This is an optimization exercise on Yosys and OpenROAD, whose aim is small area, not a production implementation.
Where RTL was checked, it was by simulation tests only, not by an equivalence proof against the original.
The series may have gaps, and a smaller design here may also do less where the tests do not look.
For runs 4 and 5, only the layout was checked, not whether the RTL still works.

Fig. 1: run 1, routed metal per tile
23 x 23 tiles, from dark purple (low) to yellow (high), scaled to the fullest tile. Values are wire area over tile area, all layers added.
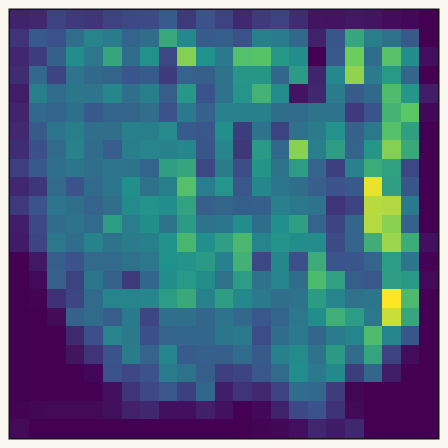
Fig. 2: run 1, where the registers sit
Scale bar: 50 um.
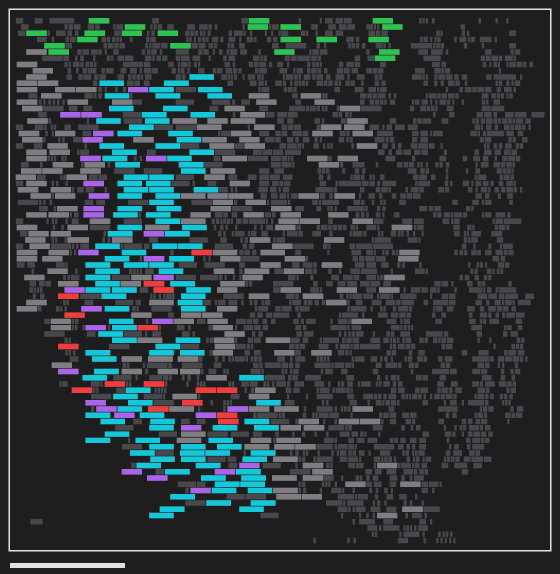
Fig. 3: run 1, worst path highlighted
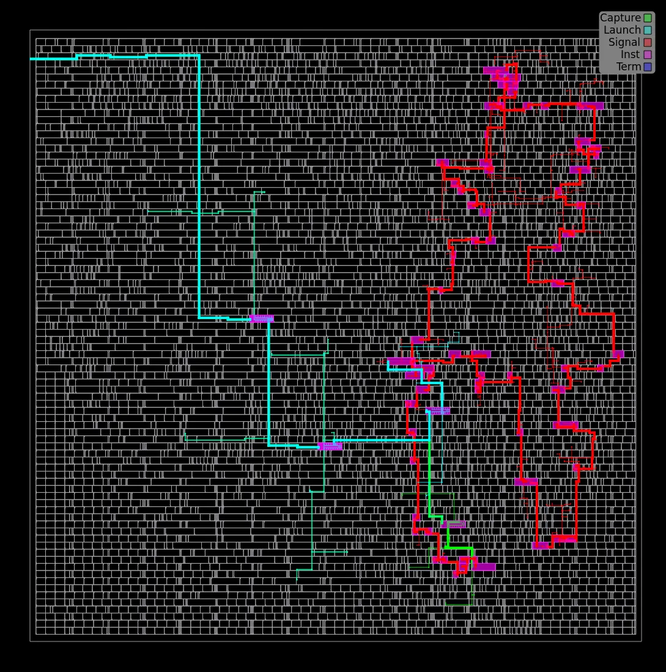
==> flow/design.v <==
    package dvs_ravens_pkg;
        localparam DVS_WIDTH_PXLS = 346;
        localparam DVS_HEIGHT_PXLS = 260;
        localparam DVS_X_ADDR_BITS = $clog2(DVS_WIDTH_PXLS);
        localparam DVS_Y_ADDR_BITS = $clog2(DVS_HEIGHT_PXLS);
        localparam CLK_PERIOD_NS = 50;
        localparam CLK_PERIOD_US_DIVISOR = 1000 / CLK_PERIOD_NS;
        localparam TIMESTAMP_US_BITS = 16;
        localparam TIMESTAMP_CLK_CYCLE_BITS = TIMESTAMP_US_BITS + $clog2(CLK_PERIOD_US_DIVISOR);
        localparam EVENT_BITS = DVS_X_ADDR_BITS + DVS_Y_ADDR_BITS + 1 + TIMESTAMP_US_BITS;
        localparam RAVENS_PKT_BITS = 32;
        localparam EVENT_QUEUE_DEPTH = 4;
    endpackage: dvs_ravens_pkg
`timescale 1ns/1ps
import dvs_ravens_pkg::*;
module dummy_sram
    (
        input logic clk,
        input logic [$clog2(EVENT_QUEUE_DEPTH)-1:0] addr,
        input logic [EVENT_BITS-1:0] din,
        input logic wr_en,
        input logic sense_en,
        output logic [EVENT_BITS-1:0] dout
    );
    logic [EVENT_BITS-1:0] sram [EVENT_QUEUE_DEPTH-1:0];
    always_ff @(posedge clk) begin: dummy_sram_mem
        if(wr_en) begin
            sram[addr] <= din;
        end
        else if(sense_en) begin
            dout <= sram[addr];
        end
    end
endmodule
`timescale 1ns/1ps
import dvs_ravens_pkg::*;
module dvs_aer_receiver
    (
        input logic clk,
        input logic rst_n,
        input logic [9:0] aer,
        input logic xsel,
        input logic req,
        input logic [TIMESTAMP_US_BITS-1:0] time_us,
        output logic ack,
        output logic [DVS_X_ADDR_BITS-1:0] event_x,
        output logic [DVS_Y_ADDR_BITS-1:0] event_y,
        output logic [TIMESTAMP_US_BITS-1:0] event_timestamp,
        output logic event_polarity,
        output logic new_event
    );
    enum bit[1:0] {WAIT_FOR_REQ_ASSERT, DELAY_50NS, RECEIVE_DATA, WAIT_FOR_REQ_DEASSERT} cur_fsm_state, next_fsm_state;
    localparam CLK_CYCLES_50NS = (50/CLK_PERIOD_NS);
    localparam REQ_COUNT_50NS = (CLK_CYCLES_50NS > 2) ? CLK_CYCLES_50NS - 2 : 0;
    logic [DVS_Y_ADDR_BITS-1:0] y_addr;
    logic [TIMESTAMP_US_BITS-1:0] timestamp_us;
    logic [$clog2(REQ_COUNT_50NS):0] req_count;
    logic [9:0] aer_mid_sync, aer_synced;
    logic xsel_mid_sync, xsel_synced;
    logic req_mid_sync, req_synced;
    always_ff @(posedge clk, negedge rst_n) begin: rec_double_ff_sync
        if(!rst_n) begin
            aer_mid_sync <= 0;
            xsel_mid_sync <= 0;
            req_mid_sync <= 0;
            aer_synced <= 0;
            xsel_synced <= 0;
            req_synced <= 0;
        end
        else begin
            aer_mid_sync <= aer;
            xsel_mid_sync <= xsel;
            req_mid_sync <= req;
            aer_synced <= aer_mid_sync;
            xsel_synced <= xsel_mid_sync;
            req_synced <= req_mid_sync;
        end
    end
    always_ff @(posedge clk, negedge rst_n) begin: rec_fsm_mem
        if(!rst_n) begin
            cur_fsm_state <= WAIT_FOR_REQ_ASSERT;
        end
        else begin
            cur_fsm_state <= next_fsm_state;
        end
    end
    always_ff @(posedge clk, negedge rst_n) begin: rec_req_delay_counter
        if(!rst_n) begin
            req_count <= REQ_COUNT_50NS;
        end
        else begin
            if(cur_fsm_state != DELAY_50NS) begin
                req_count <= REQ_COUNT_50NS;
            end
            else begin
                req_count <= req_count - 1;
            end
        end
    end
    always_ff @(posedge clk, negedge rst_n) begin: rec_sample_aer_event_data
        if(!rst_n) begin
            y_addr <= 0;
            timestamp_us <= 0;
            event_x <= 0;
            event_y <= 0;
            event_timestamp <= 0;
            event_polarity <= 0;
            new_event <= 0;
        end
        else begin
            if(next_fsm_state == RECEIVE_DATA) begin
                if(xsel_synced == 0) begin
                    y_addr <= aer_synced[DVS_Y_ADDR_BITS-1:0];
                    timestamp_us <= time_us;
                    new_event <= 0;
                end
                else begin
                    event_x <= aer_synced[DVS_X_ADDR_BITS:1];
                    event_y <= y_addr;
                    event_timestamp <= timestamp_us;
                    event_polarity <= aer_synced[0];
                    new_event <= 1;
                end
            end
            else begin
                new_event <= 0;
            end
        end
    end
    always_comb begin: rec_fsm_next_state
        unique case(cur_fsm_state)
            WAIT_FOR_REQ_ASSERT: begin
                if(req_synced) begin
                    if(xsel_synced == 0) begin
                        next_fsm_state = DELAY_50NS;
                    end
                    else begin
                        next_fsm_state = RECEIVE_DATA;
                    end
                end
                else begin
                    next_fsm_state = WAIT_FOR_REQ_ASSERT;
                end
            end
            DELAY_50NS: begin
                if(req_count > 1) begin
                    next_fsm_state = DELAY_50NS;
                end
                else begin
                    next_fsm_state = RECEIVE_DATA;
                end
            end
            RECEIVE_DATA: begin
                next_fsm_state = WAIT_FOR_REQ_DEASSERT;
            end
            WAIT_FOR_REQ_DEASSERT: begin
                if(!req_synced) begin
                    next_fsm_state = WAIT_FOR_REQ_ASSERT;
                end
                else begin
                    next_fsm_state = WAIT_FOR_REQ_DEASSERT;
                end
            end
            default: begin
                next_fsm_state = WAIT_FOR_REQ_ASSERT;
            end
        endcase
    end
    assign ack = (cur_fsm_state == WAIT_FOR_REQ_DEASSERT || cur_fsm_state == RECEIVE_DATA) ? 1 : 0;
endmodule
`timescale 1ns/1ps
import dvs_ravens_pkg::*;
module dvs_event_crop_filter #(parameter CROP_WIDTH = 100, CROP_HEIGHT = 100, CROP_CORNER_X = 0, CROP_CORNER_Y = 0)
    (
        input logic [DVS_X_ADDR_BITS-1:0] event_x,
        input logic [DVS_Y_ADDR_BITS-1:0] event_y,
        output logic crop_filter
    );
    always_comb begin: crop_filter_comb
        if(event_x < CROP_CORNER_X || event_x >= CROP_CORNER_X + CROP_WIDTH || event_y < CROP_CORNER_Y || event_y >= CROP_CORNER_Y + CROP_HEIGHT) begin
            crop_filter = 1;
        end
        else begin
            crop_filter = 0;
        end    
    end
endmodule
`timescale 1ns/1ps
import dvs_ravens_pkg::*;
module dvs_event_polarity_filter #(parameter POS_FILTER = 1)
    (
        input logic event_polarity,
        output logic polarity_filter
    );
    always_comb begin: polarity_filter_comb
        if(POS_FILTER) begin
            if(event_polarity == 0) begin
                polarity_filter = 1;
            end
            else begin
                polarity_filter = 0;
            end
        end
        else begin
            if(event_polarity == 0) begin
                polarity_filter = 0;
            end
            else begin
                polarity_filter = 1;
            end
        end
    end
endmodule
`timescale 1ns/1ps
import dvs_ravens_pkg::*;
module dvs_event_preprocessor
    (
        input logic clk,
        input logic rst_n,
        input logic [DVS_X_ADDR_BITS-1:0] event_x,
        input logic [DVS_Y_ADDR_BITS-1:0] event_y,
        input logic [TIMESTAMP_US_BITS-1:0] event_timestamp,
        input logic event_polarity,
        output logic [EVENT_BITS-1:0] preprocessed_event,
        output logic event_filtered
    );
    logic polarity_filter;
    logic crop_filter;
    dvs_event_polarity_filter #(.POS_FILTER(1)) DVS_EVENT_POLARITY_FILTER_INST (
        .event_polarity(event_polarity),
        .polarity_filter(polarity_filter)
    );
    dvs_event_crop_filter #(.CROP_WIDTH(100), .CROP_HEIGHT(100), .CROP_CORNER_X(0), .CROP_CORNER_Y(0)) DVS_EVENT_CROP_FILTER_INST (
        .event_x(event_x),
        .event_y(event_y),
        .crop_filter(crop_filter)
    );
    assign preprocessed_event = (event_filtered == 0) ? {event_x, event_y, event_polarity, event_timestamp} : 0;
    assign event_filtered = polarity_filter | crop_filter;
endmodule
`timescale 1ns/1ps
import dvs_ravens_pkg::*;
module dvs_aer_to_event_interface
    (
        input logic clk,
        input logic rst_n,
        input logic [9:0] aer,
        input logic xsel,
        input logic req,
        input logic fifo_grant,
        input logic [TIMESTAMP_US_BITS-1:0] time_us,
        output logic ack,
        output logic fifo_req,
        output logic fifo_wr_en,
        output logic [EVENT_BITS-1:0] fifo_event
    );
    logic [DVS_X_ADDR_BITS-1:0] event_x;
    logic [DVS_Y_ADDR_BITS-1:0] event_y;
    logic [TIMESTAMP_US_BITS-1:0] event_timestamp;
    logic event_polarity;
    logic new_event;
    logic [EVENT_BITS-1:0] dvs_event;
    logic event_filtered;
    logic event_written;
    dvs_aer_receiver DVS_AER_RECEIVER_INST (
        .clk(clk),
        .rst_n(rst_n),
        .aer(aer),
        .xsel(xsel),
        .req(req),
        .time_us(time_us),
        .ack(ack),
        .event_x(event_x),
        .event_y(event_y),
        .event_timestamp(event_timestamp),
        .event_polarity(event_polarity),
        .new_event(new_event)
    );
    dvs_event_preprocessor DVS_EVENT_PREPROCESSOR_INST (
        .clk(clk),
        .rst_n(rst_n),
        .event_x(event_x),
        .event_y(event_y),
        .event_timestamp(event_timestamp),
        .event_polarity(event_polarity),
        .preprocessed_event(dvs_event),
        .event_filtered(event_filtered)
    );
    always_ff @(posedge clk, negedge rst_n) begin: aer_event_interface_event_written
        if(!rst_n) begin
            event_written <= 1;
        end
        else begin
            if(new_event) begin
                event_written <= 0;
            end
            else if(fifo_grant) begin
                event_written <= 1;
            end
        end
    end
    always_ff @(posedge clk, negedge rst_n) begin: aer_event_interface_fifo_bus_event
        if(!rst_n) begin
            fifo_event <= 0;
            fifo_wr_en <= 0;
        end
        else begin
            if(fifo_grant) begin
                fifo_event <= dvs_event;
                fifo_wr_en <= 1;
            end
            else begin
                fifo_event <= fifo_event;
                fifo_wr_en <= 0;
            end
        end
    end
    assign fifo_req = ~(event_written | event_filtered);
endmodule
`timescale 1ns/1ps
import dvs_ravens_pkg::*;
module timer_us
    (
        input logic clk,
        input logic rst_n,
        output logic [TIMESTAMP_US_BITS-1:0] time_us
    );
    logic [TIMESTAMP_CLK_CYCLE_BITS-1:0] timestamp_clk_cycles;
    always_ff @(posedge clk, negedge rst_n) begin: timestamp_clk_cycles_counter
        if(!rst_n) begin
            timestamp_clk_cycles <= 0;
        end
        else begin
            timestamp_clk_cycles <= timestamp_clk_cycles + 1;
        end
    end
    assign time_us = timestamp_clk_cycles / CLK_PERIOD_US_DIVISOR;
endmodule
`timescale 1ns/1ps
import dvs_ravens_pkg::*;
module dvs_ravens_arbiter
    (
        input logic req_m1,
        input logic req_m2,
        input logic fifo_empty,
        input logic fifo_full,
        output logic grant_m1,
        output logic grant_m2
    );
    assign grant_m1 = req_m1 & ~fifo_full;
    assign grant_m2 = req_m2 & ~req_m1 & ~fifo_empty;
endmodule
`timescale 1ns/1ps
import dvs_ravens_pkg::*;
module dvs_fifo_event_queue
    (
        input logic clk,
        input logic rst_n,
        input logic [EVENT_BITS-1:0] event_in,
        input logic wr_en,
        input logic rd_en,
        output logic [EVENT_BITS-1:0] event_out,
        output logic empty,
        output logic full
    );
    logic [$clog2(EVENT_QUEUE_DEPTH)-1:0] read_ptr;
    logic [$clog2(EVENT_QUEUE_DEPTH)-1:0] write_ptr;
    logic [$clog2(EVENT_QUEUE_DEPTH)-1:0] next_write_ptr;
    logic [$clog2(EVENT_QUEUE_DEPTH)-1:0] next_read_ptr;
    logic [$clog2(EVENT_QUEUE_DEPTH)-1:0] addr;
    dummy_sram DUMMY_SRAM_INST  (
        .clk(clk),
        .addr(addr),
        .din(event_in),
        .wr_en(wr_en),
        .sense_en(rd_en),
        .dout(event_out)
    );
    always_ff @(posedge clk, negedge rst_n) begin: fifo_queue_update_pointer_mem
        if(!rst_n) begin
            read_ptr <= 0;
            write_ptr <= 0;
        end
        else begin
            read_ptr <= next_read_ptr;
            write_ptr <= next_write_ptr;
        end
    end
    always_comb begin: fifo_queue_next_pointer_logic
        next_read_ptr = read_ptr;
        next_write_ptr = write_ptr;
        if(wr_en && !full) begin
            next_write_ptr = (write_ptr + 1) % EVENT_QUEUE_DEPTH;
        end
        if(rd_en && !empty) begin
            next_read_ptr = (read_ptr + 1) % EVENT_QUEUE_DEPTH;
        end
    end
    assign addr = (wr_en == 1) ? write_ptr : read_ptr;
    assign empty = (read_ptr == write_ptr);
    assign full = ((write_ptr + 1) % EVENT_QUEUE_DEPTH == read_ptr);
endmodule
`timescale 1ns/1ps
import dvs_ravens_pkg::*;
module dvs_event_to_ravens_spike
    (
        input logic [EVENT_BITS-1:0] dvs_event,
        output logic [RAVENS_PKT_BITS-1:0] ravens_spike
    );
    logic [$clog2(DVS_WIDTH_PXLS*DVS_HEIGHT_PXLS)-1:0] flat_pxl_ind;
    logic [7:0] flat_pxl_ind_8_bits;
    assign flat_pxl_ind = dvs_event[EVENT_BITS-1 -: DVS_X_ADDR_BITS] + dvs_event[EVENT_BITS-DVS_X_ADDR_BITS-1 -: DVS_Y_ADDR_BITS] * DVS_WIDTH_PXLS;
    assign flat_pxl_ind_8_bits = flat_pxl_ind % 256;
    assign ravens_spike = {3'b0, 16'b0, flat_pxl_ind_8_bits[7:4], flat_pxl_ind_8_bits[3:0], 5'b0};
endmodule
`timescale 1ns/1ps
import dvs_ravens_pkg::*;
module dvs_ravens_transmitter #(parameter SEGMENT_LENGTH_US = 25, NUM_SEGMENTS_PER_SIM_TIME = 10, SIM_TIME = 15)
    (
        input logic clk,
        input logic rst_n,
        input logic new_spike,
        input logic [TIMESTAMP_US_BITS-1:0] ravens_spike_timestamp_us,
        input logic [RAVENS_PKT_BITS-1:0] ravens_spike,
        input logic [TIMESTAMP_US_BITS-1:0] time_us,
        output logic sent_spike,
        output logic rdy_for_next_spike,
        output logic [RAVENS_PKT_BITS-1:0] ravens_pkt
    );
    enum bit[2:0] {WAIT_FOR_SPIKE_NEW_SIM_TIME, WAIT_FOR_NEXT_SPIKE_IN_SIM_TIME, START_NEW_SIM_TIME, RUN, TRANSMIT_SPIKE} cur_fsm_state, next_fsm_state;
    logic [TIMESTAMP_US_BITS-1:0] time_us_start_looking_for_new_sim_time;
    logic [TIMESTAMP_US_BITS-1:0] segment_last_timestamp_us;
    logic [$clog2(SIM_TIME)-1:0] cur_sim_time_timestep;
    logic [$clog2((1<<TIMESTAMP_US_BITS) / SEGMENT_LENGTH_US + 1) - 1 : 0] num_timesteps_to_run;
    logic is_new_sim_time;
    always_ff @(posedge clk, negedge rst_n) begin: ravens_trasmitter_fsm_mem
        if(!rst_n) begin
            cur_fsm_state <= WAIT_FOR_SPIKE_NEW_SIM_TIME;
        end
        else begin
            cur_fsm_state <= next_fsm_state;
        end
    end
    always_ff @(posedge clk, negedge rst_n) begin: ravens_trasmitter_last_timestamp_us_mem
        if(!rst_n) begin
            segment_last_timestamp_us <= 0;
        end
        else begin
            if(cur_fsm_state == RUN) begin
                segment_last_timestamp_us <= segment_last_timestamp_us + num_timesteps_to_run * SEGMENT_LENGTH_US;
            end
            else if(cur_fsm_state == START_NEW_SIM_TIME) begin
                segment_last_timestamp_us <= ravens_spike_timestamp_us;
            end
        end
    end
    always_ff @(posedge clk, negedge rst_n) begin: ravens_trasmitter_sim_time_timestep_mem
        if(!rst_n) begin
            cur_sim_time_timestep <= 0;
        end
        else begin
            if(cur_fsm_state == RUN) begin
                cur_sim_time_timestep <= cur_sim_time_timestep + num_timesteps_to_run;
            end
            else if(cur_fsm_state == START_NEW_SIM_TIME) begin
                cur_sim_time_timestep <= 0;
            end
        end
    end
    always_ff @(posedge clk, negedge rst_n) begin: ravens_trasmitter_ravens_pkt_mem
        if(!rst_n) begin
            ravens_pkt <= 0;
        end
        else begin
            unique case(cur_fsm_state)
                TRANSMIT_SPIKE: ravens_pkt <= ravens_spike;
                RUN: ravens_pkt <= {3'b001, 29'b0};
                START_NEW_SIM_TIME: ravens_pkt <= {3'b010, 29'b0};
                default: ravens_pkt <= ravens_pkt;
            endcase
        end
    end
    always_ff @(posedge clk, negedge rst_n) begin: ravens_trasmitter_time_us_start_looking_for_new_sim_time_mem
        if(!rst_n) begin
            time_us_start_looking_for_new_sim_time <= 0;
        end
        else begin
            if(next_fsm_state == WAIT_FOR_SPIKE_NEW_SIM_TIME) begin
                time_us_start_looking_for_new_sim_time <= time_us;
            end
        end
    end
    always_comb begin: ravens_transmitter_fsm_next_state
        unique case(cur_fsm_state)
            WAIT_FOR_SPIKE_NEW_SIM_TIME: begin
                if(new_spike == 1 && (time_us_start_looking_for_new_sim_time < ravens_spike_timestamp_us || time_us_start_looking_for_new_sim_time - ravens_spike_timestamp_us < SEGMENT_LENGTH_US*NUM_SEGMENTS_PER_SIM_TIME)) begin
                    next_fsm_state = START_NEW_SIM_TIME;
                end
                else begin
                    next_fsm_state = WAIT_FOR_SPIKE_NEW_SIM_TIME;
                end
            end
            WAIT_FOR_NEXT_SPIKE_IN_SIM_TIME: begin
                if(new_spike == 1) begin
                    if(num_timesteps_to_run > 0) begin
                        next_fsm_state = RUN;
                    end
                    else begin
                        next_fsm_state = TRANSMIT_SPIKE;    
                    end
                end
                else begin
                    next_fsm_state = WAIT_FOR_NEXT_SPIKE_IN_SIM_TIME;
                end
            end
            START_NEW_SIM_TIME: next_fsm_state = TRANSMIT_SPIKE;
            RUN: begin
                if(is_new_sim_time) begin
                    next_fsm_state = WAIT_FOR_SPIKE_NEW_SIM_TIME;
                end
                else begin
                    next_fsm_state = TRANSMIT_SPIKE;
                end
            end
            TRANSMIT_SPIKE: next_fsm_state = WAIT_FOR_NEXT_SPIKE_IN_SIM_TIME;
            default: next_fsm_state = WAIT_FOR_SPIKE_NEW_SIM_TIME;
        endcase
    end
    always_comb begin: ravens_transmitter_num_timesteps_to_run
        if(ravens_spike_timestamp_us > segment_last_timestamp_us) begin
            num_timesteps_to_run = (ravens_spike_timestamp_us - segment_last_timestamp_us - 1) / SEGMENT_LENGTH_US + 1;
            if(cur_sim_time_timestep + num_timesteps_to_run >= NUM_SEGMENTS_PER_SIM_TIME) begin
                num_timesteps_to_run = SIM_TIME - cur_sim_time_timestep;
            end
        end
        else begin
            num_timesteps_to_run = 0;
        end
    end
    assign is_new_sim_time = (num_timesteps_to_run == SIM_TIME - cur_sim_time_timestep) ? 1 : 0;
    assign sent_spike = (cur_fsm_state == TRANSMIT_SPIKE) ? 1 : 0;
    assign rdy_for_next_spike = (cur_fsm_state == WAIT_FOR_SPIKE_NEW_SIM_TIME || cur_fsm_state == WAIT_FOR_NEXT_SPIKE_IN_SIM_TIME) ? 1 : 0;
endmodule
`timescale 1ns/1ps
import dvs_ravens_pkg::*;
module dvs_event_to_ravens
    (
        input logic clk,
        input logic rst_n,
        input logic fifo_grant,
        input logic [EVENT_BITS-1:0] fifo_event,
        input logic [TIMESTAMP_US_BITS-1:0] time_us,
        output logic fifo_req,
        output logic fifo_rd_en,
        output logic [RAVENS_PKT_BITS-1:0] ravens_pkt
    );
    enum bit[1:0] {WAIT_FOR_GRANT, READ_CTRL, READ} cur_fsm_state, next_fsm_state;
    logic new_spike;
    logic sent_spike;
    logic [EVENT_BITS-1:0] dvs_event;
    logic [RAVENS_PKT_BITS-1:0] ravens_spike;
    dvs_event_to_ravens_spike DVS_EVENT_TO_RAVENS_SPIKE_INST (
        .dvs_event(dvs_event),
        .ravens_spike(ravens_spike)
    );
    dvs_ravens_transmitter DVS_RAVENS_TRANSMITTER_INST (
        .clk(clk),
        .rst_n(rst_n),
        .new_spike(new_spike),
        .ravens_spike_timestamp_us(dvs_event[TIMESTAMP_US_BITS-1:0]),
        .ravens_spike(ravens_spike),
        .time_us(time_us),
        .sent_spike(sent_spike),
        .rdy_for_next_spike(fifo_req),
        .ravens_pkt(ravens_pkt)
    );
    always_ff @(posedge clk, negedge rst_n) begin: event_ravens_interface_fsm_mem
        if(!rst_n) begin
            cur_fsm_state <= WAIT_FOR_GRANT;
        end
        else begin
            cur_fsm_state <= next_fsm_state;
        end
    end
    always_ff @(posedge clk, negedge rst_n) begin: event_ravens_interface_fifo_bus_read_event
        if(!rst_n) begin
            dvs_event <= 0;
        end
        else begin
            if(cur_fsm_state == READ) begin
                dvs_event <= fifo_event;
            end
        end
    end
    always_ff @(posedge clk, negedge rst_n) begin: event_ravens_interface_new_spike
        if(!rst_n) begin
            new_spike <= 0;
        end
        else begin
            if(cur_fsm_state == READ) begin
                new_spike <= 1;
            end
            else if(sent_spike == 1) begin
                new_spike <= 0;
            end
        end
    end
    always_comb begin: event_ravens_interface_fsm_next_state
        unique case(cur_fsm_state)
            WAIT_FOR_GRANT: next_fsm_state = (fifo_grant == 1) ? READ_CTRL : WAIT_FOR_GRANT;
            READ_CTRL: next_fsm_state = READ;
            READ: next_fsm_state = WAIT_FOR_GRANT;
            default: next_fsm_state = WAIT_FOR_GRANT;
        endcase
    end
    assign fifo_rd_en = (cur_fsm_state == READ_CTRL) ? 1 : 0;
endmodule
`timescale 1ns/1ps
import dvs_ravens_pkg::*;
module dvs_ravens
    (
        input logic clk,
        input logic rst_n,
        input logic [9:0] aer,
        input logic xsel,
        input logic req,
        output logic ack,
        output logic [RAVENS_PKT_BITS-1:0] ravens_pkt
    );
    logic [TIMESTAMP_US_BITS-1:0] time_us;
    logic fifo_req_write;
    logic fifo_req_read;
    logic fifo_grant_write;
    logic fifo_grant_read;
    logic fifo_wr_en;
    logic fifo_rd_en;
    logic fifo_empty;
    logic fifo_full;
    logic [EVENT_BITS-1:0] fifo_write_event;
    logic [EVENT_BITS-1:0] fifo_read_event;
    dvs_aer_to_event_interface  DVS_AER_TO_EVENT_INTERFACE_INST (
        .clk(clk),
        .rst_n(rst_n),
        .aer(aer),
        .xsel(xsel),
        .req(req),
        .fifo_grant(fifo_grant_write),
        .time_us(time_us),
        .ack(ack),
        .fifo_req(fifo_req_write),
        .fifo_wr_en(fifo_wr_en),
        .fifo_event(fifo_write_event)
    );
    timer_us TIMER_US_INST (
        .clk(clk),
        .rst_n(rst_n),
        .time_us(time_us)
    );
    dvs_ravens_arbiter DVS_RAVENS_ARBITER_INST (
        .req_m1(fifo_req_write),
        .req_m2(fifo_req_read),
        .fifo_empty(fifo_empty),
        .fifo_full(fifo_full),
        .grant_m1(fifo_grant_write),
        .grant_m2(fifo_grant_read)
    );
    dvs_fifo_event_queue DVS_FIFO_EVENT_QUEUE_INST (
        .clk(clk),
        .rst_n(rst_n),
        .event_in(fifo_write_event),
        .wr_en(fifo_wr_en),
        .rd_en(fifo_rd_en),
        .event_out(fifo_read_event),
        .empty(fifo_empty),
        .full(fifo_full)
    );
    dvs_event_to_ravens DVS_EVENT_TO_RAVENS_INST (
        .clk(clk),
        .rst_n(rst_n),
        .fifo_grant(fifo_grant_read),
        .fifo_event(fifo_read_event),
        .time_us(time_us),
        .fifo_req(fifo_req_read),
        .fifo_rd_en(fifo_rd_en),
        .ravens_pkt(ravens_pkt)
    );
endmodule
==> flow/run.sh <==
#!/bin/bash
# synth_recipe.tcl (not shown) runs the flow's synth.tcl, then flattens the netlist and writes it again
# the make line also repeats each setting of config.mk as NAME=value (left out here)
make -C /OpenROAD-flow-scripts/flow DESIGN_CONFIG=/design/flow/config.mk WORK_HOME=/design/flow/orfs CLKGATE_MAP_FILE= SYNTH_SCRIPT=/design/flow/synth_recipe.tcl finish
==> flow/config.mk <==
export PLATFORM = sky130hd
export DESIGN_NAME = dvs_ravens
export DESIGN_NICKNAME = dvs_ravens
export VERILOG_FILES = /design/flow/design.v
export SDC_FILE = /design/flow/constraint.sdc
export NUM_CORES = 4
export LEC_CHECK = 0
export CAP_MARGIN = 20
export CORE_MARGIN = 2
export CORE_UTILIZATION = 45
export PLACE_DENSITY = 0.6
export SLEW_MARGIN = 20
==> flow/constraint.sdc <==
create_clock -name core_clock -period 24.0 [get_ports {clk}]
set_input_delay 4.8000 -clock core_clock [delete_from_list [all_inputs] [get_ports {clk}]]
set_output_delay 4.8000 -clock core_clock [all_outputs]
set_load 0.01 [all_outputs]
==> reports/qor.csv, run 1 <==
stage,metric,value,unit
timing,slew margin rel.,0.348,
worst_setup_path,"Largest stage delay, worst path",720,ps
yosys,Ys Warns,9,
drt,Starting DRT DRC Count,935,
yosys,"area leader, netlist",dfrtp_1,
worst_setup_path,crit-path most repeated cell,a21oi_1,
layout,fill count,4797,
timing,part of the cycle the worst path needs,0.839,
timing,Clock Skew,29.5,ps
timing,max frequency,0.0497,GHz
yosys,top cell type's share of synthesized area,0.238,
drt,met3 WL post-DR,1630,um
global_routing,first-pass GRT wire length,90200,um
die,Die Y,234,um
die,Std-Cell Rows,84,
global_routing,antenna violations before repair,0,
yosys,XOR/XNOR Fraction of Synth Area,0.0460,
timing,minimum hold slack,348,ps
global_routing,grt peak-use layer,met2,
run,Max Cap Viol,0,
yosys,Synth Area in Simple Gates,0.135,
worst_setup_path,CP arrival,20610,ps
worst_setup_path,"CP delay by family, top",compound AO/OA/AOI/OAI gates,
yosys,"count leader, synth",nand2_1,
layout,Area Growth Syn to Fin,9.24,%
drt,Final ANT Viol Nets,0,
yosys,Netlist Area Pre-Place,23900,sq um
layout,multi-input gate share of total cell area,0.485,
cts,"Clk Latency, worst-skew pair",560,ps
drt,drt drc,0,
outcome,status,"complete, no violations",
worst_setup_path,Worst Reg-to-Reg Cells,73,
yosys,Post-Syn Instances,2312,
worst_setup_path,worst r2r src,DVS_EVENT_TO_RAVENS_INST.dvs_event[0]$_DFFE_PN0P_,
cts,Clock Path Buffers,3,
drt,DR top layer,met4,
yosys,multiplexer share of the synthesized area,0.0834,
layout,clkbuf count,54,
layout,Final #Nets,2479,
timing,final hold vios,0,
worst_setup_path,Register-to-Register Setup Slack,3860,ps
worst_setup_path,Critical Path RT,24470,ps
layout,Multi-input gate area,12700,sq um
global_routing,vias in the first global route,16800,
die,core area,52600,sq um
die,die area,55000,sq um
yosys,post-synthesis async set-or-reset flop share,0.595,
global_routing,grt ovf,0,
layout,count of plain and timing-repair buffers,52,
yosys,Post-synth EDFFs,155,
cts,Clock Sinks,383,
worst_setup_path,Worst Setup Start Kind,register,
worst_setup_path,Buffers & Inverters on Critical Path,4,
yosys,synth top area cells,"dfrtp_1 (24%), edfxtp_1 (19%), ha_1 (5.7%), nand2_1 (4.3%), xnor2_1 (3.2%)",
cts,# H-tree levels,2,
die,num ports,47,
yosys,most instantiated cells after synthesis,"nand2_1 (276), dfrtp_1 (227), edfxtp_1 (155), inv_1 (142), o21ai_0 (142)",
cts,clk slew on worst S/H paths,60,ps
place,Post-DP HPWL,39900,um
worst_setup_path,CP max FO,16,
layout,non-clock buffer share of cell area,0.0174,
timing,worst-margin pin slew,974,ps
layout,Area-dominant class,multi-input gates,
yosys,Adder-Cell Fraction of Synth Area,0.0818,
yosys,main combinational cell family by area after synthesis,compound AO/OA/AOI/OAI gates,
layout,number of sequential cells,383,
worst_setup_path,instance count on the critical path,73,
worst_setup_path,CP endpoint kind,register,
place,GPL Wtd Cong,0.868,
yosys,Cell variety after synth,131,
drt,routed vias/inst,5.70,
global_routing,met3 Use GR,0.0206,
timing,Final Slew Violations,0,
place,placed cell count,2975,
drt,DR pass1 iterations,5,
die,TAP cells,688,
timing,Final setup viols,0,
cts,CTS Buf Count,40,
drt,WL met2,28500,um
place,Port Buffer Count,24,
place,pre-CTS setup slack,3990,ps
cts,# Post-CTS Setup Buffers,0,
worst_setup_path,CP startpoint,DVS_EVENT_TO_RAVENS_INST.dvs_event[0]$_DFFE_PN0P_,
worst_setup_path,Critical-path top delay cell,nor3b_1,
layout,layout cells sized above 1,0.115,
global_routing,global-route track usage on met1,0.264,
yosys,post-synthesis register bit count,383,
drt,routed length on met1,24200,um
yosys,syn avg cell area,10.3,sq um
layout,Signal inverters,146,
min_path,Hold WC Path Type,reg -> reg,
-- Fig. 1 (at the start) --
fullest tile = 0.51
mean over tiles = 0.16
emptiest ninth of the die = south-west
densest ninth of the die = center
tiles over half the peak = 16%
nearly empty tiles = 13%
routed length per instance: 18.3 um
routed wire length: 55800 um
vias post-DR: 17400
gr usage total: 0.205

-- Fig. 2 (at the start) --
green -> TIMER_US_INST.timestamp_clk_cycles  # flops 21
cyan -> DVS_FIFO_EVENT_QUEUE_INST.DUMMY_SRAM_INST.sram  # flops 124, where a column on the left
purple -> DVS_AER_TO_EVENT_INTERFACE_INST.fifo_event  # flops 31, where a column on the left
red -> DVS_AER_TO_EVENT_INTERFACE_INST.DVS_AER_RECEIVER_INST.event_timestamp  # flops 16
register area: 10400 sq um
sequential share of cell area: 0.397

-- Fig. 3 (at the start) --
Worst Setup Slack, final: 3860 ps
Final Util: 0.497
Setup TNS Final: 0 ps
Period minus WS final: 20140 ps
Non-Filler Instances: 3049

Fig. 4: run 1, routed clock nets over the placement
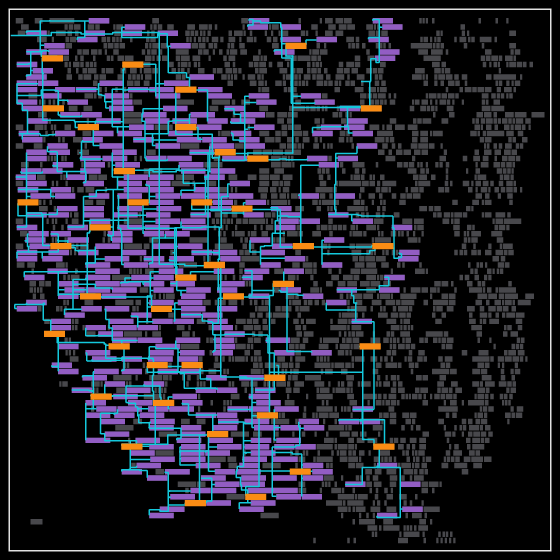

## Run 2: files that changed since run 1, shown whole
==> flow/design.v <==
`timescale 1ns/1ps
module timer_us
    (
        input  logic        clk,
        input  logic        rst_n,
        output logic [15:0] time_prev
    );
    logic [4:0]  tm_pre;
    logic [16:0] tm_us;
    wire tm_wrap = tm_us[16] & tm_us[15] & tm_us[12] & tm_us[11] & tm_us[8] &
                   tm_us[7] & tm_us[4] & tm_us[3] & tm_us[0] &
                   tm_pre[3] & ~tm_pre[2] & tm_pre[1] & tm_pre[0];
    wire tm_tick = tm_pre[4] & tm_pre[1] & tm_pre[0];
    always_ff @(posedge clk, negedge rst_n) begin
        if (!rst_n) begin
            tm_pre <= 5'd11;
            tm_us  <= 17'd104857;
        end
        else if (tm_wrap) begin
            tm_pre <= 5'd0;
            tm_us  <= 17'd0;
        end
        else if (tm_tick) begin
            tm_pre <= 5'd0;
            tm_us  <= tm_us + 17'd1;
        end
        else begin
            tm_pre <= tm_pre + 5'd1;
        end
    end
    assign time_prev = tm_us[15:0];
endmodule
`timescale 1ns/1ps
module dvs_ravens
    (
        input  logic        clk,
        input  logic        rst_n,
        input  logic [9:0]  aer,
        input  logic        xsel,
        input  logic        req,
        output logic        ack,
        output logic [31:0] ravens_pkt
    );
    logic [15:0] time_prev;
    timer_us TIMER (
        .clk(clk),
        .rst_n(rst_n),
        .time_prev(time_prev)
    );
    logic       req_m, req_s;
    logic       xsel_m, xsel_s;
    logic [9:0] aer_m, aer_s;
    always_ff @(posedge clk, negedge rst_n) begin
        if (!rst_n) begin
            req_m <= 1'b0;
            req_s <= 1'b0;
        end
        else begin
            req_m <= req;
            req_s <= req_m;
        end
    end
    always_ff @(posedge clk) begin
        xsel_m <= xsel;
        xsel_s <= xsel_m;
        aer_m  <= aer;
        aer_s  <= aer_m;
    end
    logic [1:0] rx_st;
    wire rx_samp = (rx_st == 2'd1) | ((rx_st == 2'd0) & req_s & xsel_s);
    always_ff @(posedge clk, negedge rst_n) begin
        if (!rst_n) begin
            rx_st <= 2'd0;
        end
        else begin
            case (rx_st)
                2'd0: rx_st <= req_s ? (xsel_s ? 2'd2 : 2'd1) : 2'd0;
                2'd1: rx_st <= 2'd2;
                2'd2: rx_st <= 2'd3;
                2'd3: rx_st <= req_s ? 2'd3 : 2'd0;
            endcase
        end
    end
    assign ack = rx_st[1];
    logic       row_yok;
    logic [6:0] row_y;
    logic       row_tcap;
    logic [15:0] row_ts;
    always_ff @(posedge clk, negedge rst_n) begin
        if (!rst_n) begin
            row_yok  <= 1'b1;
            row_y    <= 7'd0;
            row_tcap <= 1'b0;
        end
        else begin
            row_tcap <= rx_samp & ~xsel_s;
            if (rx_samp & ~xsel_s) begin
                row_yok <= (aer_s[8:0] < 9'd100);
                row_y   <= aer_s[6:0];
            end
        end
    end
    always_ff @(posedge clk, negedge rst_n) begin
        if (!rst_n) begin
            row_ts <= 16'd0;
        end
        else if (row_tcap) begin
            row_ts <= time_prev;
        end
    end
    wire       ev_ok  = aer_s[0] & (aer_s[9:1] < 9'd100) & row_yok;
    wire [7:0] ev_idx = aer_s[8:1] + {row_y, 1'b0} * 8'd45;
    logic [7:0]  ev_idx_q;
    logic [15:0] ev_ts_q;
    logic        ev_unf;
    always_ff @(posedge clk) begin
        if (rx_samp & xsel_s) begin
            ev_idx_q <= ev_idx;
            ev_ts_q  <= row_ts;
        end
    end
    logic ev_new, ev_done, wr_en;
    logic [1:0]  wp, rp;
    logic [23:0] slot [0:3];         
    logic [23:0] cur_ev;             
    logic [1:0] rd_st;
    logic       new_spike;
    logic [2:0] tx_st;
    wire full     = (wp + 2'd1 == rp);
    wire empty    = (wp == rp);
    wire wr_req   = ev_unf & ~ev_done;
    wire wr_grant = wr_req & ~full;
    wire rdy      = (tx_st == 3'd0) | (tx_st == 3'd1);
    wire rd_grant = rdy & ~wr_req & ~empty;
    wire [1:0] wr_slot = wp + {1'b0, wr_en & ~full};
    always_ff @(posedge clk, negedge rst_n) begin
        if (!rst_n) begin
            ev_new  <= 1'b0;
            ev_unf  <= 1'b0;
            ev_done <= 1'b1;
            wr_en   <= 1'b0;
            wp      <= 2'd0;
            rp      <= 2'd0;
            rd_st   <= 2'd0;
        end
        else begin
            ev_new <= rx_samp & xsel_s;
            if (rx_samp & xsel_s) ev_unf <= ev_ok;
            if (ev_new) ev_done <= 1'b0;
            else if (wr_grant) ev_done <= 1'b1;
            wr_en <= wr_grant;
            if (wr_en & ~full) wp <= wp + 2'd1;
            if (rd_st == 2'd1 && !empty) rp <= rp + 2'd1;
            case (rd_st)
                2'd0: rd_st <= rd_grant ? 2'd1 : 2'd0;
                2'd1: rd_st <= 2'd2;
                default: rd_st <= 2'd0;
            endcase
        end
    end
    always_ff @(posedge clk) begin
        if (wr_grant) slot[wr_slot] <= {ev_idx_q, ev_ts_q};
        if (rd_st == 2'd2) cur_ev <= slot[rp - 2'd1];
    end
    wire [15:0] sp_ts  = cur_ev[15:0];
    wire [7:0]  sp_idx = cur_ev[23:16];
    localparam TX_WAIT_NEW = 3'd0, TX_WAIT_NEXT = 3'd1, TX_START = 3'd2, TX_RUN = 3'd3, TX_SPIKE = 3'd4;
    logic [15:0] seg_last;
    logic [3:0]  step;
    wire [16:0] dsum = {1'b0, sp_ts} + {1'b0, ~seg_last};
    wire        later = dsum[16];
    wire [15:0] d = dsum[15:0];
    logic [3:0] q;
    always_comb begin
        if (d[15:8] != 8'd0 || d[7:0] >= 8'd225) q = 4'd9;
        else if (d[7:0] >= 8'd200) q = 4'd8;
        else if (d[7:0] >= 8'd175) q = 4'd7;
        else if (d[7:0] >= 8'd150) q = 4'd6;
        else if (d[7:0] >= 8'd125) q = 4'd5;
        else if (d[7:0] >= 8'd100) q = 4'd4;
        else if (d[7:0] >= 8'd75)  q = 4'd3;
        else if (d[7:0] >= 8'd50)  q = 4'd2;
        else if (d[7:0] >= 8'd25)  q = 4'd1;
        else q = 4'd0;
    end
    wire [4:0] cq     = {1'b0, step} + {1'b0, q};
    wire       capped = (cq >= 5'd9);
    wire [3:0] nrun   = ~later ? 4'd0 : (capped ? (4'd15 - step) : (q + 4'd1));
    wire [4:0] nsum   = {1'b0, nrun} + {1'b0, step};
    wire       new_sim = (nsum == 5'd15);
    wire [16:0] ts_lim  = {1'b0, sp_ts} + 17'd250;
    wire        ts_near = (ts_lim > {1'b0, time_prev});
    always_ff @(posedge clk, negedge rst_n) begin
        if (!rst_n) begin
            tx_st <= TX_WAIT_NEW;
        end
        else begin
            case (tx_st)
                TX_WAIT_NEW:  tx_st <= (new_spike & ts_near) ? TX_START : TX_WAIT_NEW;
                TX_WAIT_NEXT: tx_st <= new_spike ? (later ? TX_RUN : TX_SPIKE) : TX_WAIT_NEXT;
                TX_START:     tx_st <= TX_SPIKE;
                TX_RUN:       tx_st <= new_sim ? TX_WAIT_NEW : TX_SPIKE;
                TX_SPIKE:     tx_st <= TX_WAIT_NEXT;
                default:      tx_st <= TX_WAIT_NEW;
            endcase
        end
    end
    always_ff @(posedge clk, negedge rst_n) begin
        if (!rst_n) begin
            new_spike <= 1'b0;
        end
        else if (rd_st == 2'd2) begin
            new_spike <= 1'b1;
        end
        else if (tx_st == TX_SPIKE) begin
            new_spike <= 1'b0;
        end
    end
    always_ff @(posedge clk, negedge rst_n) begin
        if (!rst_n) begin
            seg_last <= 16'd0;
            step     <= 4'd0;
        end
        else if (tx_st == TX_RUN) begin
            seg_last <= seg_last + nrun * 16'd25;
            step     <= step + nrun;
        end
        else if (tx_st == TX_START) begin
            seg_last <= sp_ts;
            step     <= 4'd0;
        end
    end
    logic [1:0] pkt_hdr;
    logic [7:0] pkt_idx;
    always_ff @(posedge clk, negedge rst_n) begin
        if (!rst_n) begin
            pkt_hdr <= 2'b00;
            pkt_idx <= 8'd0;
        end
        else begin
            case (tx_st)
                TX_SPIKE: begin pkt_hdr <= 2'b00; pkt_idx <= sp_idx; end
                TX_RUN:   begin pkt_hdr <= 2'b01; pkt_idx <= 8'd0; end
                TX_START: begin pkt_hdr <= 2'b10; pkt_idx <= 8'd0; end
                default: ;
            endcase
        end
    end
    assign ravens_pkt = {1'b0, pkt_hdr, 16'd0, pkt_idx, 5'd0};
endmodule
Fig. 5: run 2, routed clock nets over the placement
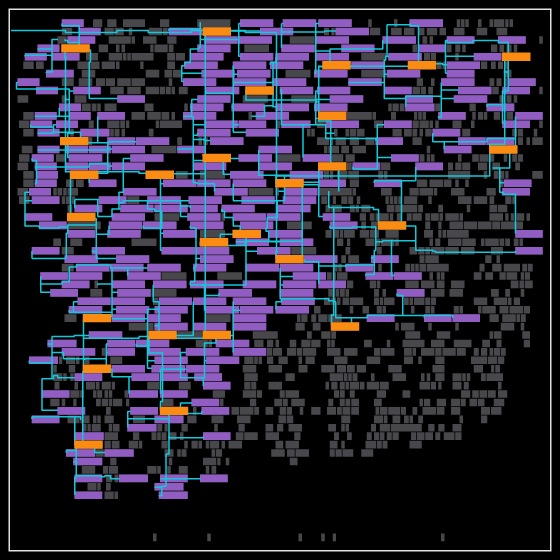
cyan -> clock wires  # length 3010 um
orange -> cells driving clock nets  # count 26
purple -> flip-flops  # count 261
routed clock nets = 27
Clock Skew: 12.1 ps

Fig. 6: run 2, the metal 2 layer
Scale bar: 50 um.
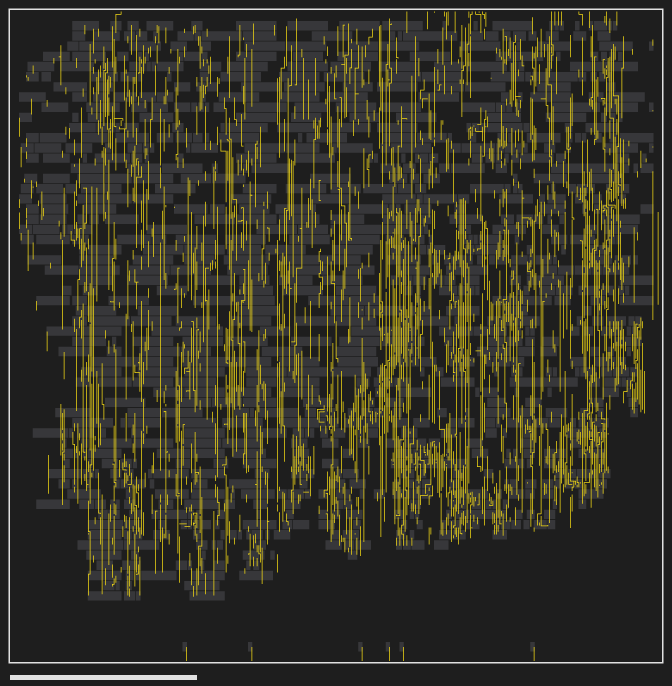
nets with wire on the layer = 1003
longest straight run = 72.1 um
main direction = vertical
vias post-DR: 7984
routed wire length: 26600 um
grt met2 use: 0.291

==> reports/qor.csv, run 2 <==
stage,metric,value,unit
die,num ports,47,
layout,fill count,2461,
die,TAP cells,384,
layout,count of plain and timing-repair buffers,32,
timing,part of the cycle the worst path needs,0.330,
layout,register area,7160,sq um
drt,routed vias/inst,5.38,
layout,Signal inverters,75,
global_routing,grt ovf,0,
timing,"Worst Setup Slack, final",16070,ps
cts,"Clk Latency, worst-skew pair",540,ps
worst_setup_path,CP endpoint kind,register,
worst_setup_path,Worst Setup Start Kind,register,
layout,number of sequential cells,261,
global_routing,grt peak-use layer,met2,
yosys,Adder-Cell Fraction of Synth Area,0.0931,
yosys,most instantiated cells after synthesis,"edfxtp_1 (144), dfrtp_1 (81), ha_1 (81), inv_1 (75), nand2_1 (64)",
drt,WL met2,12600,um
drt,routed length per instance,17.9,um
timing,Final setup viols,0,
place,Post-DP HPWL,18700,um
worst_setup_path,CP startpoint,cur_ev[4]$_DFFE_PP_,
worst_setup_path,instance count on the critical path,26,
layout,Area Growth Syn to Fin,10.9,%
die,die area,30400,sq um
yosys,post-synthesis register bit count,261,
worst_setup_path,worst r2r src,cur_ev[4]$_DFFE_PP_,
drt,Starting DRT DRC Count,410,
yosys,main combinational cell family by area after synthesis,compound AO/OA/AOI/OAI gates,
place,Port Buffer Count,24,
timing,Setup TNS Final,0,ps
global_routing,antenna violations before repair,0,
timing,minimum hold slack,326,ps
cts,clk slew on worst S/H paths,70,ps
timing,worst-margin pin slew,970,ps
layout,Final Util,0.505,
cts,Clock Sinks,261,
drt,met3 WL post-DR,760,um
layout,Non-Filler Instances,1485,
place,pre-CTS setup slack,16170,ps
layout,Area-dominant class,registers,
yosys,"area leader, netlist",edfxtp_1,
layout,non-clock buffer share of cell area,0.0206,
layout,clkbuf count,31,
yosys,Netlist Area Pre-Place,13000,sq um
outcome,status,"complete, no violations",
cts,CTS Buf Count,26,
drt,drt drc,0,
layout,Final #Nets,1186,
yosys,multiplexer share of the synthesized area,0.0733,
drt,DR top layer,met4,
cts,# H-tree levels,1,
drt,routed length on met1,12700,um
timing,max frequency,0.126,GHz
worst_setup_path,Worst Reg-to-Reg Cells,26,
yosys,"count leader, synth",edfxtp_1,
yosys,post-synthesis async set-or-reset flop share,0.364,
yosys,Post-synth EDFFs,144,
layout,multi-input gate share of total cell area,0.373,
layout,Multi-input gate area,5400,sq um
cts,Clock Path Buffers,3,
yosys,Post-Syn Instances,1057,
global_routing,global-route track usage on met1,0.256,
global_routing,gr usage total,0.178,
yosys,synth top area cells,"edfxtp_1 (33%), dfrtp_1 (16%), ha_1 (7.8%), mux4_2 (4.1%), dfxtp_1 (3.4%)",
worst_setup_path,CP max FO,12,
yosys,Ys Warns,2,
Fig. 7: run 2, worst path highlighted
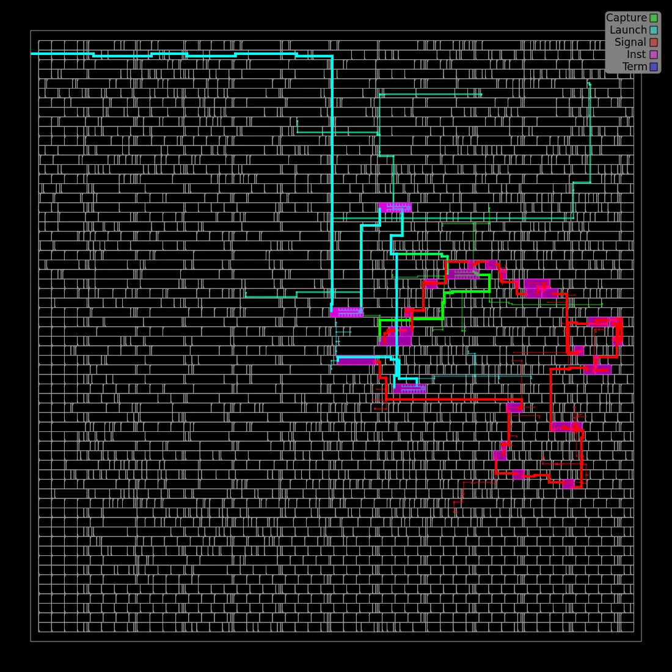

==> run 2 -> run 3 <==
--- a/flow/design.v
+++ b/flow/design.v
@@ -120,9 +120,8 @@
         end
     end
     logic ev_new, ev_done, wr_en;
-    logic [1:0]  wp, rp;
+    logic [1:0]  wp, rp, cur_ptr;
     logic [23:0] slot [0:3];         
-    logic [23:0] cur_ev;             
     logic [1:0] rd_st;
     logic       new_spike;
     logic [2:0] tx_st;
@@ -158,10 +157,13 @@
             endcase
         end
     end
-    always_ff @(posedge clk) begin
-        if (wr_grant) slot[wr_slot] <= {ev_idx_q, ev_ts_q};
-        if (rd_st == 2'd2) cur_ev <= slot[rp - 2'd1];
-    end
+    wire [1:0] rp_next  = rp + {1'b0, rd_st == 2'd1 && !empty};
+    wire       wr_keep  = (wr_slot + 2'd1 != rp_next);
+    always_ff @(posedge clk) begin
+        if (wr_grant & wr_keep) slot[wr_slot] <= {ev_idx_q, ev_ts_q};
+        if (rd_st == 2'd2) cur_ptr <= rp - 2'd1;
+    end
+    wire [23:0] cur_ev = slot[cur_ptr];
     wire [15:0] sp_ts  = cur_ev[15:0];
     wire [7:0]  sp_idx = cur_ev[23:16];
     localparam TX_WAIT_NEW = 3'd0, TX_WAIT_NEXT = 3'd1, TX_START = 3'd2, TX_RUN = 3'd3, TX_SPIKE = 3'd4;
@@ -216,12 +218,8 @@
             new_spike <= 1'b0;
         end
     end
-    always_ff @(posedge clk, negedge rst_n) begin
-        if (!rst_n) begin
-            seg_last <= 16'd0;
-            step     <= 4'd0;
-        end
-        else if (tx_st == TX_RUN) begin
+    always_ff @(posedge clk) begin
+        if (tx_st == TX_RUN) begin
             seg_last <= seg_last + nrun * 16'd25;
             step     <= step + nrun;
         end
--- a/flow/config.mk
+++ b/flow/config.mk
@@ -5,8 +5,9 @@
 export SDC_FILE = /design/flow/constraint.sdc
 export NUM_CORES = 4
 export LEC_CHECK = 0
+export ABC_AREA = 1
 export CAP_MARGIN = 20
 export CORE_MARGIN = 2
-export CORE_UTILIZATION = 45
-export PLACE_DENSITY = 0.6
+export CORE_UTILIZATION = 60
+export PLACE_DENSITY = 0.75
 export SLEW_MARGIN = 20
Fig. 8: run 3, worst path highlighted
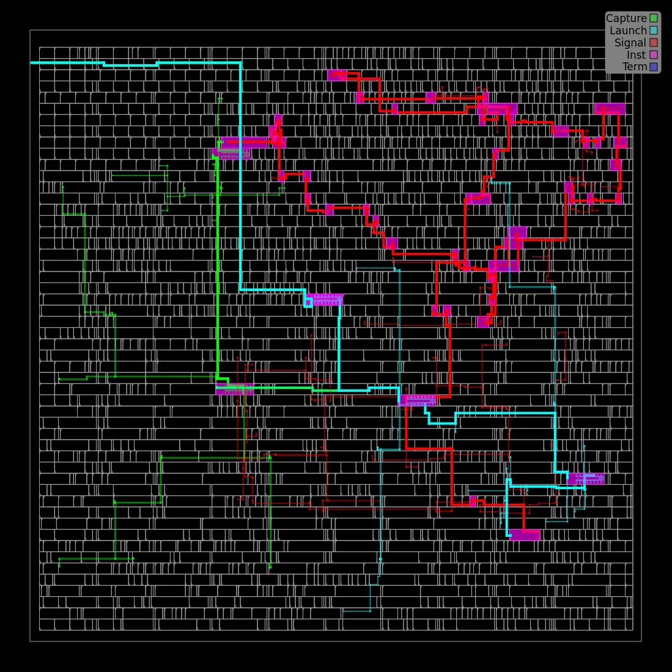
Final Util: 0.679
Worst Setup Slack, final: 15240 ps
Period minus WS final: 8760 ps

==> reports/qor.csv, run 3 <==
stage,metric,value,unit
worst_setup_path,Critical-path top delay cell,dfxtp_1,
run,Max Cap Viol,0,
yosys,main combinational cell family by area after synthesis,simple AND/OR/NAND/NOR gates,
yosys,"count leader, synth",nand2_1,
place,Port Buffer Count,24,
worst_setup_path,Buffers & Inverters on Critical Path,7,
worst_setup_path,instance count on the critical path,44,
yosys,Post-Syn Instances,1309,
worst_setup_path,CP endpoint kind,register,
worst_setup_path,Critical Path RT,24230,ps
timing,part of the cycle the worst path needs,0.365,
cts,Clock Sinks,241,
layout,Signal inverters,178,
timing,max frequency,0.114,GHz
die,core area,20400,sq um
layout,clkbuf count,31,
global_routing,grt ovf,0,
global_routing,vias in the first global route,8655,
timing,Final Slew Violations,0,
drt,drt drc,0,
yosys,Post-synth EDFFs,142,
yosys,most instantiated cells after synthesis,"nand2_1 (265), inv_1 (175), edfxtp_1 (142), nor2_1 (115), ha_1 (85)",
cts,"Clk Latency, worst-skew pair",510,ps
yosys,"area leader, netlist",edfxtp_1,
cts,CTS Buf Count,25,
layout,Final #Nets,1454,
layout,count of plain and timing-repair buffers,32,
yosys,synth top area cells,"edfxtp_1 (34%), dfrtp_1 (12%), ha_1 (8.5%), nand2_1 (8.0%), inv_1 (5.3%)",
global_routing,grt met2 use,0.388,
yosys,top cell type's share of synthesized area,0.341,
drt,routed length on met1,11500,um
die,TAP cells,270,
layout,Area Growth Syn to Fin,10.6,%
worst_setup_path,"Largest stage delay, worst path",920,ps
place,pre-CTS setup slack,15320,ps
yosys,post-synthesis async set-or-reset flop share,0.311,
global_routing,grt peak-use layer,met2,
yosys,post-synthesis register bit count,241,
cts,clk slew on worst S/H paths,60,ps
drt,routed vias/inst,5.45,
worst_setup_path,"CP delay by family, top",simple AND/OR/NAND/NOR gates,
layout,number of sequential cells,241,
layout,multi-input gate share of total cell area,0.364,
layout,Non-Filler Instances,1633,
worst_setup_path,Worst Setup Start Kind,register,
global_routing,gr usage total,0.236,
cts,# Post-CTS Setup Buffers,0,
place,Post-DP HPWL,17900,um
timing,Final setup viols,0,
layout,fill count,1504,
min_path,Hold WC Path Type,reg -> reg,
global_routing,met3 Use GR,0.0273,
worst_setup_path,crit-path most repeated cell,nand2_1,
timing,slew margin rel.,0.356,
place,placed cell count,1587,
timing,minimum hold slack,323,ps
drt,DR pass1 iterations,5,
outcome,status,"complete, no violations",
worst_setup_path,Worst Reg-to-Reg Cells,44,
worst_setup_path,CP arrival,8990,ps
layout,Area-dominant class,registers,
layout,register area,6640,sq um
die,num ports,47,
timing,Setup TNS Final,0,ps
die,Die Y,148,um
cts,# H-tree levels,1,
drt,vias post-DR,8895,
die,die area,22000,sq um
yosys,XOR/XNOR Fraction of Synth Area,0.0413,
drt,Starting DRT DRC Count,612,
cts,Clock Path Buffers,3,
yosys,Netlist Area Pre-Place,12500,sq um
timing,final hold vios,0,
layout,sequential share of cell area,0.480,
global_routing,first-pass GRT wire length,42000,um
worst_setup_path,CP max FO,25,
place,GPL Wtd Cong,0.991,
yosys,multiplexer share of the synthesized area,0,
layout,non-clock buffer share of cell area,0.0215,
yosys,Adder-Cell Fraction of Synth Area,0.103,
yosys,Cell variety after synth,51,
yosys,Synth Area in Simple Gates,0.174,
Fig. 9: run 3, the metal 2 layer
Scale bar: 50 um.
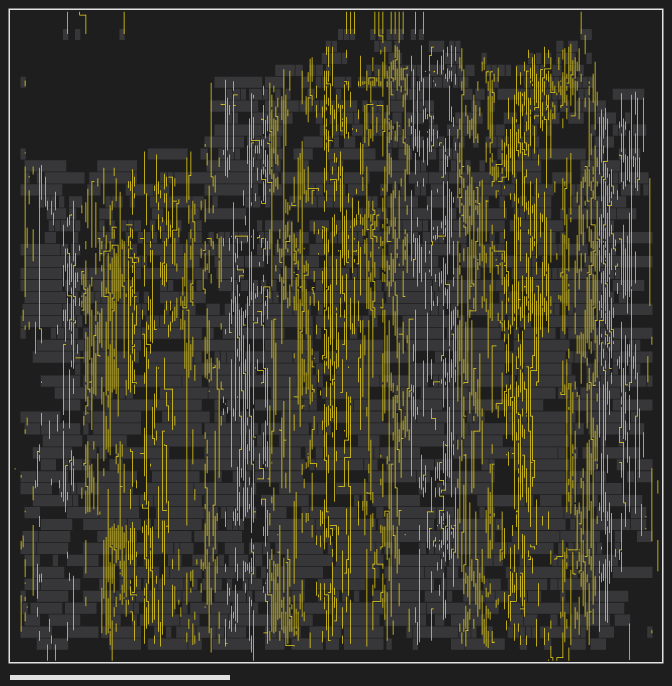
nets with wire on the layer = 1171
wire length on this layer = 11800 um

Fig. 10: run 3, routed clock nets over the placement
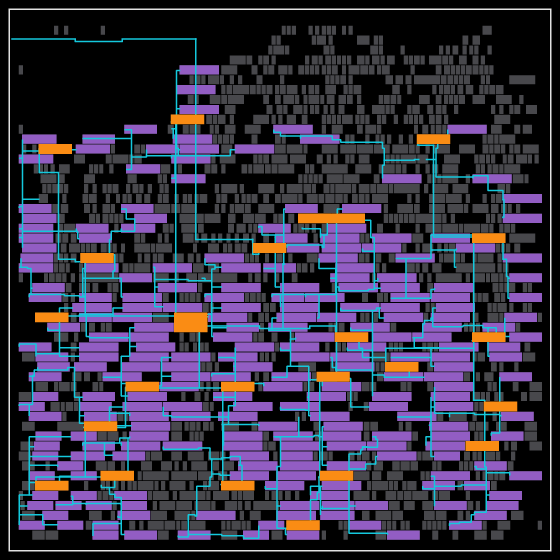

==> run 3 -> run 4 <==
--- a/flow/design.v
+++ b/flow/design.v
@@ -167,29 +167,40 @@
     wire [15:0] sp_ts  = cur_ev[15:0];
     wire [7:0]  sp_idx = cur_ev[23:16];
     localparam TX_WAIT_NEW = 3'd0, TX_WAIT_NEXT = 3'd1, TX_START = 3'd2, TX_RUN = 3'd3, TX_SPIKE = 3'd4;
-    logic [15:0] seg_last;
+    logic [15:0] base;
     logic [3:0]  step;
-    wire [16:0] dsum = {1'b0, sp_ts} + {1'b0, ~seg_last};
-    wire        later = dsum[16];
-    wire [15:0] d = dsum[15:0];
-    logic [3:0] q;
+    logic [8:0] step25;
     always_comb begin
-        if (d[15:8] != 8'd0 || d[7:0] >= 8'd225) q = 4'd9;
-        else if (d[7:0] >= 8'd200) q = 4'd8;
-        else if (d[7:0] >= 8'd175) q = 4'd7;
-        else if (d[7:0] >= 8'd150) q = 4'd6;
-        else if (d[7:0] >= 8'd125) q = 4'd5;
-        else if (d[7:0] >= 8'd100) q = 4'd4;
-        else if (d[7:0] >= 8'd75)  q = 4'd3;
-        else if (d[7:0] >= 8'd50)  q = 4'd2;
-        else if (d[7:0] >= 8'd25)  q = 4'd1;
-        else q = 4'd0;
-    end
-    wire [4:0] cq     = {1'b0, step} + {1'b0, q};
-    wire       capped = (cq >= 5'd9);
-    wire [3:0] nrun   = ~later ? 4'd0 : (capped ? (4'd15 - step) : (q + 4'd1));
-    wire [4:0] nsum   = {1'b0, nrun} + {1'b0, step};
-    wire       new_sim = (nsum == 5'd15);
+        case (step)
+            4'd0: step25 = 9'd0;    4'd1: step25 = 9'd25;   4'd2: step25 = 9'd50;
+            4'd3: step25 = 9'd75;   4'd4: step25 = 9'd100;  4'd5: step25 = 9'd125;
+            4'd6: step25 = 9'd150;  4'd7: step25 = 9'd175;  4'd8: step25 = 9'd200;
+            4'd9: step25 = 9'd225;  4'd10: step25 = 9'd250; 4'd11: step25 = 9'd275;
+            4'd12: step25 = 9'd300; 4'd13: step25 = 9'd325; 4'd14: step25 = 9'd350;
+            default: step25 = 9'd375;
+        endcase
+    end
+    wire [9:0] seg_lo = {1'b0, base[8:0]} + {1'b0, step25};
+    wire       seg_wrap = (&base[15:9]) & seg_lo[9];
+    wire [16:0] f = {1'b0, sp_ts} + {1'b0, ~base};
+    wire        e_pos = seg_wrap | f[16];
+    wire        e_big = (seg_wrap & f[16]) | (f[15:8] != 8'd0);
+    logic [3:0] qe;
+    always_comb begin
+        if (e_big || f[7:0] >= 8'd225) qe = 4'd9;
+        else if (f[7:0] >= 8'd200) qe = 4'd8;
+        else if (f[7:0] >= 8'd175) qe = 4'd7;
+        else if (f[7:0] >= 8'd150) qe = 4'd6;
+        else if (f[7:0] >= 8'd125) qe = 4'd5;
+        else if (f[7:0] >= 8'd100) qe = 4'd4;
+        else if (f[7:0] >= 8'd75)  qe = 4'd3;
+        else if (f[7:0] >= 8'd50)  qe = 4'd2;
+        else if (f[7:0] >= 8'd25)  qe = 4'd1;
+        else qe = 4'd0;
+    end
+    wire later   = e_pos & (qe >= step);
+    wire capped  = (qe == 4'd9);
+    wire new_sim = later & capped;
     wire [16:0] ts_lim  = {1'b0, sp_ts} + 17'd250;
     wire        ts_near = (ts_lim > {1'b0, time_prev});
     always_ff @(posedge clk, negedge rst_n) begin
@@ -220,12 +231,11 @@
     end
     always_ff @(posedge clk) begin
         if (tx_st == TX_RUN) begin
-            seg_last <= seg_last + nrun * 16'd25;
-            step     <= step + nrun;
+            if (later) step <= capped ? 4'd15 : qe + 4'd1;
         end
         else if (tx_st == TX_START) begin
-            seg_last <= sp_ts;
-            step     <= 4'd0;
+            base <= sp_ts;
+            step <= 4'd0;
         end
     end
     logic [1:0] pkt_hdr;
--- a/flow/config.mk
+++ b/flow/config.mk
@@ -5,9 +5,10 @@
 export SDC_FILE = /design/flow/constraint.sdc
 export NUM_CORES = 4
 export LEC_CHECK = 0
-export ABC_AREA = 1
 export CAP_MARGIN = 20
 export CORE_MARGIN = 2
 export CORE_UTILIZATION = 60
+export CTS_BUF_LIST = sky130_fd_sc_hd__clkbuf_8
+export CTS_CLUSTER_SIZE = 30
 export PLACE_DENSITY = 0.75
 export SLEW_MARGIN = 20
Fig. 11: run 4, routed clock nets over the placement
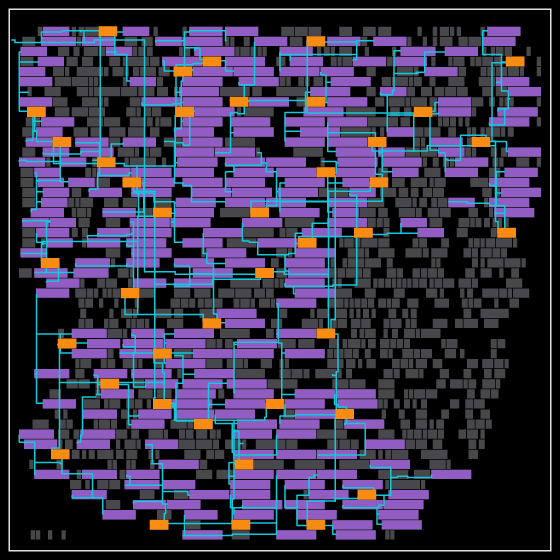
cyan -> clock wires  # length 2920 um
orange -> cells driving clock nets  # count 40
purple -> flip-flops  # count 250
flops lie = all over the die
routed clock nets = 41
Clock Skew: 30.6 ps
Clk Latency, worst-skew pair: 550 ps

Fig. 12: run 4, worst path highlighted
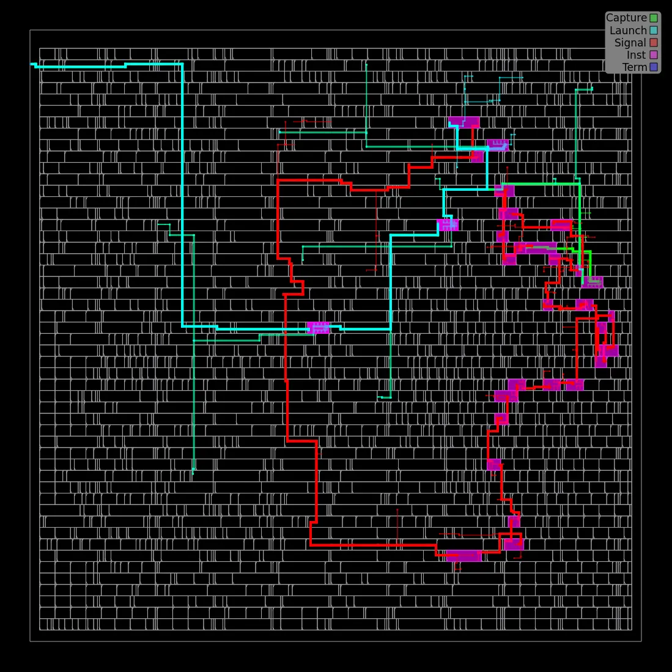
Non-Filler Instances: 1308
Final Util: 0.679
Worst Setup Slack, final: 16600 ps

==> reports/qor.csv, run 4 <==
stage,metric,value,unit
outcome,status,"complete, no violations",
drt,routed length per instance,17.0,um
die,Std-Cell Rows,51,
drt,DR pass1 iterations,5,
yosys,Adder-Cell Fraction of Synth Area,0.0881,
yosys,syn avg cell area,12.6,sq um
global_routing,gr usage total,0.216,
yosys,"area leader, netlist",edfxtp_1,
layout,sequential share of cell area,0.513,
place,Post-DP HPWL,15800,um
worst_setup_path,CP arrival,7880,ps
global_routing,grt peak-use layer,met2,
place,Port Buffer Count,24,
layout,number of sequential cells,250,
die,Die Y,146,um
timing,max frequency,0.135,GHz
yosys,Post-synth EDFFs,142,
cts,CTS Buf Count,40,
yosys,Cell variety after synth,76,
yosys,Synth Area in Simple Gates,0.0971,
drt,drt drc,0,
worst_setup_path,CP max FO,24,
worst_setup_path,Register-to-Register Setup Slack,16600,ps
timing,final hold vios,0,
layout,Area-dominant class,registers,
layout,Area Growth Syn to Fin,10.2,%
yosys,"count leader, synth",edfxtp_1,
cts,Clock Sinks,250,
layout,biggest regs,"slot: 96 flops, TIMER.tm_us: 17 flops",
timing,worst-margin pin slew,890,ps
global_routing,global-route track usage on met1,0.308,
timing,Setup TNS Final,0,ps
global_routing,antenna violations before repair,0,
layout,non-clock buffer share of cell area,0.0229,
yosys,main combinational cell family by area after synthesis,simple AND/OR/NAND/NOR gates,
layout,clkbuf count,45,
run,Max Cap Viol,0,
worst_setup_path,Worst Setup Start Kind,register,
timing,Final setup viols,0,
global_routing,met3 Use GR,0.0335,
worst_setup_path,instance count on the critical path,25,
global_routing,grt ovf,0,
global_routing,vias in the first global route,7518,
layout,count of plain and timing-repair buffers,33,
cts,# Post-CTS Setup Buffers,0,
yosys,Netlist Area Pre-Place,12100,sq um
timing,minimum hold slack,323,ps
global_routing,first-pass GRT wire length,37200,um
layout,Signal inverters,76,
yosys,top cell type's share of synthesized area,0.353,
cts,Clock Path Buffers,3,
layout,Final #Nets,1108,
yosys,most instantiated cells after synthesis,"edfxtp_1 (142), ha_1 (77), inv_1 (76), dfrtp_1 (61), nand2_1 (55)",
drt,DR top layer,met4,
worst_setup_path,CP endpoint kind,register,
place,GPL Wtd Cong,0.897,
drt,WL met2,10300,um
worst_setup_path,"CP delay by family, top",compound AO/OA/AOI/OAI gates,
worst_setup_path,Critical Path RT,24480,ps
min_path,Hold WC Path Type,reg -> reg,
global_routing,grt met2 use,0.338,
place,placed cell count,1235,
layout,register area,6820,sq um
yosys,ys flop type,edfxtp_1,
worst_setup_path,crit-path most repeated cell,ha_1,
drt,routed length on met1,10400,um
cts,Resize count post-CTS,0,
die,TAP cells,265,
drt,routed vias/inst,5.60,
die,num ports,47,
worst_setup_path,Critical-path top delay cell,mux4_2,
worst_setup_path,Worst Reg-to-Reg Cells,25,
yosys,multiplexer share of the synthesized area,0.0730,
yosys,Ys Warns,2,
cts,clk slew on worst S/H paths,60,ps
drt,Final ANT Viol Nets,0,
die,die area,21300,sq um
timing,Period minus WS final,7400,ps
timing,Final Slew Violations,0,
cts,# H-tree levels,2,
drt,routed wire length,22200,um
drt,vias post-DR,7321,
yosys,post-synthesis register bit count,250,
die,core area,19600,sq um
place,pre-CTS setup slack,16600,ps
drt,Starting DRT DRC Count,484,
layout,multi-input gate share of total cell area,0.362,
worst_setup_path,Buffers & Inverters on Critical Path,3,
layout,Multi-input gate area,4810,sq um
worst_setup_path,"Largest stage delay, worst path",650,ps
die,Initial Utilization,0.616,
layout,fill count,1425,
timing,part of the cycle the worst path needs,0.308,
timing,slew margin rel.,0.406,
yosys,synth top area cells,"edfxtp_1 (35%), dfrtp_1 (13%), ha_1 (8.0%), dfxtp_1 (5.5%), mux4_2 (4.5%)",
drt,met3 WL post-DR,948,um
yosys,Post-Syn Instances,958,
yosys,post-synthesis async set-or-reset flop share,0.300,
yosys,XOR/XNOR Fraction of Synth Area,0.0443,
Fig. 13: run 4, where the registers sit
Scale bar: 50 um.
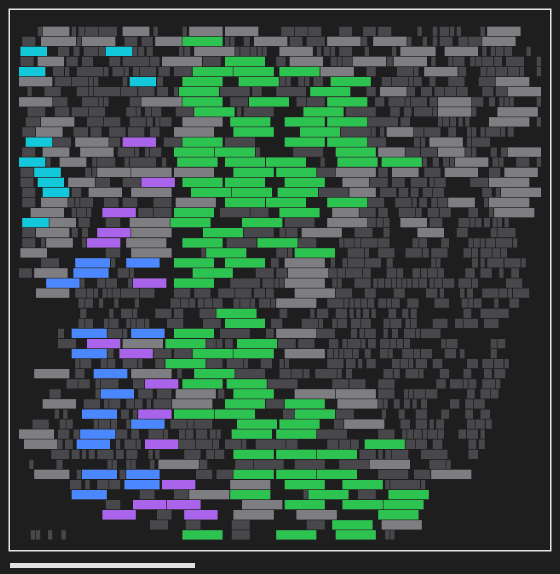

==> run 4 -> run 5 <==
--- a/flow/config.mk
+++ b/flow/config.mk
@@ -8,7 +8,6 @@
 export CAP_MARGIN = 20
 export CORE_MARGIN = 2
 export CORE_UTILIZATION = 60
-export CTS_BUF_LIST = sky130_fd_sc_hd__clkbuf_8
-export CTS_CLUSTER_SIZE = 30
+export CTS_BUF_LIST = sky130_fd_sc_hd__clkbuf_4
 export PLACE_DENSITY = 0.75
 export SLEW_MARGIN = 20
Fig. 14: run 5, where the registers sit
Scale bar: 50 um.
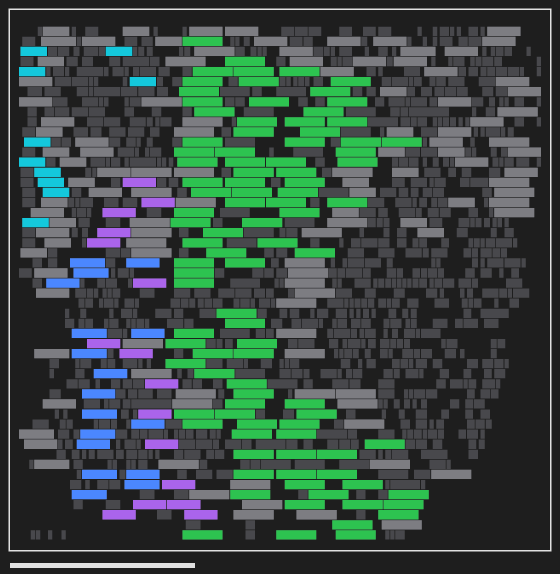
purple -> row_ts  # flops 16
blue -> TIMER.tm_us  # flops 17
green -> slot  # flops 96
cyan -> aer_m  # flops 10, where north-west
not colored = 111
sequential share of cell area: 0.507
Final Util: 0.687
register area: 6820 sq um

Fig. 15: run 5, the metal 2 layer
Scale bar: 50 um.
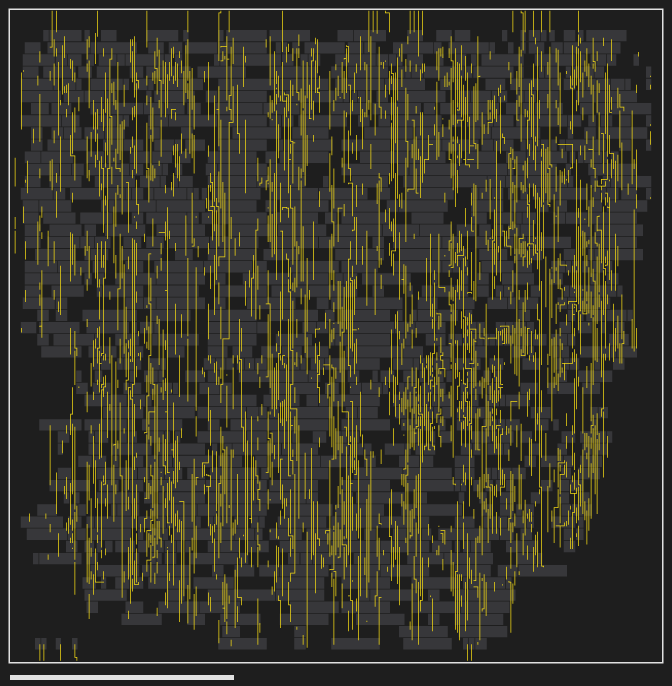
nets with wire on the layer = 986
main direction = vertical
longest straight run = 59.3 um
wire length on this layer = 10600 um
share of all routed wire = 47%

==> reports/qor.csv, run 5 <==
stage,metric,value,unit
die,Die Y,146,um
worst_setup_path,CP endpoint kind,register,
timing,part of the cycle the worst path needs,0.307,
die,Initial Utilization,0.616,
worst_setup_path,instance count on the critical path,25,
outcome,status,"complete, no violations",
die,die area,21300,sq um
drt,routed wire length,22500,um
cts,CTS tree,done,
yosys,multiplexer share of the synthesized area,0.0730,
timing,Clock Skew,41.6,ps
cts,Clock Path Buffers,3,
die,core area,19600,sq um
drt,DR pass1 iterations,5,
die,num ports,47,
worst_setup_path,Worst Setup Start Kind,register,
place,Post-DP HPWL,15800,um
yosys,post-synthesis register bit count,250,
yosys,ys flop type,edfxtp_1,
layout,count of plain and timing-repair buffers,33,
cts,Clock Sinks,250,
layout,Final #Nets,1134,
drt,drt drc,0,
yosys,synth top area cells,"edfxtp_1 (35%), dfrtp_1 (13%), ha_1 (8.0%), dfxtp_1 (5.5%), mux4_2 (4.5%)",
drt,routed vias/inst,5.58,
layout,Largest Register,slot,
worst_setup_path,crit-path most repeated cell,ha_1,
global_routing,antenna violations before repair,1,
drt,DR top layer,met4,
min_path,hold depth,0,
layout,clkbuf count,100,
yosys,Netlist Area Pre-Place,12100,sq um
drt,WL met2,10600,um
drt,met3 WL post-DR,1100,um
worst_setup_path,Buffers & Inverters on Critical Path,3,
layout,most common library cell in the layout ignoring fill and taps,edfxtp_1,
worst_setup_path,"Largest stage delay, worst path",650,ps
global_routing,vias in the first global route,7773,
cts,# Post-CTS Setup Buffers,0,
place,Area after DPL,12600,sq um
timing,final hold vios,0,
cts,CTS Hold Bufs,0,
die,Die W,146,um
layout,Non-Filler Instances,1356,
yosys,syn avg cell area,12.6,sq um
global_routing,grt peak-use layer,met2,
cts,"Clk Latency, worst-skew pair",660,ps
yosys,Post-Syn Instances,958,
yosys,post-synthesis async set-or-reset flop share,0.300,
place,GPL Wtd Cong,0.897,
yosys,Adder-Cell Fraction of Synth Area,0.0881,
layout,number of sequential cells,250,
yosys,main combinational cell family by area after synthesis,simple AND/OR/NAND/NOR gates,
layout,count of multi-input gates,611,
global_routing,met3 Use GR,0.0455,
global_routing,gr usage total,0.220,
layout,layout cells sized above 1,0.184,
layout,Signal inverters,76,
global_routing,grt met2 use,0.342,
worst_setup_path,Worst Reg-to-Reg Cells,25,
yosys,Cell variety after synth,76,
drt,Starting DRT DRC Count,472,
layout,multi-input gate share of total cell area,0.358,
yosys,top cell type's share of synthesized area,0.353,
worst_setup_path,worst r2r dst,step25[5]$_DFF_P_,
timing,"Worst Setup Slack, final",16630,ps
layout,Multi-input gate area,4810,sq um
worst_setup_path,Critical-path top delay cell,mux4_2,
cts,Resize count post-CTS,0,
timing,max frequency,0.136,GHz
global_routing,largest net degree at the start of global routing,65,
global_routing,grt ovf,0,
yosys,"area leader, netlist",edfxtp_1,
worst_setup_path,Critical Path RT,24580,ps
layout,Area Growth Syn to Fin,11.4,%
yosys,Ys Warns,2,
yosys,"count leader, synth",edfxtp_1,
timing,slew margin rel.,0.405,
cts,CTS root buffer,clkbuf_4,
min_path,Hold EP,aer_s[8]$_DFF_P_,
place,placed cell count,1235,
worst_setup_path,CP max FO,24,
yosys,Post-synth EDFFs,142,
layout,biggest regs,"slot: 96 flops, TIMER.tm_us: 17 flops",
layout,fill count,1427,
min_path,HP Start,aer_m[8]$_DFF_P_,
timing,worst-margin pin slew,891,ps
yosys,most instantiated cells after synthesis,"edfxtp_1 (142), ha_1 (77), inv_1 (76), dfrtp_1 (61), nand2_1 (55)",
global_routing,first-pass GRT wire length,37700,um
worst_setup_path,"CP delay by family, top",compound AO/OA/AOI/OAI gates,
min_path,Hold WC Path Type,reg -> reg,
timing,Final Slew Violations,0,
layout,Largest register FFs,96,
timing,minimum hold slack,327,ps
global_routing,global-route track usage on met1,0.304,
layout,Clock-cell share,0.0664,
place,Port Buffer Count,24,
yosys,Synth Area in Simple Gates,0.0971,
layout,Area-dominant class,registers,
worst_setup_path,CP endpoint,step25[5]$_DFF_P_,
timing,Final setup viols,0,
worst_setup_path,Register-to-Register Setup Slack,16630,ps
place,pre-CTS setup slack,16600,ps
cts,# H-tree levels,3,
layout,ant diodes,1,
drt,Final ANT Viol Nets,0,
layout,"commonest non-fill, non-tap cells in the layout","edfxtp_1 (142), clkbuf_4 (100), ha_1 (77), inv_1 (76), dfrtp_1 (61)",
die,Std-Cell Rows,51,
die,TAP cells,265,
yosys,XOR/XNOR Fraction of Synth Area,0.0443,
run,Max Cap Viol,0,
worst_setup_path,CP Class,reg -> reg,
drt,routed length per instance,16.6,um
cts,CTS Buf Count,66,
yosys,"Seq/Total Area, Yosys",0.565,
layout,fin area,13400,sq um
drt,vias post-DR,7562,
worst_setup_path,CP arrival,7940,ps
cts,clk slew on worst S/H paths,60,ps
layout,non-clock buffer share of cell area,0.0227,
drt,routed length on met1,10200,um
timing,Period minus WS final,7370,ps
timing,Setup TNS Final,0,ps
Fig. 16: run 5, worst path highlighted
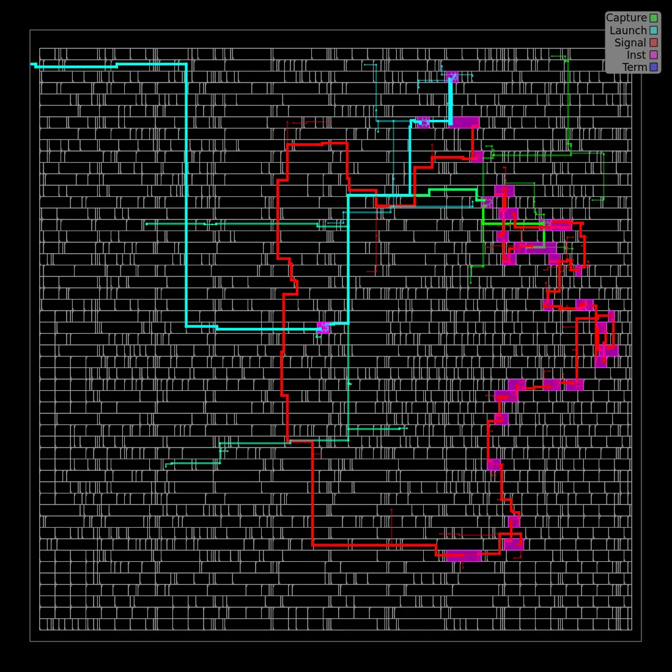

==> run 5 -> run 6 <==
--- a/flow/design.v
+++ b/flow/design.v
@@ -169,20 +169,11 @@
     localparam TX_WAIT_NEW = 3'd0, TX_WAIT_NEXT = 3'd1, TX_START = 3'd2, TX_RUN = 3'd3, TX_SPIKE = 3'd4;
     logic [15:0] base;
     logic [3:0]  step;
-    logic [8:0] step25;
-    always_comb begin
-        case (step)
-            4'd0: step25 = 9'd0;    4'd1: step25 = 9'd25;   4'd2: step25 = 9'd50;
-            4'd3: step25 = 9'd75;   4'd4: step25 = 9'd100;  4'd5: step25 = 9'd125;
-            4'd6: step25 = 9'd150;  4'd7: step25 = 9'd175;  4'd8: step25 = 9'd200;
-            4'd9: step25 = 9'd225;  4'd10: step25 = 9'd250; 4'd11: step25 = 9'd275;
-            4'd12: step25 = 9'd300; 4'd13: step25 = 9'd325; 4'd14: step25 = 9'd350;
-            default: step25 = 9'd375;
-        endcase
-    end
+    wire [8:0] step25 = {1'b0, step, 4'b0} + {2'b0, step, 3'b0} + {5'b0, step};
     wire [9:0] seg_lo = {1'b0, base[8:0]} + {1'b0, step25};
     wire       seg_wrap = (&base[15:9]) & seg_lo[9];
-    wire [16:0] f = {1'b0, sp_ts} + {1'b0, ~base};
+    wire [15:0] f_x = (tx_st == TX_WAIT_NEW) ? time_prev : base;
+    wire [16:0] f = {1'b0, sp_ts} + {1'b0, ~f_x};
     wire        e_pos = seg_wrap | f[16];
     wire        e_big = (seg_wrap & f[16]) | (f[15:8] != 8'd0);
     logic [3:0] qe;
@@ -201,8 +192,7 @@
     wire later   = e_pos & (qe >= step);
     wire capped  = (qe == 4'd9);
     wire new_sim = later & capped;
-    wire [16:0] ts_lim  = {1'b0, sp_ts} + 17'd250;
-    wire        ts_near = (ts_lim > {1'b0, time_prev});
+    wire        ts_near = f[16] | (f[15:0] >= 16'd65286);
     always_ff @(posedge clk, negedge rst_n) begin
         if (!rst_n) begin
             tx_st <= TX_WAIT_NEW;
--- a/flow/config.mk
+++ b/flow/config.mk
@@ -8,6 +8,8 @@
 export CAP_MARGIN = 20
 export CORE_MARGIN = 2
 export CORE_UTILIZATION = 60
-export CTS_BUF_LIST = sky130_fd_sc_hd__clkbuf_4
+export CTS_BUF_LIST = sky130_fd_sc_hd__clkbuf_8
+export CTS_CLUSTER_DIAMETER = 100
+export CTS_CLUSTER_SIZE = 20
 export PLACE_DENSITY = 0.75
 export SLEW_MARGIN = 20
Fig. 17: run 6, worst path highlighted
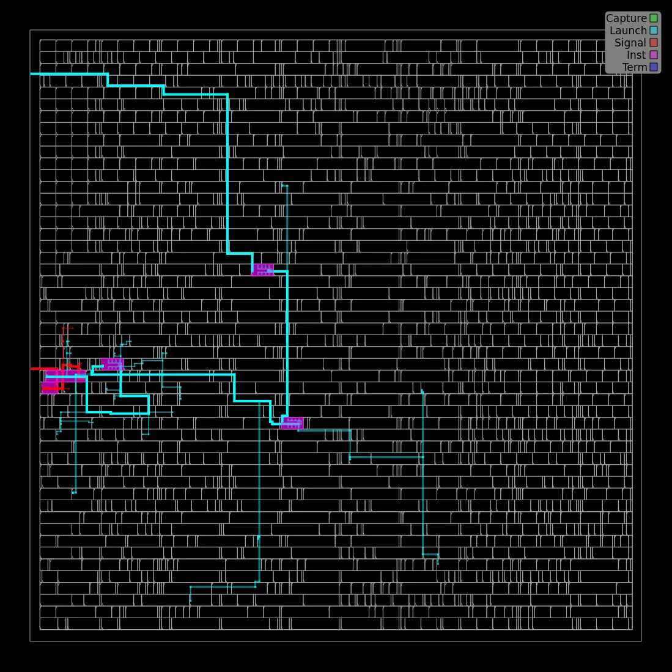
Final Util: 0.647
Worst Setup Slack, final: 17660 ps
Non-Filler Instances: 1105
Period minus WS final: 6340 ps

Fig. 18: run 6, routed clock nets over the placement
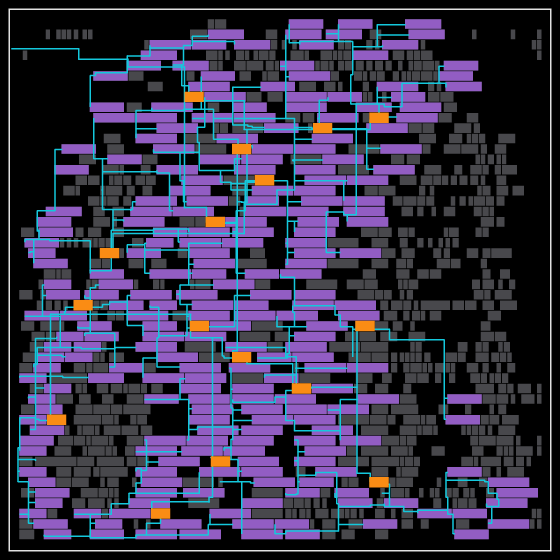
purple -> flip-flops  # count 241
cyan -> clock wires  # length 2450 um
orange -> cells driving clock nets  # count 16
routed clock nets = 17

==> reports/qor.csv, run 6 <==
stage,metric,value,unit
min_path,Hold WC Path Type,reg -> reg,
layout,multi-input gate share of total cell area,0.358,
drt,routed length on met1,9290,um
die,die area,19900,sq um
yosys,"count leader, synth",edfxtp_1,
layout,sequential share of cell area,0.552,
global_routing,first-pass GRT wire length,35200,um
die,Initial Utilization,0.606,
yosys,syn avg cell area,13.5,sq um
layout,biggest regs,"slot: 96 flops, TIMER.tm_us: 17 flops",
timing,max frequency,0.158,GHz
worst_setup_path,Register-to-Register Setup Slack,18130,ps
global_routing,antenna violations before repair,0,
layout,Final #Nets,939,
die,core area,18600,sq um
place,pre-CTS setup slack,18130,ps
timing,Final setup viols,0,
outcome,status,"complete, no violations",
yosys,post-synthesis register bit count,241,
cts,CTS Buf Count,16,
layout,"commonest non-fill, non-tap cells in the layout","edfxtp_1 (142), dfrtp_1 (61), nor2_1 (55), ha_1 (55), inv_1 (44)",
layout,Signal inverters,35,
global_routing,met3 Use GR,0.0194,
layout,fin area,12000,sq um
timing,worst-margin pin slew,799,ps
timing,minimum hold slack,336,ps
min_path,hold depth,0,
layout,number of sequential cells,241,
drt,DR pass1 iterations,6,
worst_setup_path,CP arrival,1540,ps
die,Std-Cell Rows,50,
yosys,post-synthesis async set-or-reset flop share,0.311,
drt,routed wire length,22000,um
drt,drt drc,0,
layout,Largest register FFs,96,
worst_setup_path,worst r2r dst,step[0]$_SDFFCE_PP0P_,
layout,Clock-cell share,0.0257,
worst_setup_path,Worst Reg-to-Reg Cells,20,
worst_setup_path,"CP delay by family, top",buffers and inverters,
drt,routed vias/inst,6.06,
timing,Clock Skew,30.7,ps
cts,Resize count post-CTS,0,
drt,vias post-DR,6691,
timing,Setup TNS Final,0,ps
global_routing,global-route track usage on met1,0.306,
cts,CTS Hold Bufs,0,
global_routing,largest net degree at the start of global routing,76,
worst_setup_path,Buffers & Inverters on Critical Path,1,
layout,most common library cell in the layout ignoring fill and taps,edfxtp_1,
layout,count of multi-input gates,531,
drt,met3 WL post-DR,1150,um
drt,Starting DRT DRC Count,518,
timing,final hold vios,0,
global_routing,grt ovf,0,
place,GPL Wtd Cong,0.854,
layout,non-clock buffer share of cell area,0.0289,
worst_setup_path,CP endpoint,ack,
layout,clkbuf count,16,
yosys,top cell type's share of synthesized area,0.379,
worst_setup_path,Critical-path top delay cell,clkdlybuf4s50_1,
drt,WL met2,11100,um
worst_setup_path,CP startpoint,rx_st[1]$_DFF_PN0_,
yosys,Netlist Area Pre-Place,11300,sq um
die,Die Y,141,um
cts,# H-tree levels,1,
global_routing,grt peak-use layer,met2,
yosys,"area leader, netlist",edfxtp_1,
drt,DR top layer,met4,
yosys,main combinational cell family by area after synthesis,multiplexers,
die,num ports,47,
layout,count of plain and timing-repair buffers,36,
cts,clk slew on worst S/H paths,120,ps
cts,Clock Sinks,241,
yosys,Cell variety after synth,75,
drt,routed length per instance,19.9,um
layout,Area Growth Syn to Fin,6.75,%
run,Max Cap Viol,0,
worst_setup_path,CP max FO,6,
yosys,XOR/XNOR Fraction of Synth Area,0.0389,
yosys,ys flop type,edfxtp_1,
timing,part of the cycle the worst path needs,0.264,
global_routing,vias in the first global route,6687,
layout,Multi-input gate area,4300,sq um
worst_setup_path,Critical Path RT,19200,ps
layout,Area-dominant class,registers,
global_routing,grt met2 use,0.397,
cts,CTS root buffer,clkbuf_8,
min_path,HP Start,xsel_m$_DFF_P_,
min_path,Hold EP,xsel_s$_DFF_P_,
worst_setup_path,instance count on the critical path,1,
yosys,synth top area cells,"edfxtp_1 (38%), dfrtp_1 (14%), ha_1 (6.1%), mux4_2 (4.8%), dfxtp_1 (4.3%)",
layout,register area,6640,sq um
yosys,most instantiated cells after synthesis,"edfxtp_1 (142), dfrtp_1 (61), ha_1 (55), nor2_1 (55), nand2_1 (39)",
Fig. 19: run 6, where the registers sit
Scale bar: 50 um.
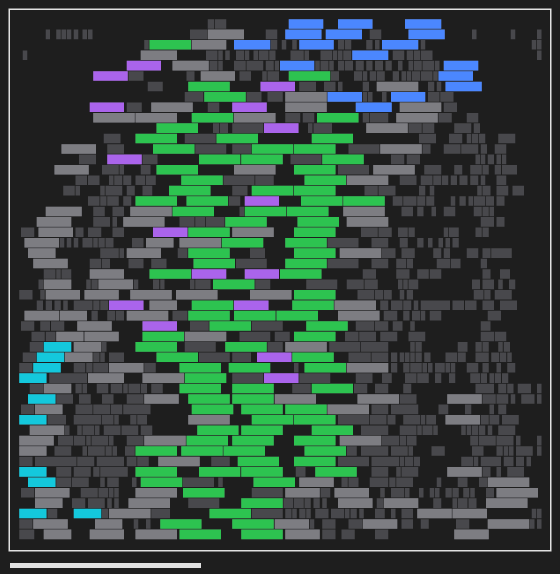

==> run 6 -> run 7 <==
--- a/flow/config.mk
+++ b/flow/config.mk
@@ -8,8 +8,8 @@
 export CAP_MARGIN = 20
 export CORE_MARGIN = 2
 export CORE_UTILIZATION = 60
-export CTS_BUF_LIST = sky130_fd_sc_hd__clkbuf_8
+export CTS_BUF_LIST = sky130_fd_sc_hd__clkbuf_16
 export CTS_CLUSTER_DIAMETER = 100
-export CTS_CLUSTER_SIZE = 20
+export CTS_CLUSTER_SIZE = 25
 export PLACE_DENSITY = 0.75
 export SLEW_MARGIN = 20
Fig. 20: run 7, where the registers sit
Scale bar: 50 um.
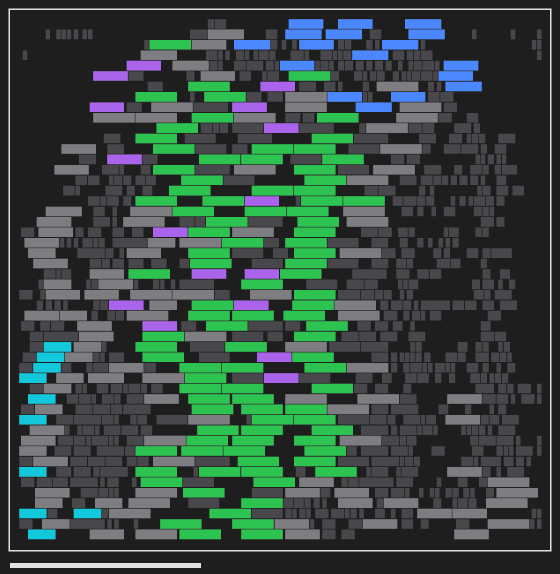
green -> slot  # flops 96
purple -> row_ts  # flops 16
cyan -> aer_m  # flops 10
blue -> TIMER.tm_us  # flops 17

Fig. 21: run 7, worst path highlighted
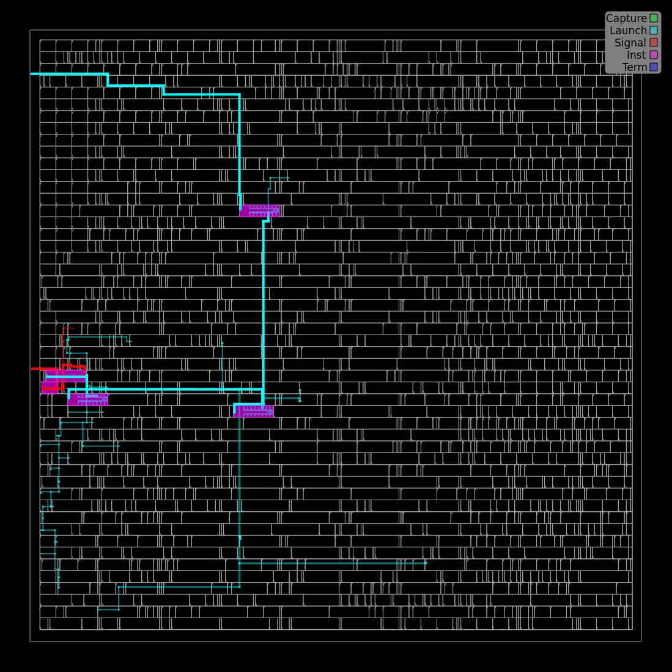
Final Util: 0.654
Worst Setup Slack, final: 17720 ps
Period minus WS final: 6280 ps
Non-Filler Instances: 1102

==> reports/qor.csv, run 7 <==
stage,metric,value,unit
min_path,Hold WC Path Type,reg -> reg,
layout,register area,6640,sq um
worst_setup_path,Critical-path top delay cell,clkdlybuf4s50_1,
yosys,ys flop type,edfxtp_1,
timing,Final Slew Violations,0,
timing,slew margin rel.,0.456,
layout,Signal inverters,35,
layout,count of plain and timing-repair buffers,36,
yosys,Post-Syn Instances,835,
drt,vias post-DR,6659,
layout,sequential share of cell area,0.547,
place,Area after DPL,11700,sq um
timing,Final setup viols,0,
yosys,Synth Area in Simple Gates,0.0854,
layout,most common library cell in the layout ignoring fill and taps,edfxtp_1,
drt,drt drc,0,
worst_setup_path,Buffers & Inverters on Critical Path,1,
layout,ant diodes,1,
worst_setup_path,Worst Setup Start Kind,register,
drt,DR pass1 iterations,5,
yosys,Adder-Cell Fraction of Synth Area,0.0780,
layout,fin area,12100,sq um
yosys,post-synthesis async set-or-reset flop share,0.311,
layout,Area-dominant class,registers,
drt,routed vias/inst,6.04,
layout,Clock-cell share,0.0360,
yosys,"count leader, synth",edfxtp_1,
worst_setup_path,Critical Path RT,19200,ps
run,Max Cap Viol,0,
min_path,hold depth,0,
min_path,HP Start,aer_m[2]$_DFF_P_,
global_routing,met3 Use GR,0.0272,
place,placed cell count,1076,
layout,Area Growth Syn to Fin,7.85,%
place,Port Buffer Count,24,
layout,Multi-input gate area,4300,sq um
die,core area,18600,sq um
yosys,post-synthesis register bit count,241,
place,pre-CTS setup slack,18130,ps
yosys,"area leader, netlist",edfxtp_1,
timing,worst-margin pin slew,816,ps
layout,Largest Register,slot,
cts,CTS Hold Bufs,0,
die,Die Y,141,um
layout,multi-input gate share of total cell area,0.354,
cts,"Clk Latency, worst-skew pair",480,ps
yosys,Cell variety after synth,75,
timing,max frequency,0.159,GHz
drt,routed wire length,22100,um
timing,Clock Skew,20.8,ps
layout,Final #Nets,937,
die,die area,19900,sq um
drt,routed length per instance,20.1,um
cts,Clock Path Buffers,3,
yosys,XOR/XNOR Fraction of Synth Area,0.0389,
layout,"commonest non-fill, non-tap cells in the layout","edfxtp_1 (142), dfrtp_1 (61), nor2_1 (55), ha_1 (55), inv_1 (42)",
yosys,syn avg cell area,13.5,sq um
worst_setup_path,CP endpoint kind,primary output,
cts,Resize count post-CTS,0,
yosys,synth top area cells,"edfxtp_1 (38%), dfrtp_1 (14%), ha_1 (6.1%), mux4_2 (4.8%), dfxtp_1 (4.3%)",
place,Post-DP HPWL,15500,um
global_routing,gr usage total,0.228,
drt,WL met2,11300,um
layout,layout cells sized above 1,0.122,
cts,clk slew on worst S/H paths,90,ps
drt,Final ANT Viol Nets,0,
yosys,main combinational cell family by area after synthesis,multiplexers,
yosys,Netlist Area Pre-Place,11300,sq um
worst_setup_path,"CP delay by family, top",buffers and inverters,
worst_setup_path,Register-to-Register Setup Slack,18150,ps
cts,CTS Buf Count,14,
global_routing,grt peak-use layer,met2,
worst_setup_path,CP Class,reg -> out,
die,Die W,141,um
timing,Setup TNS Final,0,ps
die,Std-Cell Rows,50,
timing,minimum hold slack,317,ps
drt,Starting DRT DRC Count,511,
outcome,status,"complete, no violations",
layout,non-clock buffer share of cell area,0.0280,
drt,met3 WL post-DR,1190,um
Fig. 22: run 7, the metal 2 layer
Scale bar: 50 um.
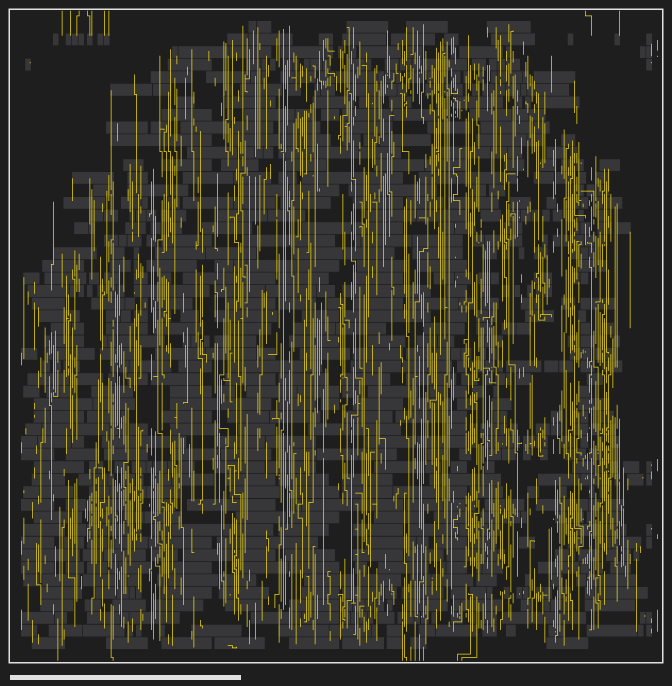

==> run 7 -> run 8 <==
==> flow/flow/run.sh (new file) <==
#!/bin/bash
# Standard ORFS layout (standard.sh), with two changes to how it is
# made: CTS without dummy loads, and the smallest buffer on the ports.
set -euo pipefail
CTS="-sink_clustering_enable -repair_clock_nets -dont_use_dummy_load -buf_list sky130_fd_sc_hd__clkbuf_16 -sink_clustering_size 25 -sink_clustering_max_diameter 100"
bash standard.sh finish "CTS_ARGS=$CTS" "BUFFER_PORTS_ARGS=-buffer_cell sky130_fd_sc_hd__buf_1" > standard.log 2>&1
==> flow/standard.sh (new file) <==
#!/bin/bash
# synth_recipe.tcl (not shown) runs the flow's synth.tcl, then flattens the netlist and writes it again
# the make line also repeats each setting of config.mk as NAME=value (left out here)
make -C /OpenROAD-flow-scripts/flow DESIGN_CONFIG=/design/flow/config.mk WORK_HOME=/design/flow/orfs CLKGATE_MAP_FILE= SYNTH_SCRIPT=/design/flow/synth_recipe.tcl "${@:-finish}"
removed: flow/run.sh
Fig. 23: run 8, the metal 2 layer
Scale bar: 50 um.
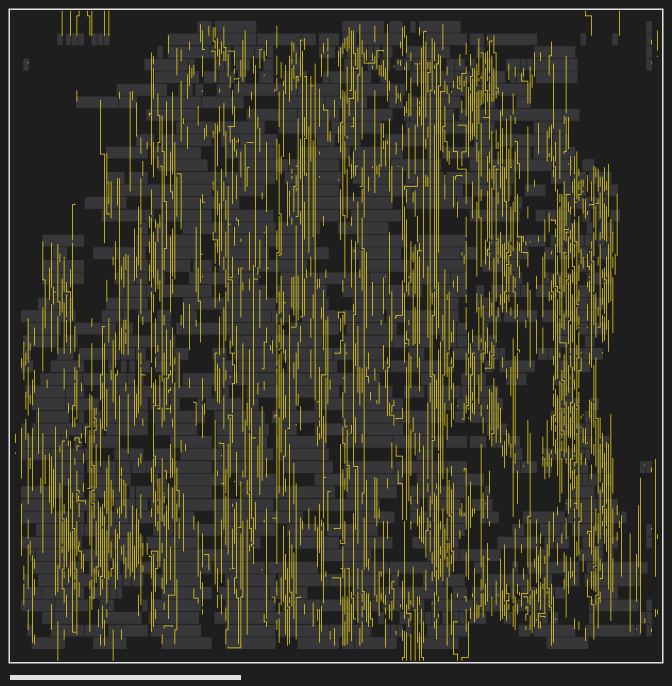
wire length on this layer = 10800 um
longest straight run = 72.8 um
main direction = vertical
nets with wire on the layer = 835
vias post-DR: 6713
routed wire length: 21800 um

==> reports/qor.csv, run 8 <==
stage,metric,value,unit
yosys,main combinational cell family by area after synthesis,multiplexers,
worst_setup_path,worst r2r dst,step[3]$_SDFFCE_PP0P_,
worst_setup_path,CP Class,reg -> out,
yosys,XOR/XNOR Fraction of Synth Area,0.0389,
layout,most common library cell in the layout ignoring fill and taps,edfxtp_1,
layout,fin area,11900,sq um
min_path,hold depth,0,
yosys,synth top area cells,"edfxtp_1 (38%), dfrtp_1 (14%), ha_1 (6.1%), mux4_2 (4.8%), dfxtp_1 (4.3%)",
outcome,status,"complete, no violations",
global_routing,met3 Use GR,0.0238,
timing,Final setup viols,0,
layout,Non-Filler Instances,1088,
drt,routed length on met1,9230,um
cts,"Clk Latency, worst-skew pair",470,ps
global_routing,grt peak-use layer,met2,
global_routing,vias in the first global route,6686,
timing,Clock Skew,19.1,ps
drt,DR top layer,met4,
layout,Largest register FFs,96,
timing,minimum hold slack,328,ps
worst_setup_path,"CP delay by family, top",flip-flops,
layout,biggest regs,"slot: 96 flops, TIMER.tm_us: 17 flops",
place,pre-CTS setup slack,18170,ps
timing,"Worst Setup Slack, final",18100,ps
cts,CTS root buffer,clkbuf_16,
global_routing,gr usage total,0.225,
timing,Final Slew Violations,0,
yosys,top cell type's share of synthesized area,0.379,
die,die area,19900,sq um
yosys,Adder-Cell Fraction of Synth Area,0.0780,
die,Std-Cell Rows,50,
worst_setup_path,Worst Setup Start Kind,register,
cts,clk slew on worst S/H paths,90,ps
worst_setup_path,"Largest stage delay, worst path",440,ps
layout,register area,6640,sq um
layout,Multi-input gate area,4300,sq um
timing,max frequency,0.170,GHz
global_routing,antenna violations before repair,0,
cts,# H-tree levels,1,
die,Initial Utilization,0.606,
worst_setup_path,CP arrival,1100,ps
min_path,HP Start,xsel_m$_DFF_P_,
timing,Setup TNS Final,0,ps
worst_setup_path,Buffers & Inverters on Critical Path,1,
layout,sequential share of cell area,0.560,
layout,Area-dominant class,registers,
layout,layout cells sized above 1,0.119,
timing,part of the cycle the worst path needs,0.246,
worst_setup_path,CP max FO,6,
worst_setup_path,CP endpoint kind,primary output,
timing,final hold vios,0,
global_routing,largest net degree at the start of global routing,76,
drt,DR pass1 iterations,5,
global_routing,grt met2 use,0.390,
global_routing,first-pass GRT wire length,34900,um
layout,Signal inverters,35,
yosys,post-synthesis register bit count,241,
cts,Resize count post-CTS,0,
cts,Clock Path Buffers,3,
yosys,Synth Area in Simple Gates,0.0854,
worst_setup_path,CP startpoint,rx_st[1]$_DFF_PN0_,
yosys,Ys Warns,2,
layout,count of multi-input gates,531,
yosys,"Seq/Total Area, Yosys",0.589,
yosys,Netlist Area Pre-Place,11300,sq um
layout,count of plain and timing-repair buffers,34,
worst_setup_path,instance count on the critical path,1,
yosys,post-synthesis async set-or-reset flop share,0.311,
drt,drt drc,0,
yosys,most instantiated cells after synthesis,"edfxtp_1 (142), dfrtp_1 (61), ha_1 (55), nor2_1 (55), nand2_1 (39)",
layout,Area Growth Syn to Fin,5.35,%
run,Max Cap Viol,0,
yosys,"count leader, synth",edfxtp_1,
place,placed cell count,1075,
yosys,syn avg cell area,13.5,sq um
drt,Final ANT Viol Nets,0,
cts,Clock Sinks,241,
worst_setup_path,CP endpoint,ack,
yosys,"area leader, netlist",edfxtp_1,
cts,CTS Buf Count,13,
drt,met3 WL post-DR,1150,um
min_path,Hold WC Path Type,reg -> reg,
drt,routed length per instance,20.1,um
die,Die W,141,um
cts,CTS tree,done,
global_routing,global-route track usage on met1,0.302,
yosys,Post-synth EDFFs,142,
worst_setup_path,Worst Reg-to-Reg Cells,20,
drt,WL met2,10800,um
layout,clkbuf count,13,
die,core area,18600,sq um
layout,Final #Nets,934,
layout,ant diodes,0,
layout,number of sequential cells,241,
worst_setup_path,Critical Path RT,19200,ps
layout,Clock-cell share,0.0274,
min_path,Hold EP,xsel_s$_DFF_P_,
Fig. 24: run 8, routed clock nets over the placement
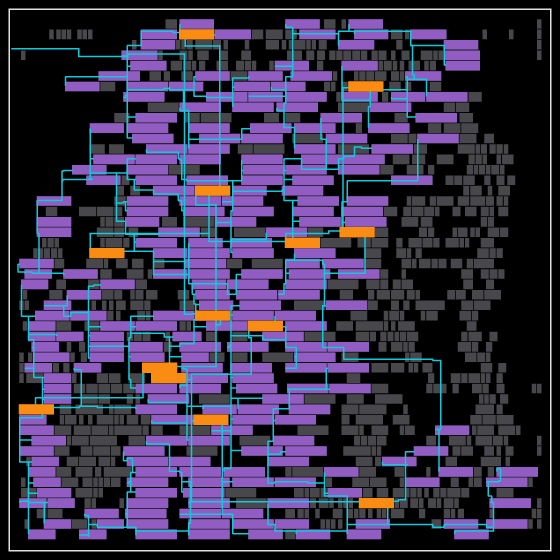
orange -> cells driving clock nets  # count 13
purple -> flip-flops  # count 241
cyan -> clock wires  # length 2290 um
routed clock nets = 14

Fig. 25: run 8, worst path highlighted
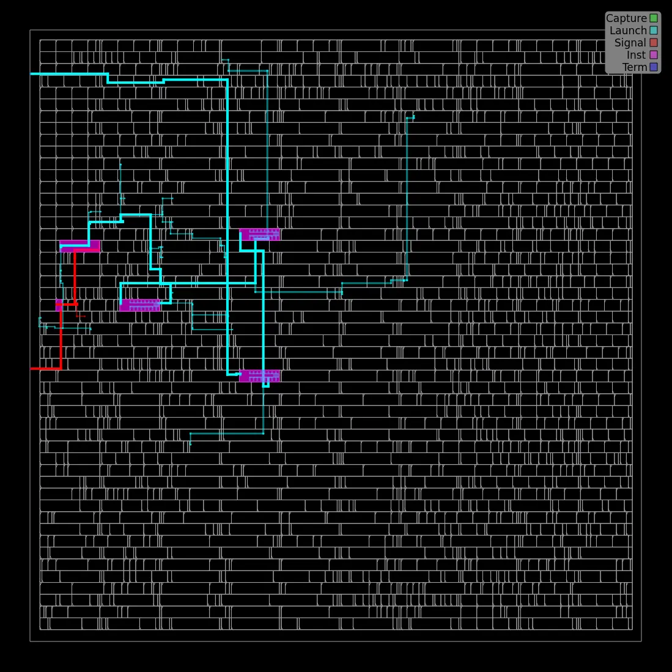

==> run 8 -> run 9 <==
==> flow/flow/run.sh (replaced) <==
#!/bin/bash
# Standard ORFS layout (standard.sh), with changes to how it is
# made: CTS without dummy loads, the smallest buffer on the ports, and one
# tie cell for the constant outputs.
set -euo pipefail
CTS="-sink_clustering_enable -repair_clock_nets -dont_use_dummy_load -buf_list sky130_fd_sc_hd__clkbuf_16 -sink_clustering_size 30 -sink_clustering_max_diameter 120"
bash standard.sh finish "CTS_ARGS=$CTS" "BUFFER_PORTS_ARGS=-buffer_cell sky130_fd_sc_hd__buf_1" "SKIP_REPAIR_TIE_FANOUT=1" > standard.log 2>&1
Fig. 26: run 9, worst path highlighted
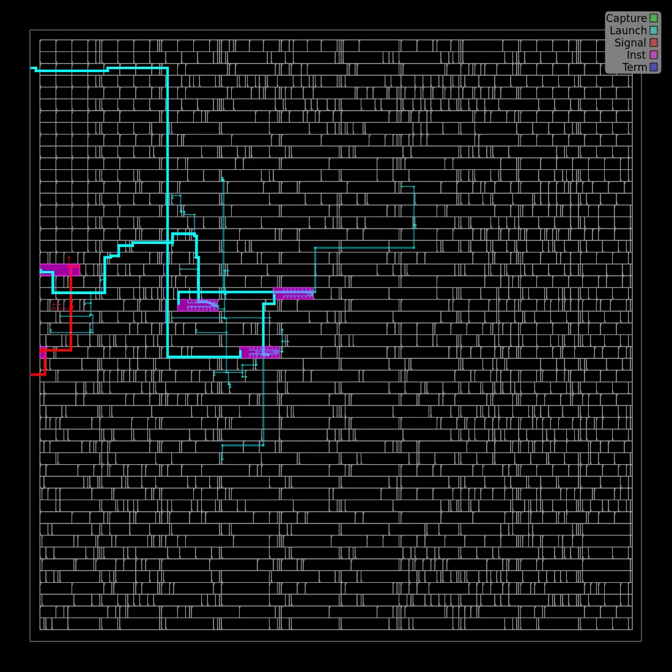
Non-Filler Instances: 1066
Final Util: 0.633
Worst Setup Slack, final: 18110 ps
Period minus WS final: 5890 ps

==> reports/qor.csv, run 9 <==
stage,metric,value,unit
die,Die W,141,um
drt,routed length per instance,20.1,um
cts,# Post-CTS Setup Buffers,0,
worst_setup_path,CP startpoint,rx_st[1]$_DFF_PN0_,
yosys,Synth Area in Simple Gates,0.0854,
yosys,post-synthesis register bit count,241,
die,core area,18600,sq um
worst_setup_path,CP Class,reg -> out,
worst_setup_path,"Largest stage delay, worst path",460,ps
worst_setup_path,Critical-path top delay cell,dfrtp_1,
timing,part of the cycle the worst path needs,0.245,
global_routing,met3 Use GR,0.0207,
die,Initial Utilization,0.606,
timing,minimum hold slack,259,ps
global_routing,grt ovf,0,
layout,layout cells sized above 1,0.120,
layout,Area Growth Syn to Fin,4.39,%
yosys,ys flop type,edfxtp_1,
yosys,Ys Warns,2,
yosys,post-synthesis async set-or-reset flop share,0.311,
worst_setup_path,Worst Setup Start Kind,register,
cts,"Clk Latency, worst-skew pair",470,ps
place,Post-DP HPWL,14900,um
die,num ports,47,
cts,Clock Path Buffers,3,
worst_setup_path,CP arrival,1090,ps
place,Port Buffer Count,24,
drt,DR top layer,met4,
cts,clk slew on worst S/H paths,100,ps
layout,Signal inverters,35,
global_routing,gr usage total,0.220,
drt,Final ANT Viol Nets,0,
global_routing,largest net degree at the start of global routing,76,
yosys,Cell variety after synth,75,
worst_setup_path,Worst Reg-to-Reg Cells,20,
worst_setup_path,CP endpoint,ack,
yosys,XOR/XNOR Fraction of Synth Area,0.0389,
layout,most common library cell in the layout ignoring fill and taps,edfxtp_1,
yosys,top cell type's share of synthesized area,0.379,
timing,Final Slew Violations,0,
cts,CTS Hold Bufs,0,
run,Max Cap Viol,0,
worst_setup_path,worst r2r dst,step[1]$_SDFFCE_PP0P_,
layout,ant diodes,0,
yosys,Netlist Area Pre-Place,11300,sq um
min_path,Hold WC Path Type,reg -> reg,
yosys,multiplexer share of the synthesized area,0.0870,
global_routing,grt peak-use layer,met2,
timing,max frequency,0.170,GHz
place,GPL Wtd Cong,0.896,
layout,count of multi-input gates,510,
min_path,HP Start,aer_m[5]$_DFF_P_,
place,pre-CTS setup slack,18160,ps
layout,number of sequential cells,241,
worst_setup_path,Critical Path RT,19200,ps
yosys,Adder-Cell Fraction of Synth Area,0.0780,
layout,fin area,11800,sq um
layout,biggest regs,"slot: 96 flops, TIMER.tm_us: 17 flops",
worst_setup_path,CP max FO,6,
layout,Clock-cell share,0.0255,
die,die area,19900,sq um
yosys,Post-synth EDFFs,142,
die,Std-Cell Rows,50,
cts,CTS tree,done,
min_path,Hold EP,aer_s[5]$_DFF_P_,
cts,CTS root buffer,clkbuf_16,
layout,Area-dominant class,registers,
outcome,status,"complete, no violations",
die,TAP cells,234,
worst_setup_path,Register-to-Register Setup Slack,18170,ps
yosys,syn avg cell area,13.5,sq um
layout,non-clock buffer share of cell area,0.0144,
layout,fill count,1356,
layout,Final #Nets,912,
yosys,main combinational cell family by area after synthesis,multiplexers,
cts,Clock Sinks,241,
yosys,synth top area cells,"edfxtp_1 (38%), dfrtp_1 (14%), ha_1 (6.1%), mux4_2 (4.8%), dfxtp_1 (4.3%)",
min_path,hold depth,0,
drt,met3 WL post-DR,1030,um
layout,clkbuf count,12,
timing,slew margin rel.,0.338,
place,Area after DPL,11500,sq um
global_routing,vias in the first global route,6684,
yosys,"count leader, synth",edfxtp_1,
timing,Clock Skew,62.8,ps
worst_setup_path,"CP delay by family, top",flip-flops,
drt,WL met2,10800,um
cts,CTS Buf Count,12,
layout,register area,6640,sq um
timing,final hold vios,0,
drt,DR pass1 iterations,4,
layout,Largest Register,slot,
layout,Largest register FFs,96,
worst_setup_path,Buffers & Inverters on Critical Path,1,
layout,sequential share of cell area,0.565,
drt,routed length on met1,9170,um
drt,routed vias/inst,6.19,
place,placed cell count,1054,
timing,Final setup viols,0,
global_routing,first-pass GRT wire length,34500,um
global_routing,antenna violations before repair,0,
yosys,Post-Syn Instances,835,
layout,Multi-input gate area,4230,sq um
cts,# H-tree levels,1,
yosys,"Seq/Total Area, Yosys",0.589,
yosys,most instantiated cells after synthesis,"edfxtp_1 (142), dfrtp_1 (61), ha_1 (55), nor2_1 (55), nand2_1 (39)",
worst_setup_path,CP endpoint kind,primary output,
timing,Setup TNS Final,0,ps
Fig. 27: run 9, the metal 2 layer
Scale bar: 50 um.
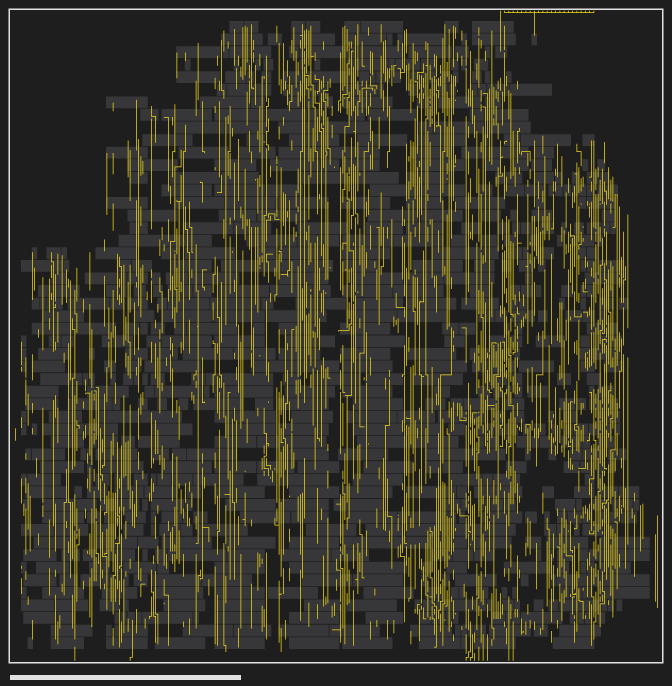
main direction = vertical
longest straight run = 72.6 um
nets with wire on the layer = 815
wire length on this layer = 10800 um
grt met2 use: 0.383
vias post-DR: 6602
routed wire length: 21400 um

Fig. 28: run 9, routed clock nets over the placement
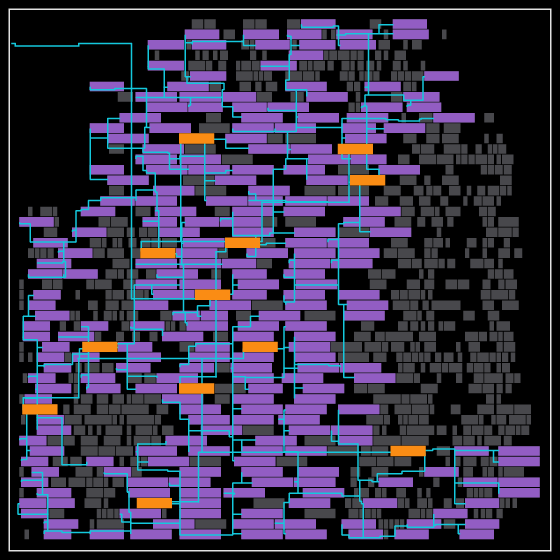

==> run 9 -> run 10 <==
--- a/flow/design.v
+++ b/flow/design.v
@@ -5,27 +5,29 @@
         input  logic        rst_n,
         output logic [15:0] time_prev
     );
+    localparam logic [4:0] PRE_FIRST = 5'b01100;    
+    localparam logic [4:0] PRE_WRAP  = 5'b00110;    
     logic [4:0]  tm_pre;
     logic [16:0] tm_us;
-    wire tm_wrap = tm_us[16] & tm_us[15] & tm_us[12] & tm_us[11] & tm_us[8] &
-                   tm_us[7] & tm_us[4] & tm_us[3] & tm_us[0] &
-                   tm_pre[3] & ~tm_pre[2] & tm_pre[1] & tm_pre[0];
-    wire tm_tick = tm_pre[4] & tm_pre[1] & tm_pre[0];
-    always_ff @(posedge clk, negedge rst_n) begin
-        if (!rst_n) begin
-            tm_pre <= 5'd11;
+    wire pre_last = ~tm_pre[4] & ~tm_pre[2] & ~tm_pre[0];
+    wire pre_wrap = ~tm_pre[3] & ~tm_pre[0];
+    wire tm_wrap  = tm_us[16] & tm_us[15] & tm_us[12] & tm_us[11] & tm_us[8] &
+                    tm_us[7] & tm_us[4] & tm_us[3] & tm_us[0] & pre_wrap;
+    always_ff @(posedge clk, negedge rst_n) begin
+        if (!rst_n) begin
+            tm_pre <= PRE_WRAP;
             tm_us  <= 17'd104857;
         end
         else if (tm_wrap) begin
-            tm_pre <= 5'd0;
+            tm_pre <= PRE_FIRST;
             tm_us  <= 17'd0;
         end
-        else if (tm_tick) begin
-            tm_pre <= 5'd0;
+        else if (pre_last) begin
+            tm_pre <= PRE_FIRST;
             tm_us  <= tm_us + 17'd1;
         end
         else begin
-            tm_pre <= tm_pre + 5'd1;
+            tm_pre <= {tm_pre[3:0], tm_pre[4] ^ tm_pre[2]};
         end
     end
     assign time_prev = tm_us[15:0];
@@ -96,7 +98,7 @@
             row_tcap <= rx_samp & ~xsel_s;
             if (rx_samp & ~xsel_s) begin
                 row_yok <= (aer_s[8:0] < 9'd100);
-                row_y   <= aer_s[6:0];
+                row_y   <= aer_s[6:0] * 7'd45;
             end
         end
     end
@@ -109,7 +111,7 @@
         end
     end
     wire       ev_ok  = aer_s[0] & (aer_s[9:1] < 9'd100) & row_yok;
-    wire [7:0] ev_idx = aer_s[8:1] + {row_y, 1'b0} * 8'd45;
+    wire [7:0] ev_idx = {aer_s[8:2] + row_y, aer_s[1]};
     logic [7:0]  ev_idx_q;
     logic [15:0] ev_ts_q;
     logic        ev_unf;
==> flow/flow/run.sh (replaced) <==
#!/bin/bash
# Standard ORFS layout (standard.sh), with changes to how it is
# made: CTS without dummy loads, the smallest buffer on the ports, and one
# tie cell for the constant outputs.
set -euo pipefail
CTS="-sink_clustering_enable -repair_clock_nets -dont_use_dummy_load -buf_list {sky130_fd_sc_hd__clkbuf_8 sky130_fd_sc_hd__clkbuf_16} -sink_clustering_size 30 -sink_clustering_max_diameter 120"
bash standard.sh finish "CTS_ARGS=$CTS" "BUFFER_PORTS_ARGS=-buffer_cell sky130_fd_sc_hd__buf_1" "SKIP_REPAIR_TIE_FANOUT=1" > standard.log 2>&1
Fig. 29: run 10, routed clock nets over the placement
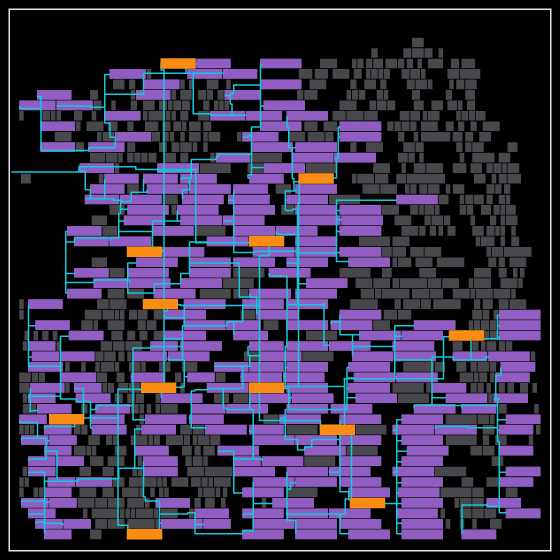
purple -> flip-flops  # count 241
cyan -> clock wires  # length 2140 um
orange -> cells driving clock nets  # count 12
routed clock nets = 13
flops lie = all over the die

==> reports/qor.csv, run 10 <==
stage,metric,value,unit
layout,"commonest non-fill, non-tap cells in the layout","edfxtp_1 (142), dfrtp_1 (62), ha_1 (55), nand2_1 (51), nor2_1 (49)",
yosys,Ys Warns,2,
global_routing,largest net degree at the start of global routing,76,
cts,clk slew on worst S/H paths,100,ps
layout,Clock-cell share,0.0257,
worst_setup_path,Buffers & Inverters on Critical Path,1,
cts,Resize count post-CTS,0,
yosys,Synth Area in Simple Gates,0.0869,
worst_setup_path,CP endpoint kind,primary output,
die,Initial Utilization,0.617,
global_routing,first-pass GRT wire length,33100,um
layout,fill count,1286,
global_routing,antenna violations before repair,0,
place,Port Buffer Count,24,
yosys,top cell type's share of synthesized area,0.382,
min_path,Hold EP,aer_s[7]$_DFF_P_,
layout,most common library cell in the layout ignoring fill and taps,edfxtp_1,
die,die area,19700,sq um
yosys,post-synthesis register bit count,241,
min_path,Hold WC Path Type,reg -> reg,
layout,non-clock buffer share of cell area,0.0145,
yosys,post-synthesis async set-or-reset flop share,0.311,
cts,# Post-CTS Setup Buffers,0,
global_routing,vias in the first global route,6409,
global_routing,met3 Use GR,0.0212,
layout,Multi-input gate area,4150,sq um
layout,clkbuf count,12,
layout,Signal inverters,35,
timing,Final setup viols,0,
yosys,multiplexer share of the synthesized area,0.0836,
layout,sequential share of cell area,0.569,
layout,Largest Register,slot,
timing,worst-margin pin slew,961,ps
layout,count of multi-input gates,499,
drt,DR top layer,met4,
worst_setup_path,Critical Path RT,19200,ps
layout,number of sequential cells,241,
min_path,HP Start,aer_m[7]$_DFF_P_,
timing,"Worst Setup Slack, final",18090,ps
layout,biggest regs,"slot: 96 flops, TIMER.tm_us: 17 flops",
cts,CTS Buf Count,12,
outcome,status,"complete, no violations",
place,Post-DP HPWL,15200,um
layout,Area Growth Syn to Fin,4.59,%
drt,routed length on met1,9230,um
worst_setup_path,CP Class,reg -> out,
layout,Final Util,0.645,
yosys,Post-synth EDFFs,142,
yosys,XOR/XNOR Fraction of Synth Area,0.0368,
yosys,"Seq/Total Area, Yosys",0.595,
worst_setup_path,Register-to-Register Setup Slack,18210,ps
layout,Final #Nets,901,
worst_setup_path,Worst Setup Start Kind,register,
timing,Clock Skew,66.4,ps
die,Die W,140,um
drt,WL met2,10100,um
drt,routed vias/inst,6.10,
worst_setup_path,"CP delay by family, top",flip-flops,
layout,register area,6640,sq um
layout,Largest register FFs,96,
timing,Final Slew Violations,0,
place,GPL Wtd Cong,0.860,
Fig. 30: run 10, routed metal per tile
28 x 28 tiles, from dark purple (low) to yellow (high), scaled to the fullest tile. Values are wire area over tile area, all layers added.
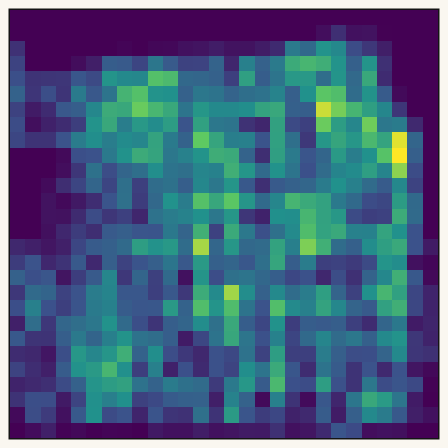
fullest tile = 0.57
nearly empty tiles = 14%
mean over tiles = 0.17
routed wire length: 20700 um
routed length per instance: 19.7 um
vias post-DR: 6401
gr usage total: 0.214


==> gallery <==
The metal 2 layer.
Scale bar: 50 um.
image #1
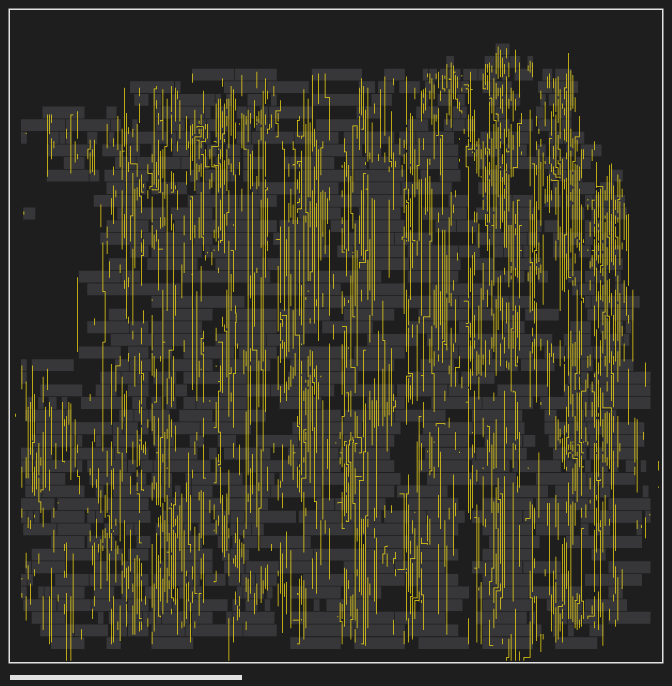
image #2
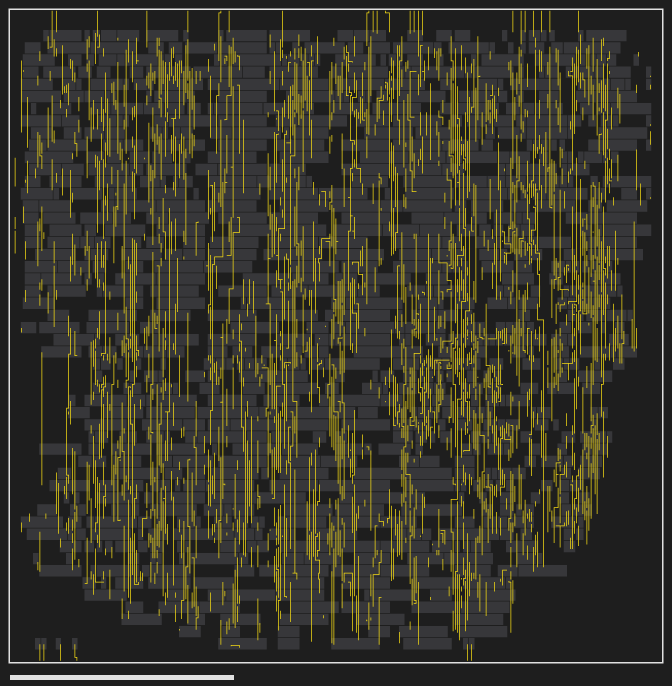
image #3
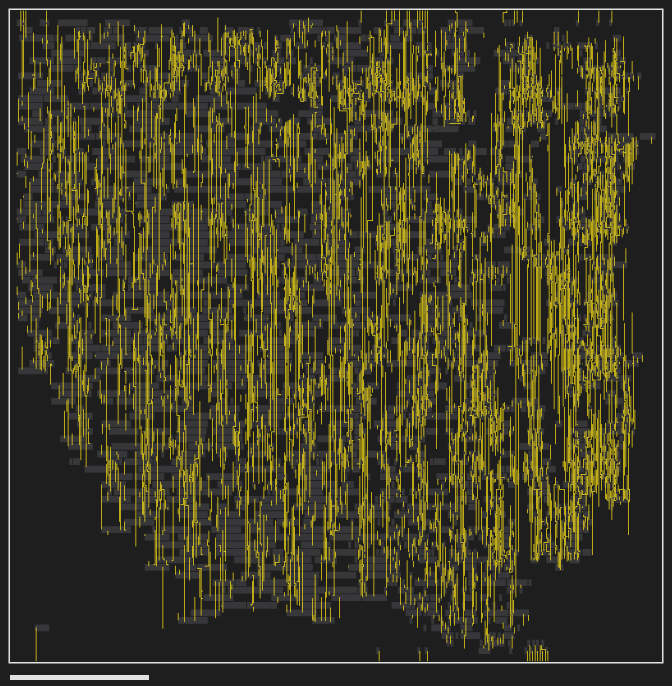
Run 1 is image #3.
Run 4 is image #2.
Run 10 is image #1.
Of these, largest die: image #3


==> screenshots <==
Where the registers sit.
Scale bar: 50 um.
Plate I
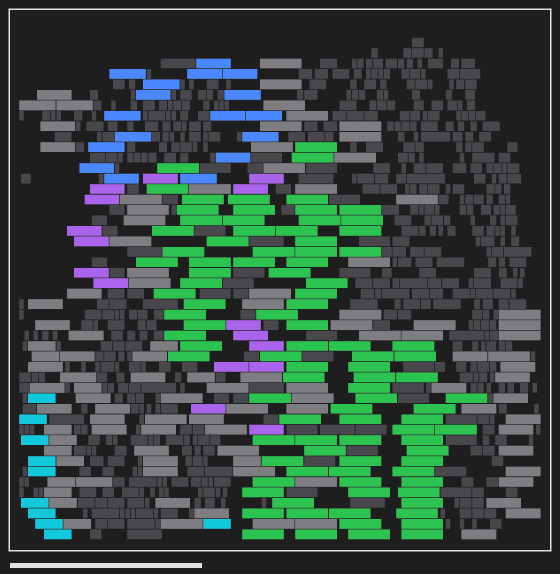
Plate II
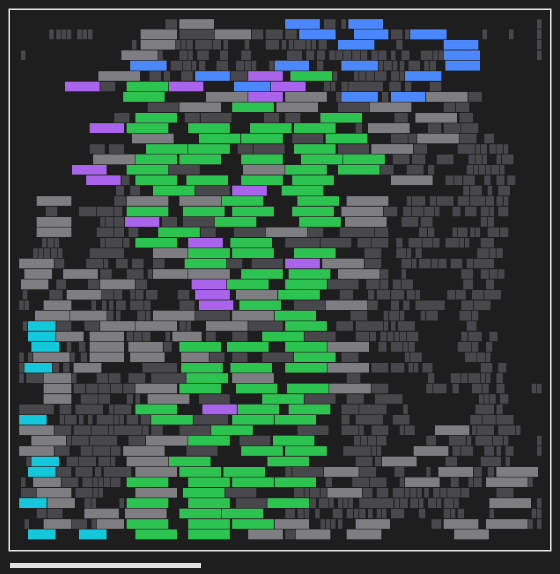
Plate III
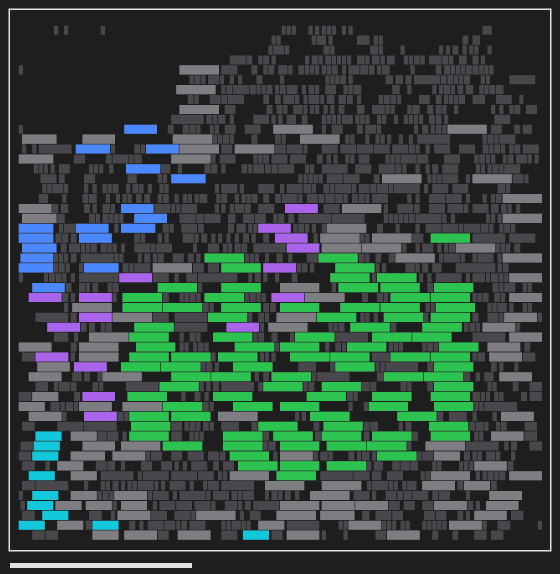
Plate IV
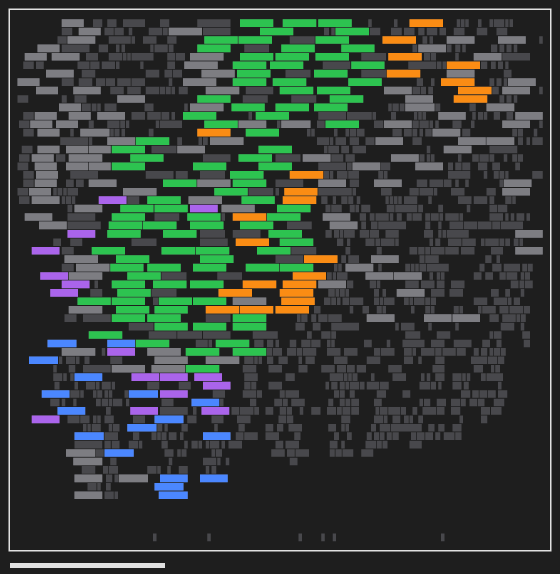
| picture | from |
|---|---|
| Plate I | run 10 |
| Plate IV | run 2 |
| Plate III | run 3 |
| Plate II | run 8 |
- largest die: Plate IV

==> what the ideal ports hide <==
The flow's constraints put no driver on any port. The routed layouts listed below were extracted and timed again, unchanged, in two steps. Step 1 (the two cells are an assumption about what drives the block):
set clk [get_ports {clk}]
set_driving_cell -lib_cell sky130_fd_sc_hd__clkbuf_16 $clk
set_driving_cell -lib_cell sky130_fd_sc_hd__buf_2 [delete_from_list [all_inputs] $clk]
Step 2 adds t to the input delays and takes it off the output delays; t is the mean of the earliest and latest rising clock arrival at the registers after step 1. Input paths then give back, and output paths get back, about the clock's delay inside the block. Three values: ideal, step 1, step 2; two values: the first two.
| run | t (ns) | slack for setup (ns) | worst setup path at the end |
|---|---|---|---|
| run 1 | 0.597 | 3.862 / 3.862 / 3.862 | register to register |
| run 2 | 0.583 | 16.072 / 16.072 / 16.072 | register to register |
| run 3 | 0.552 | 15.236 / 15.236 / 15.236 | register to register |
| run 4 | 0.575 | 16.597 / 16.597 / 16.597 | register to register |
| run 5 | 0.677 | 16.634 / 16.634 / 16.634 | register to register |
| run 6 | 0.549 | 17.658 / 17.625 / 18.127 | register to register |
| run 7 | 0.504 | 17.722 / 17.686 / 18.148 | register to register |
| run 8 | 0.506 | 18.101 / 18.057 / 18.134 | register to register |
| run 9 | 0.481 | 18.113 / 18.072 / 18.170 | register to register |
| run 10 | 0.485 | 18.087 / 18.050 / 18.206 | register to register |
After both steps setup and hold are still met in every run listed.
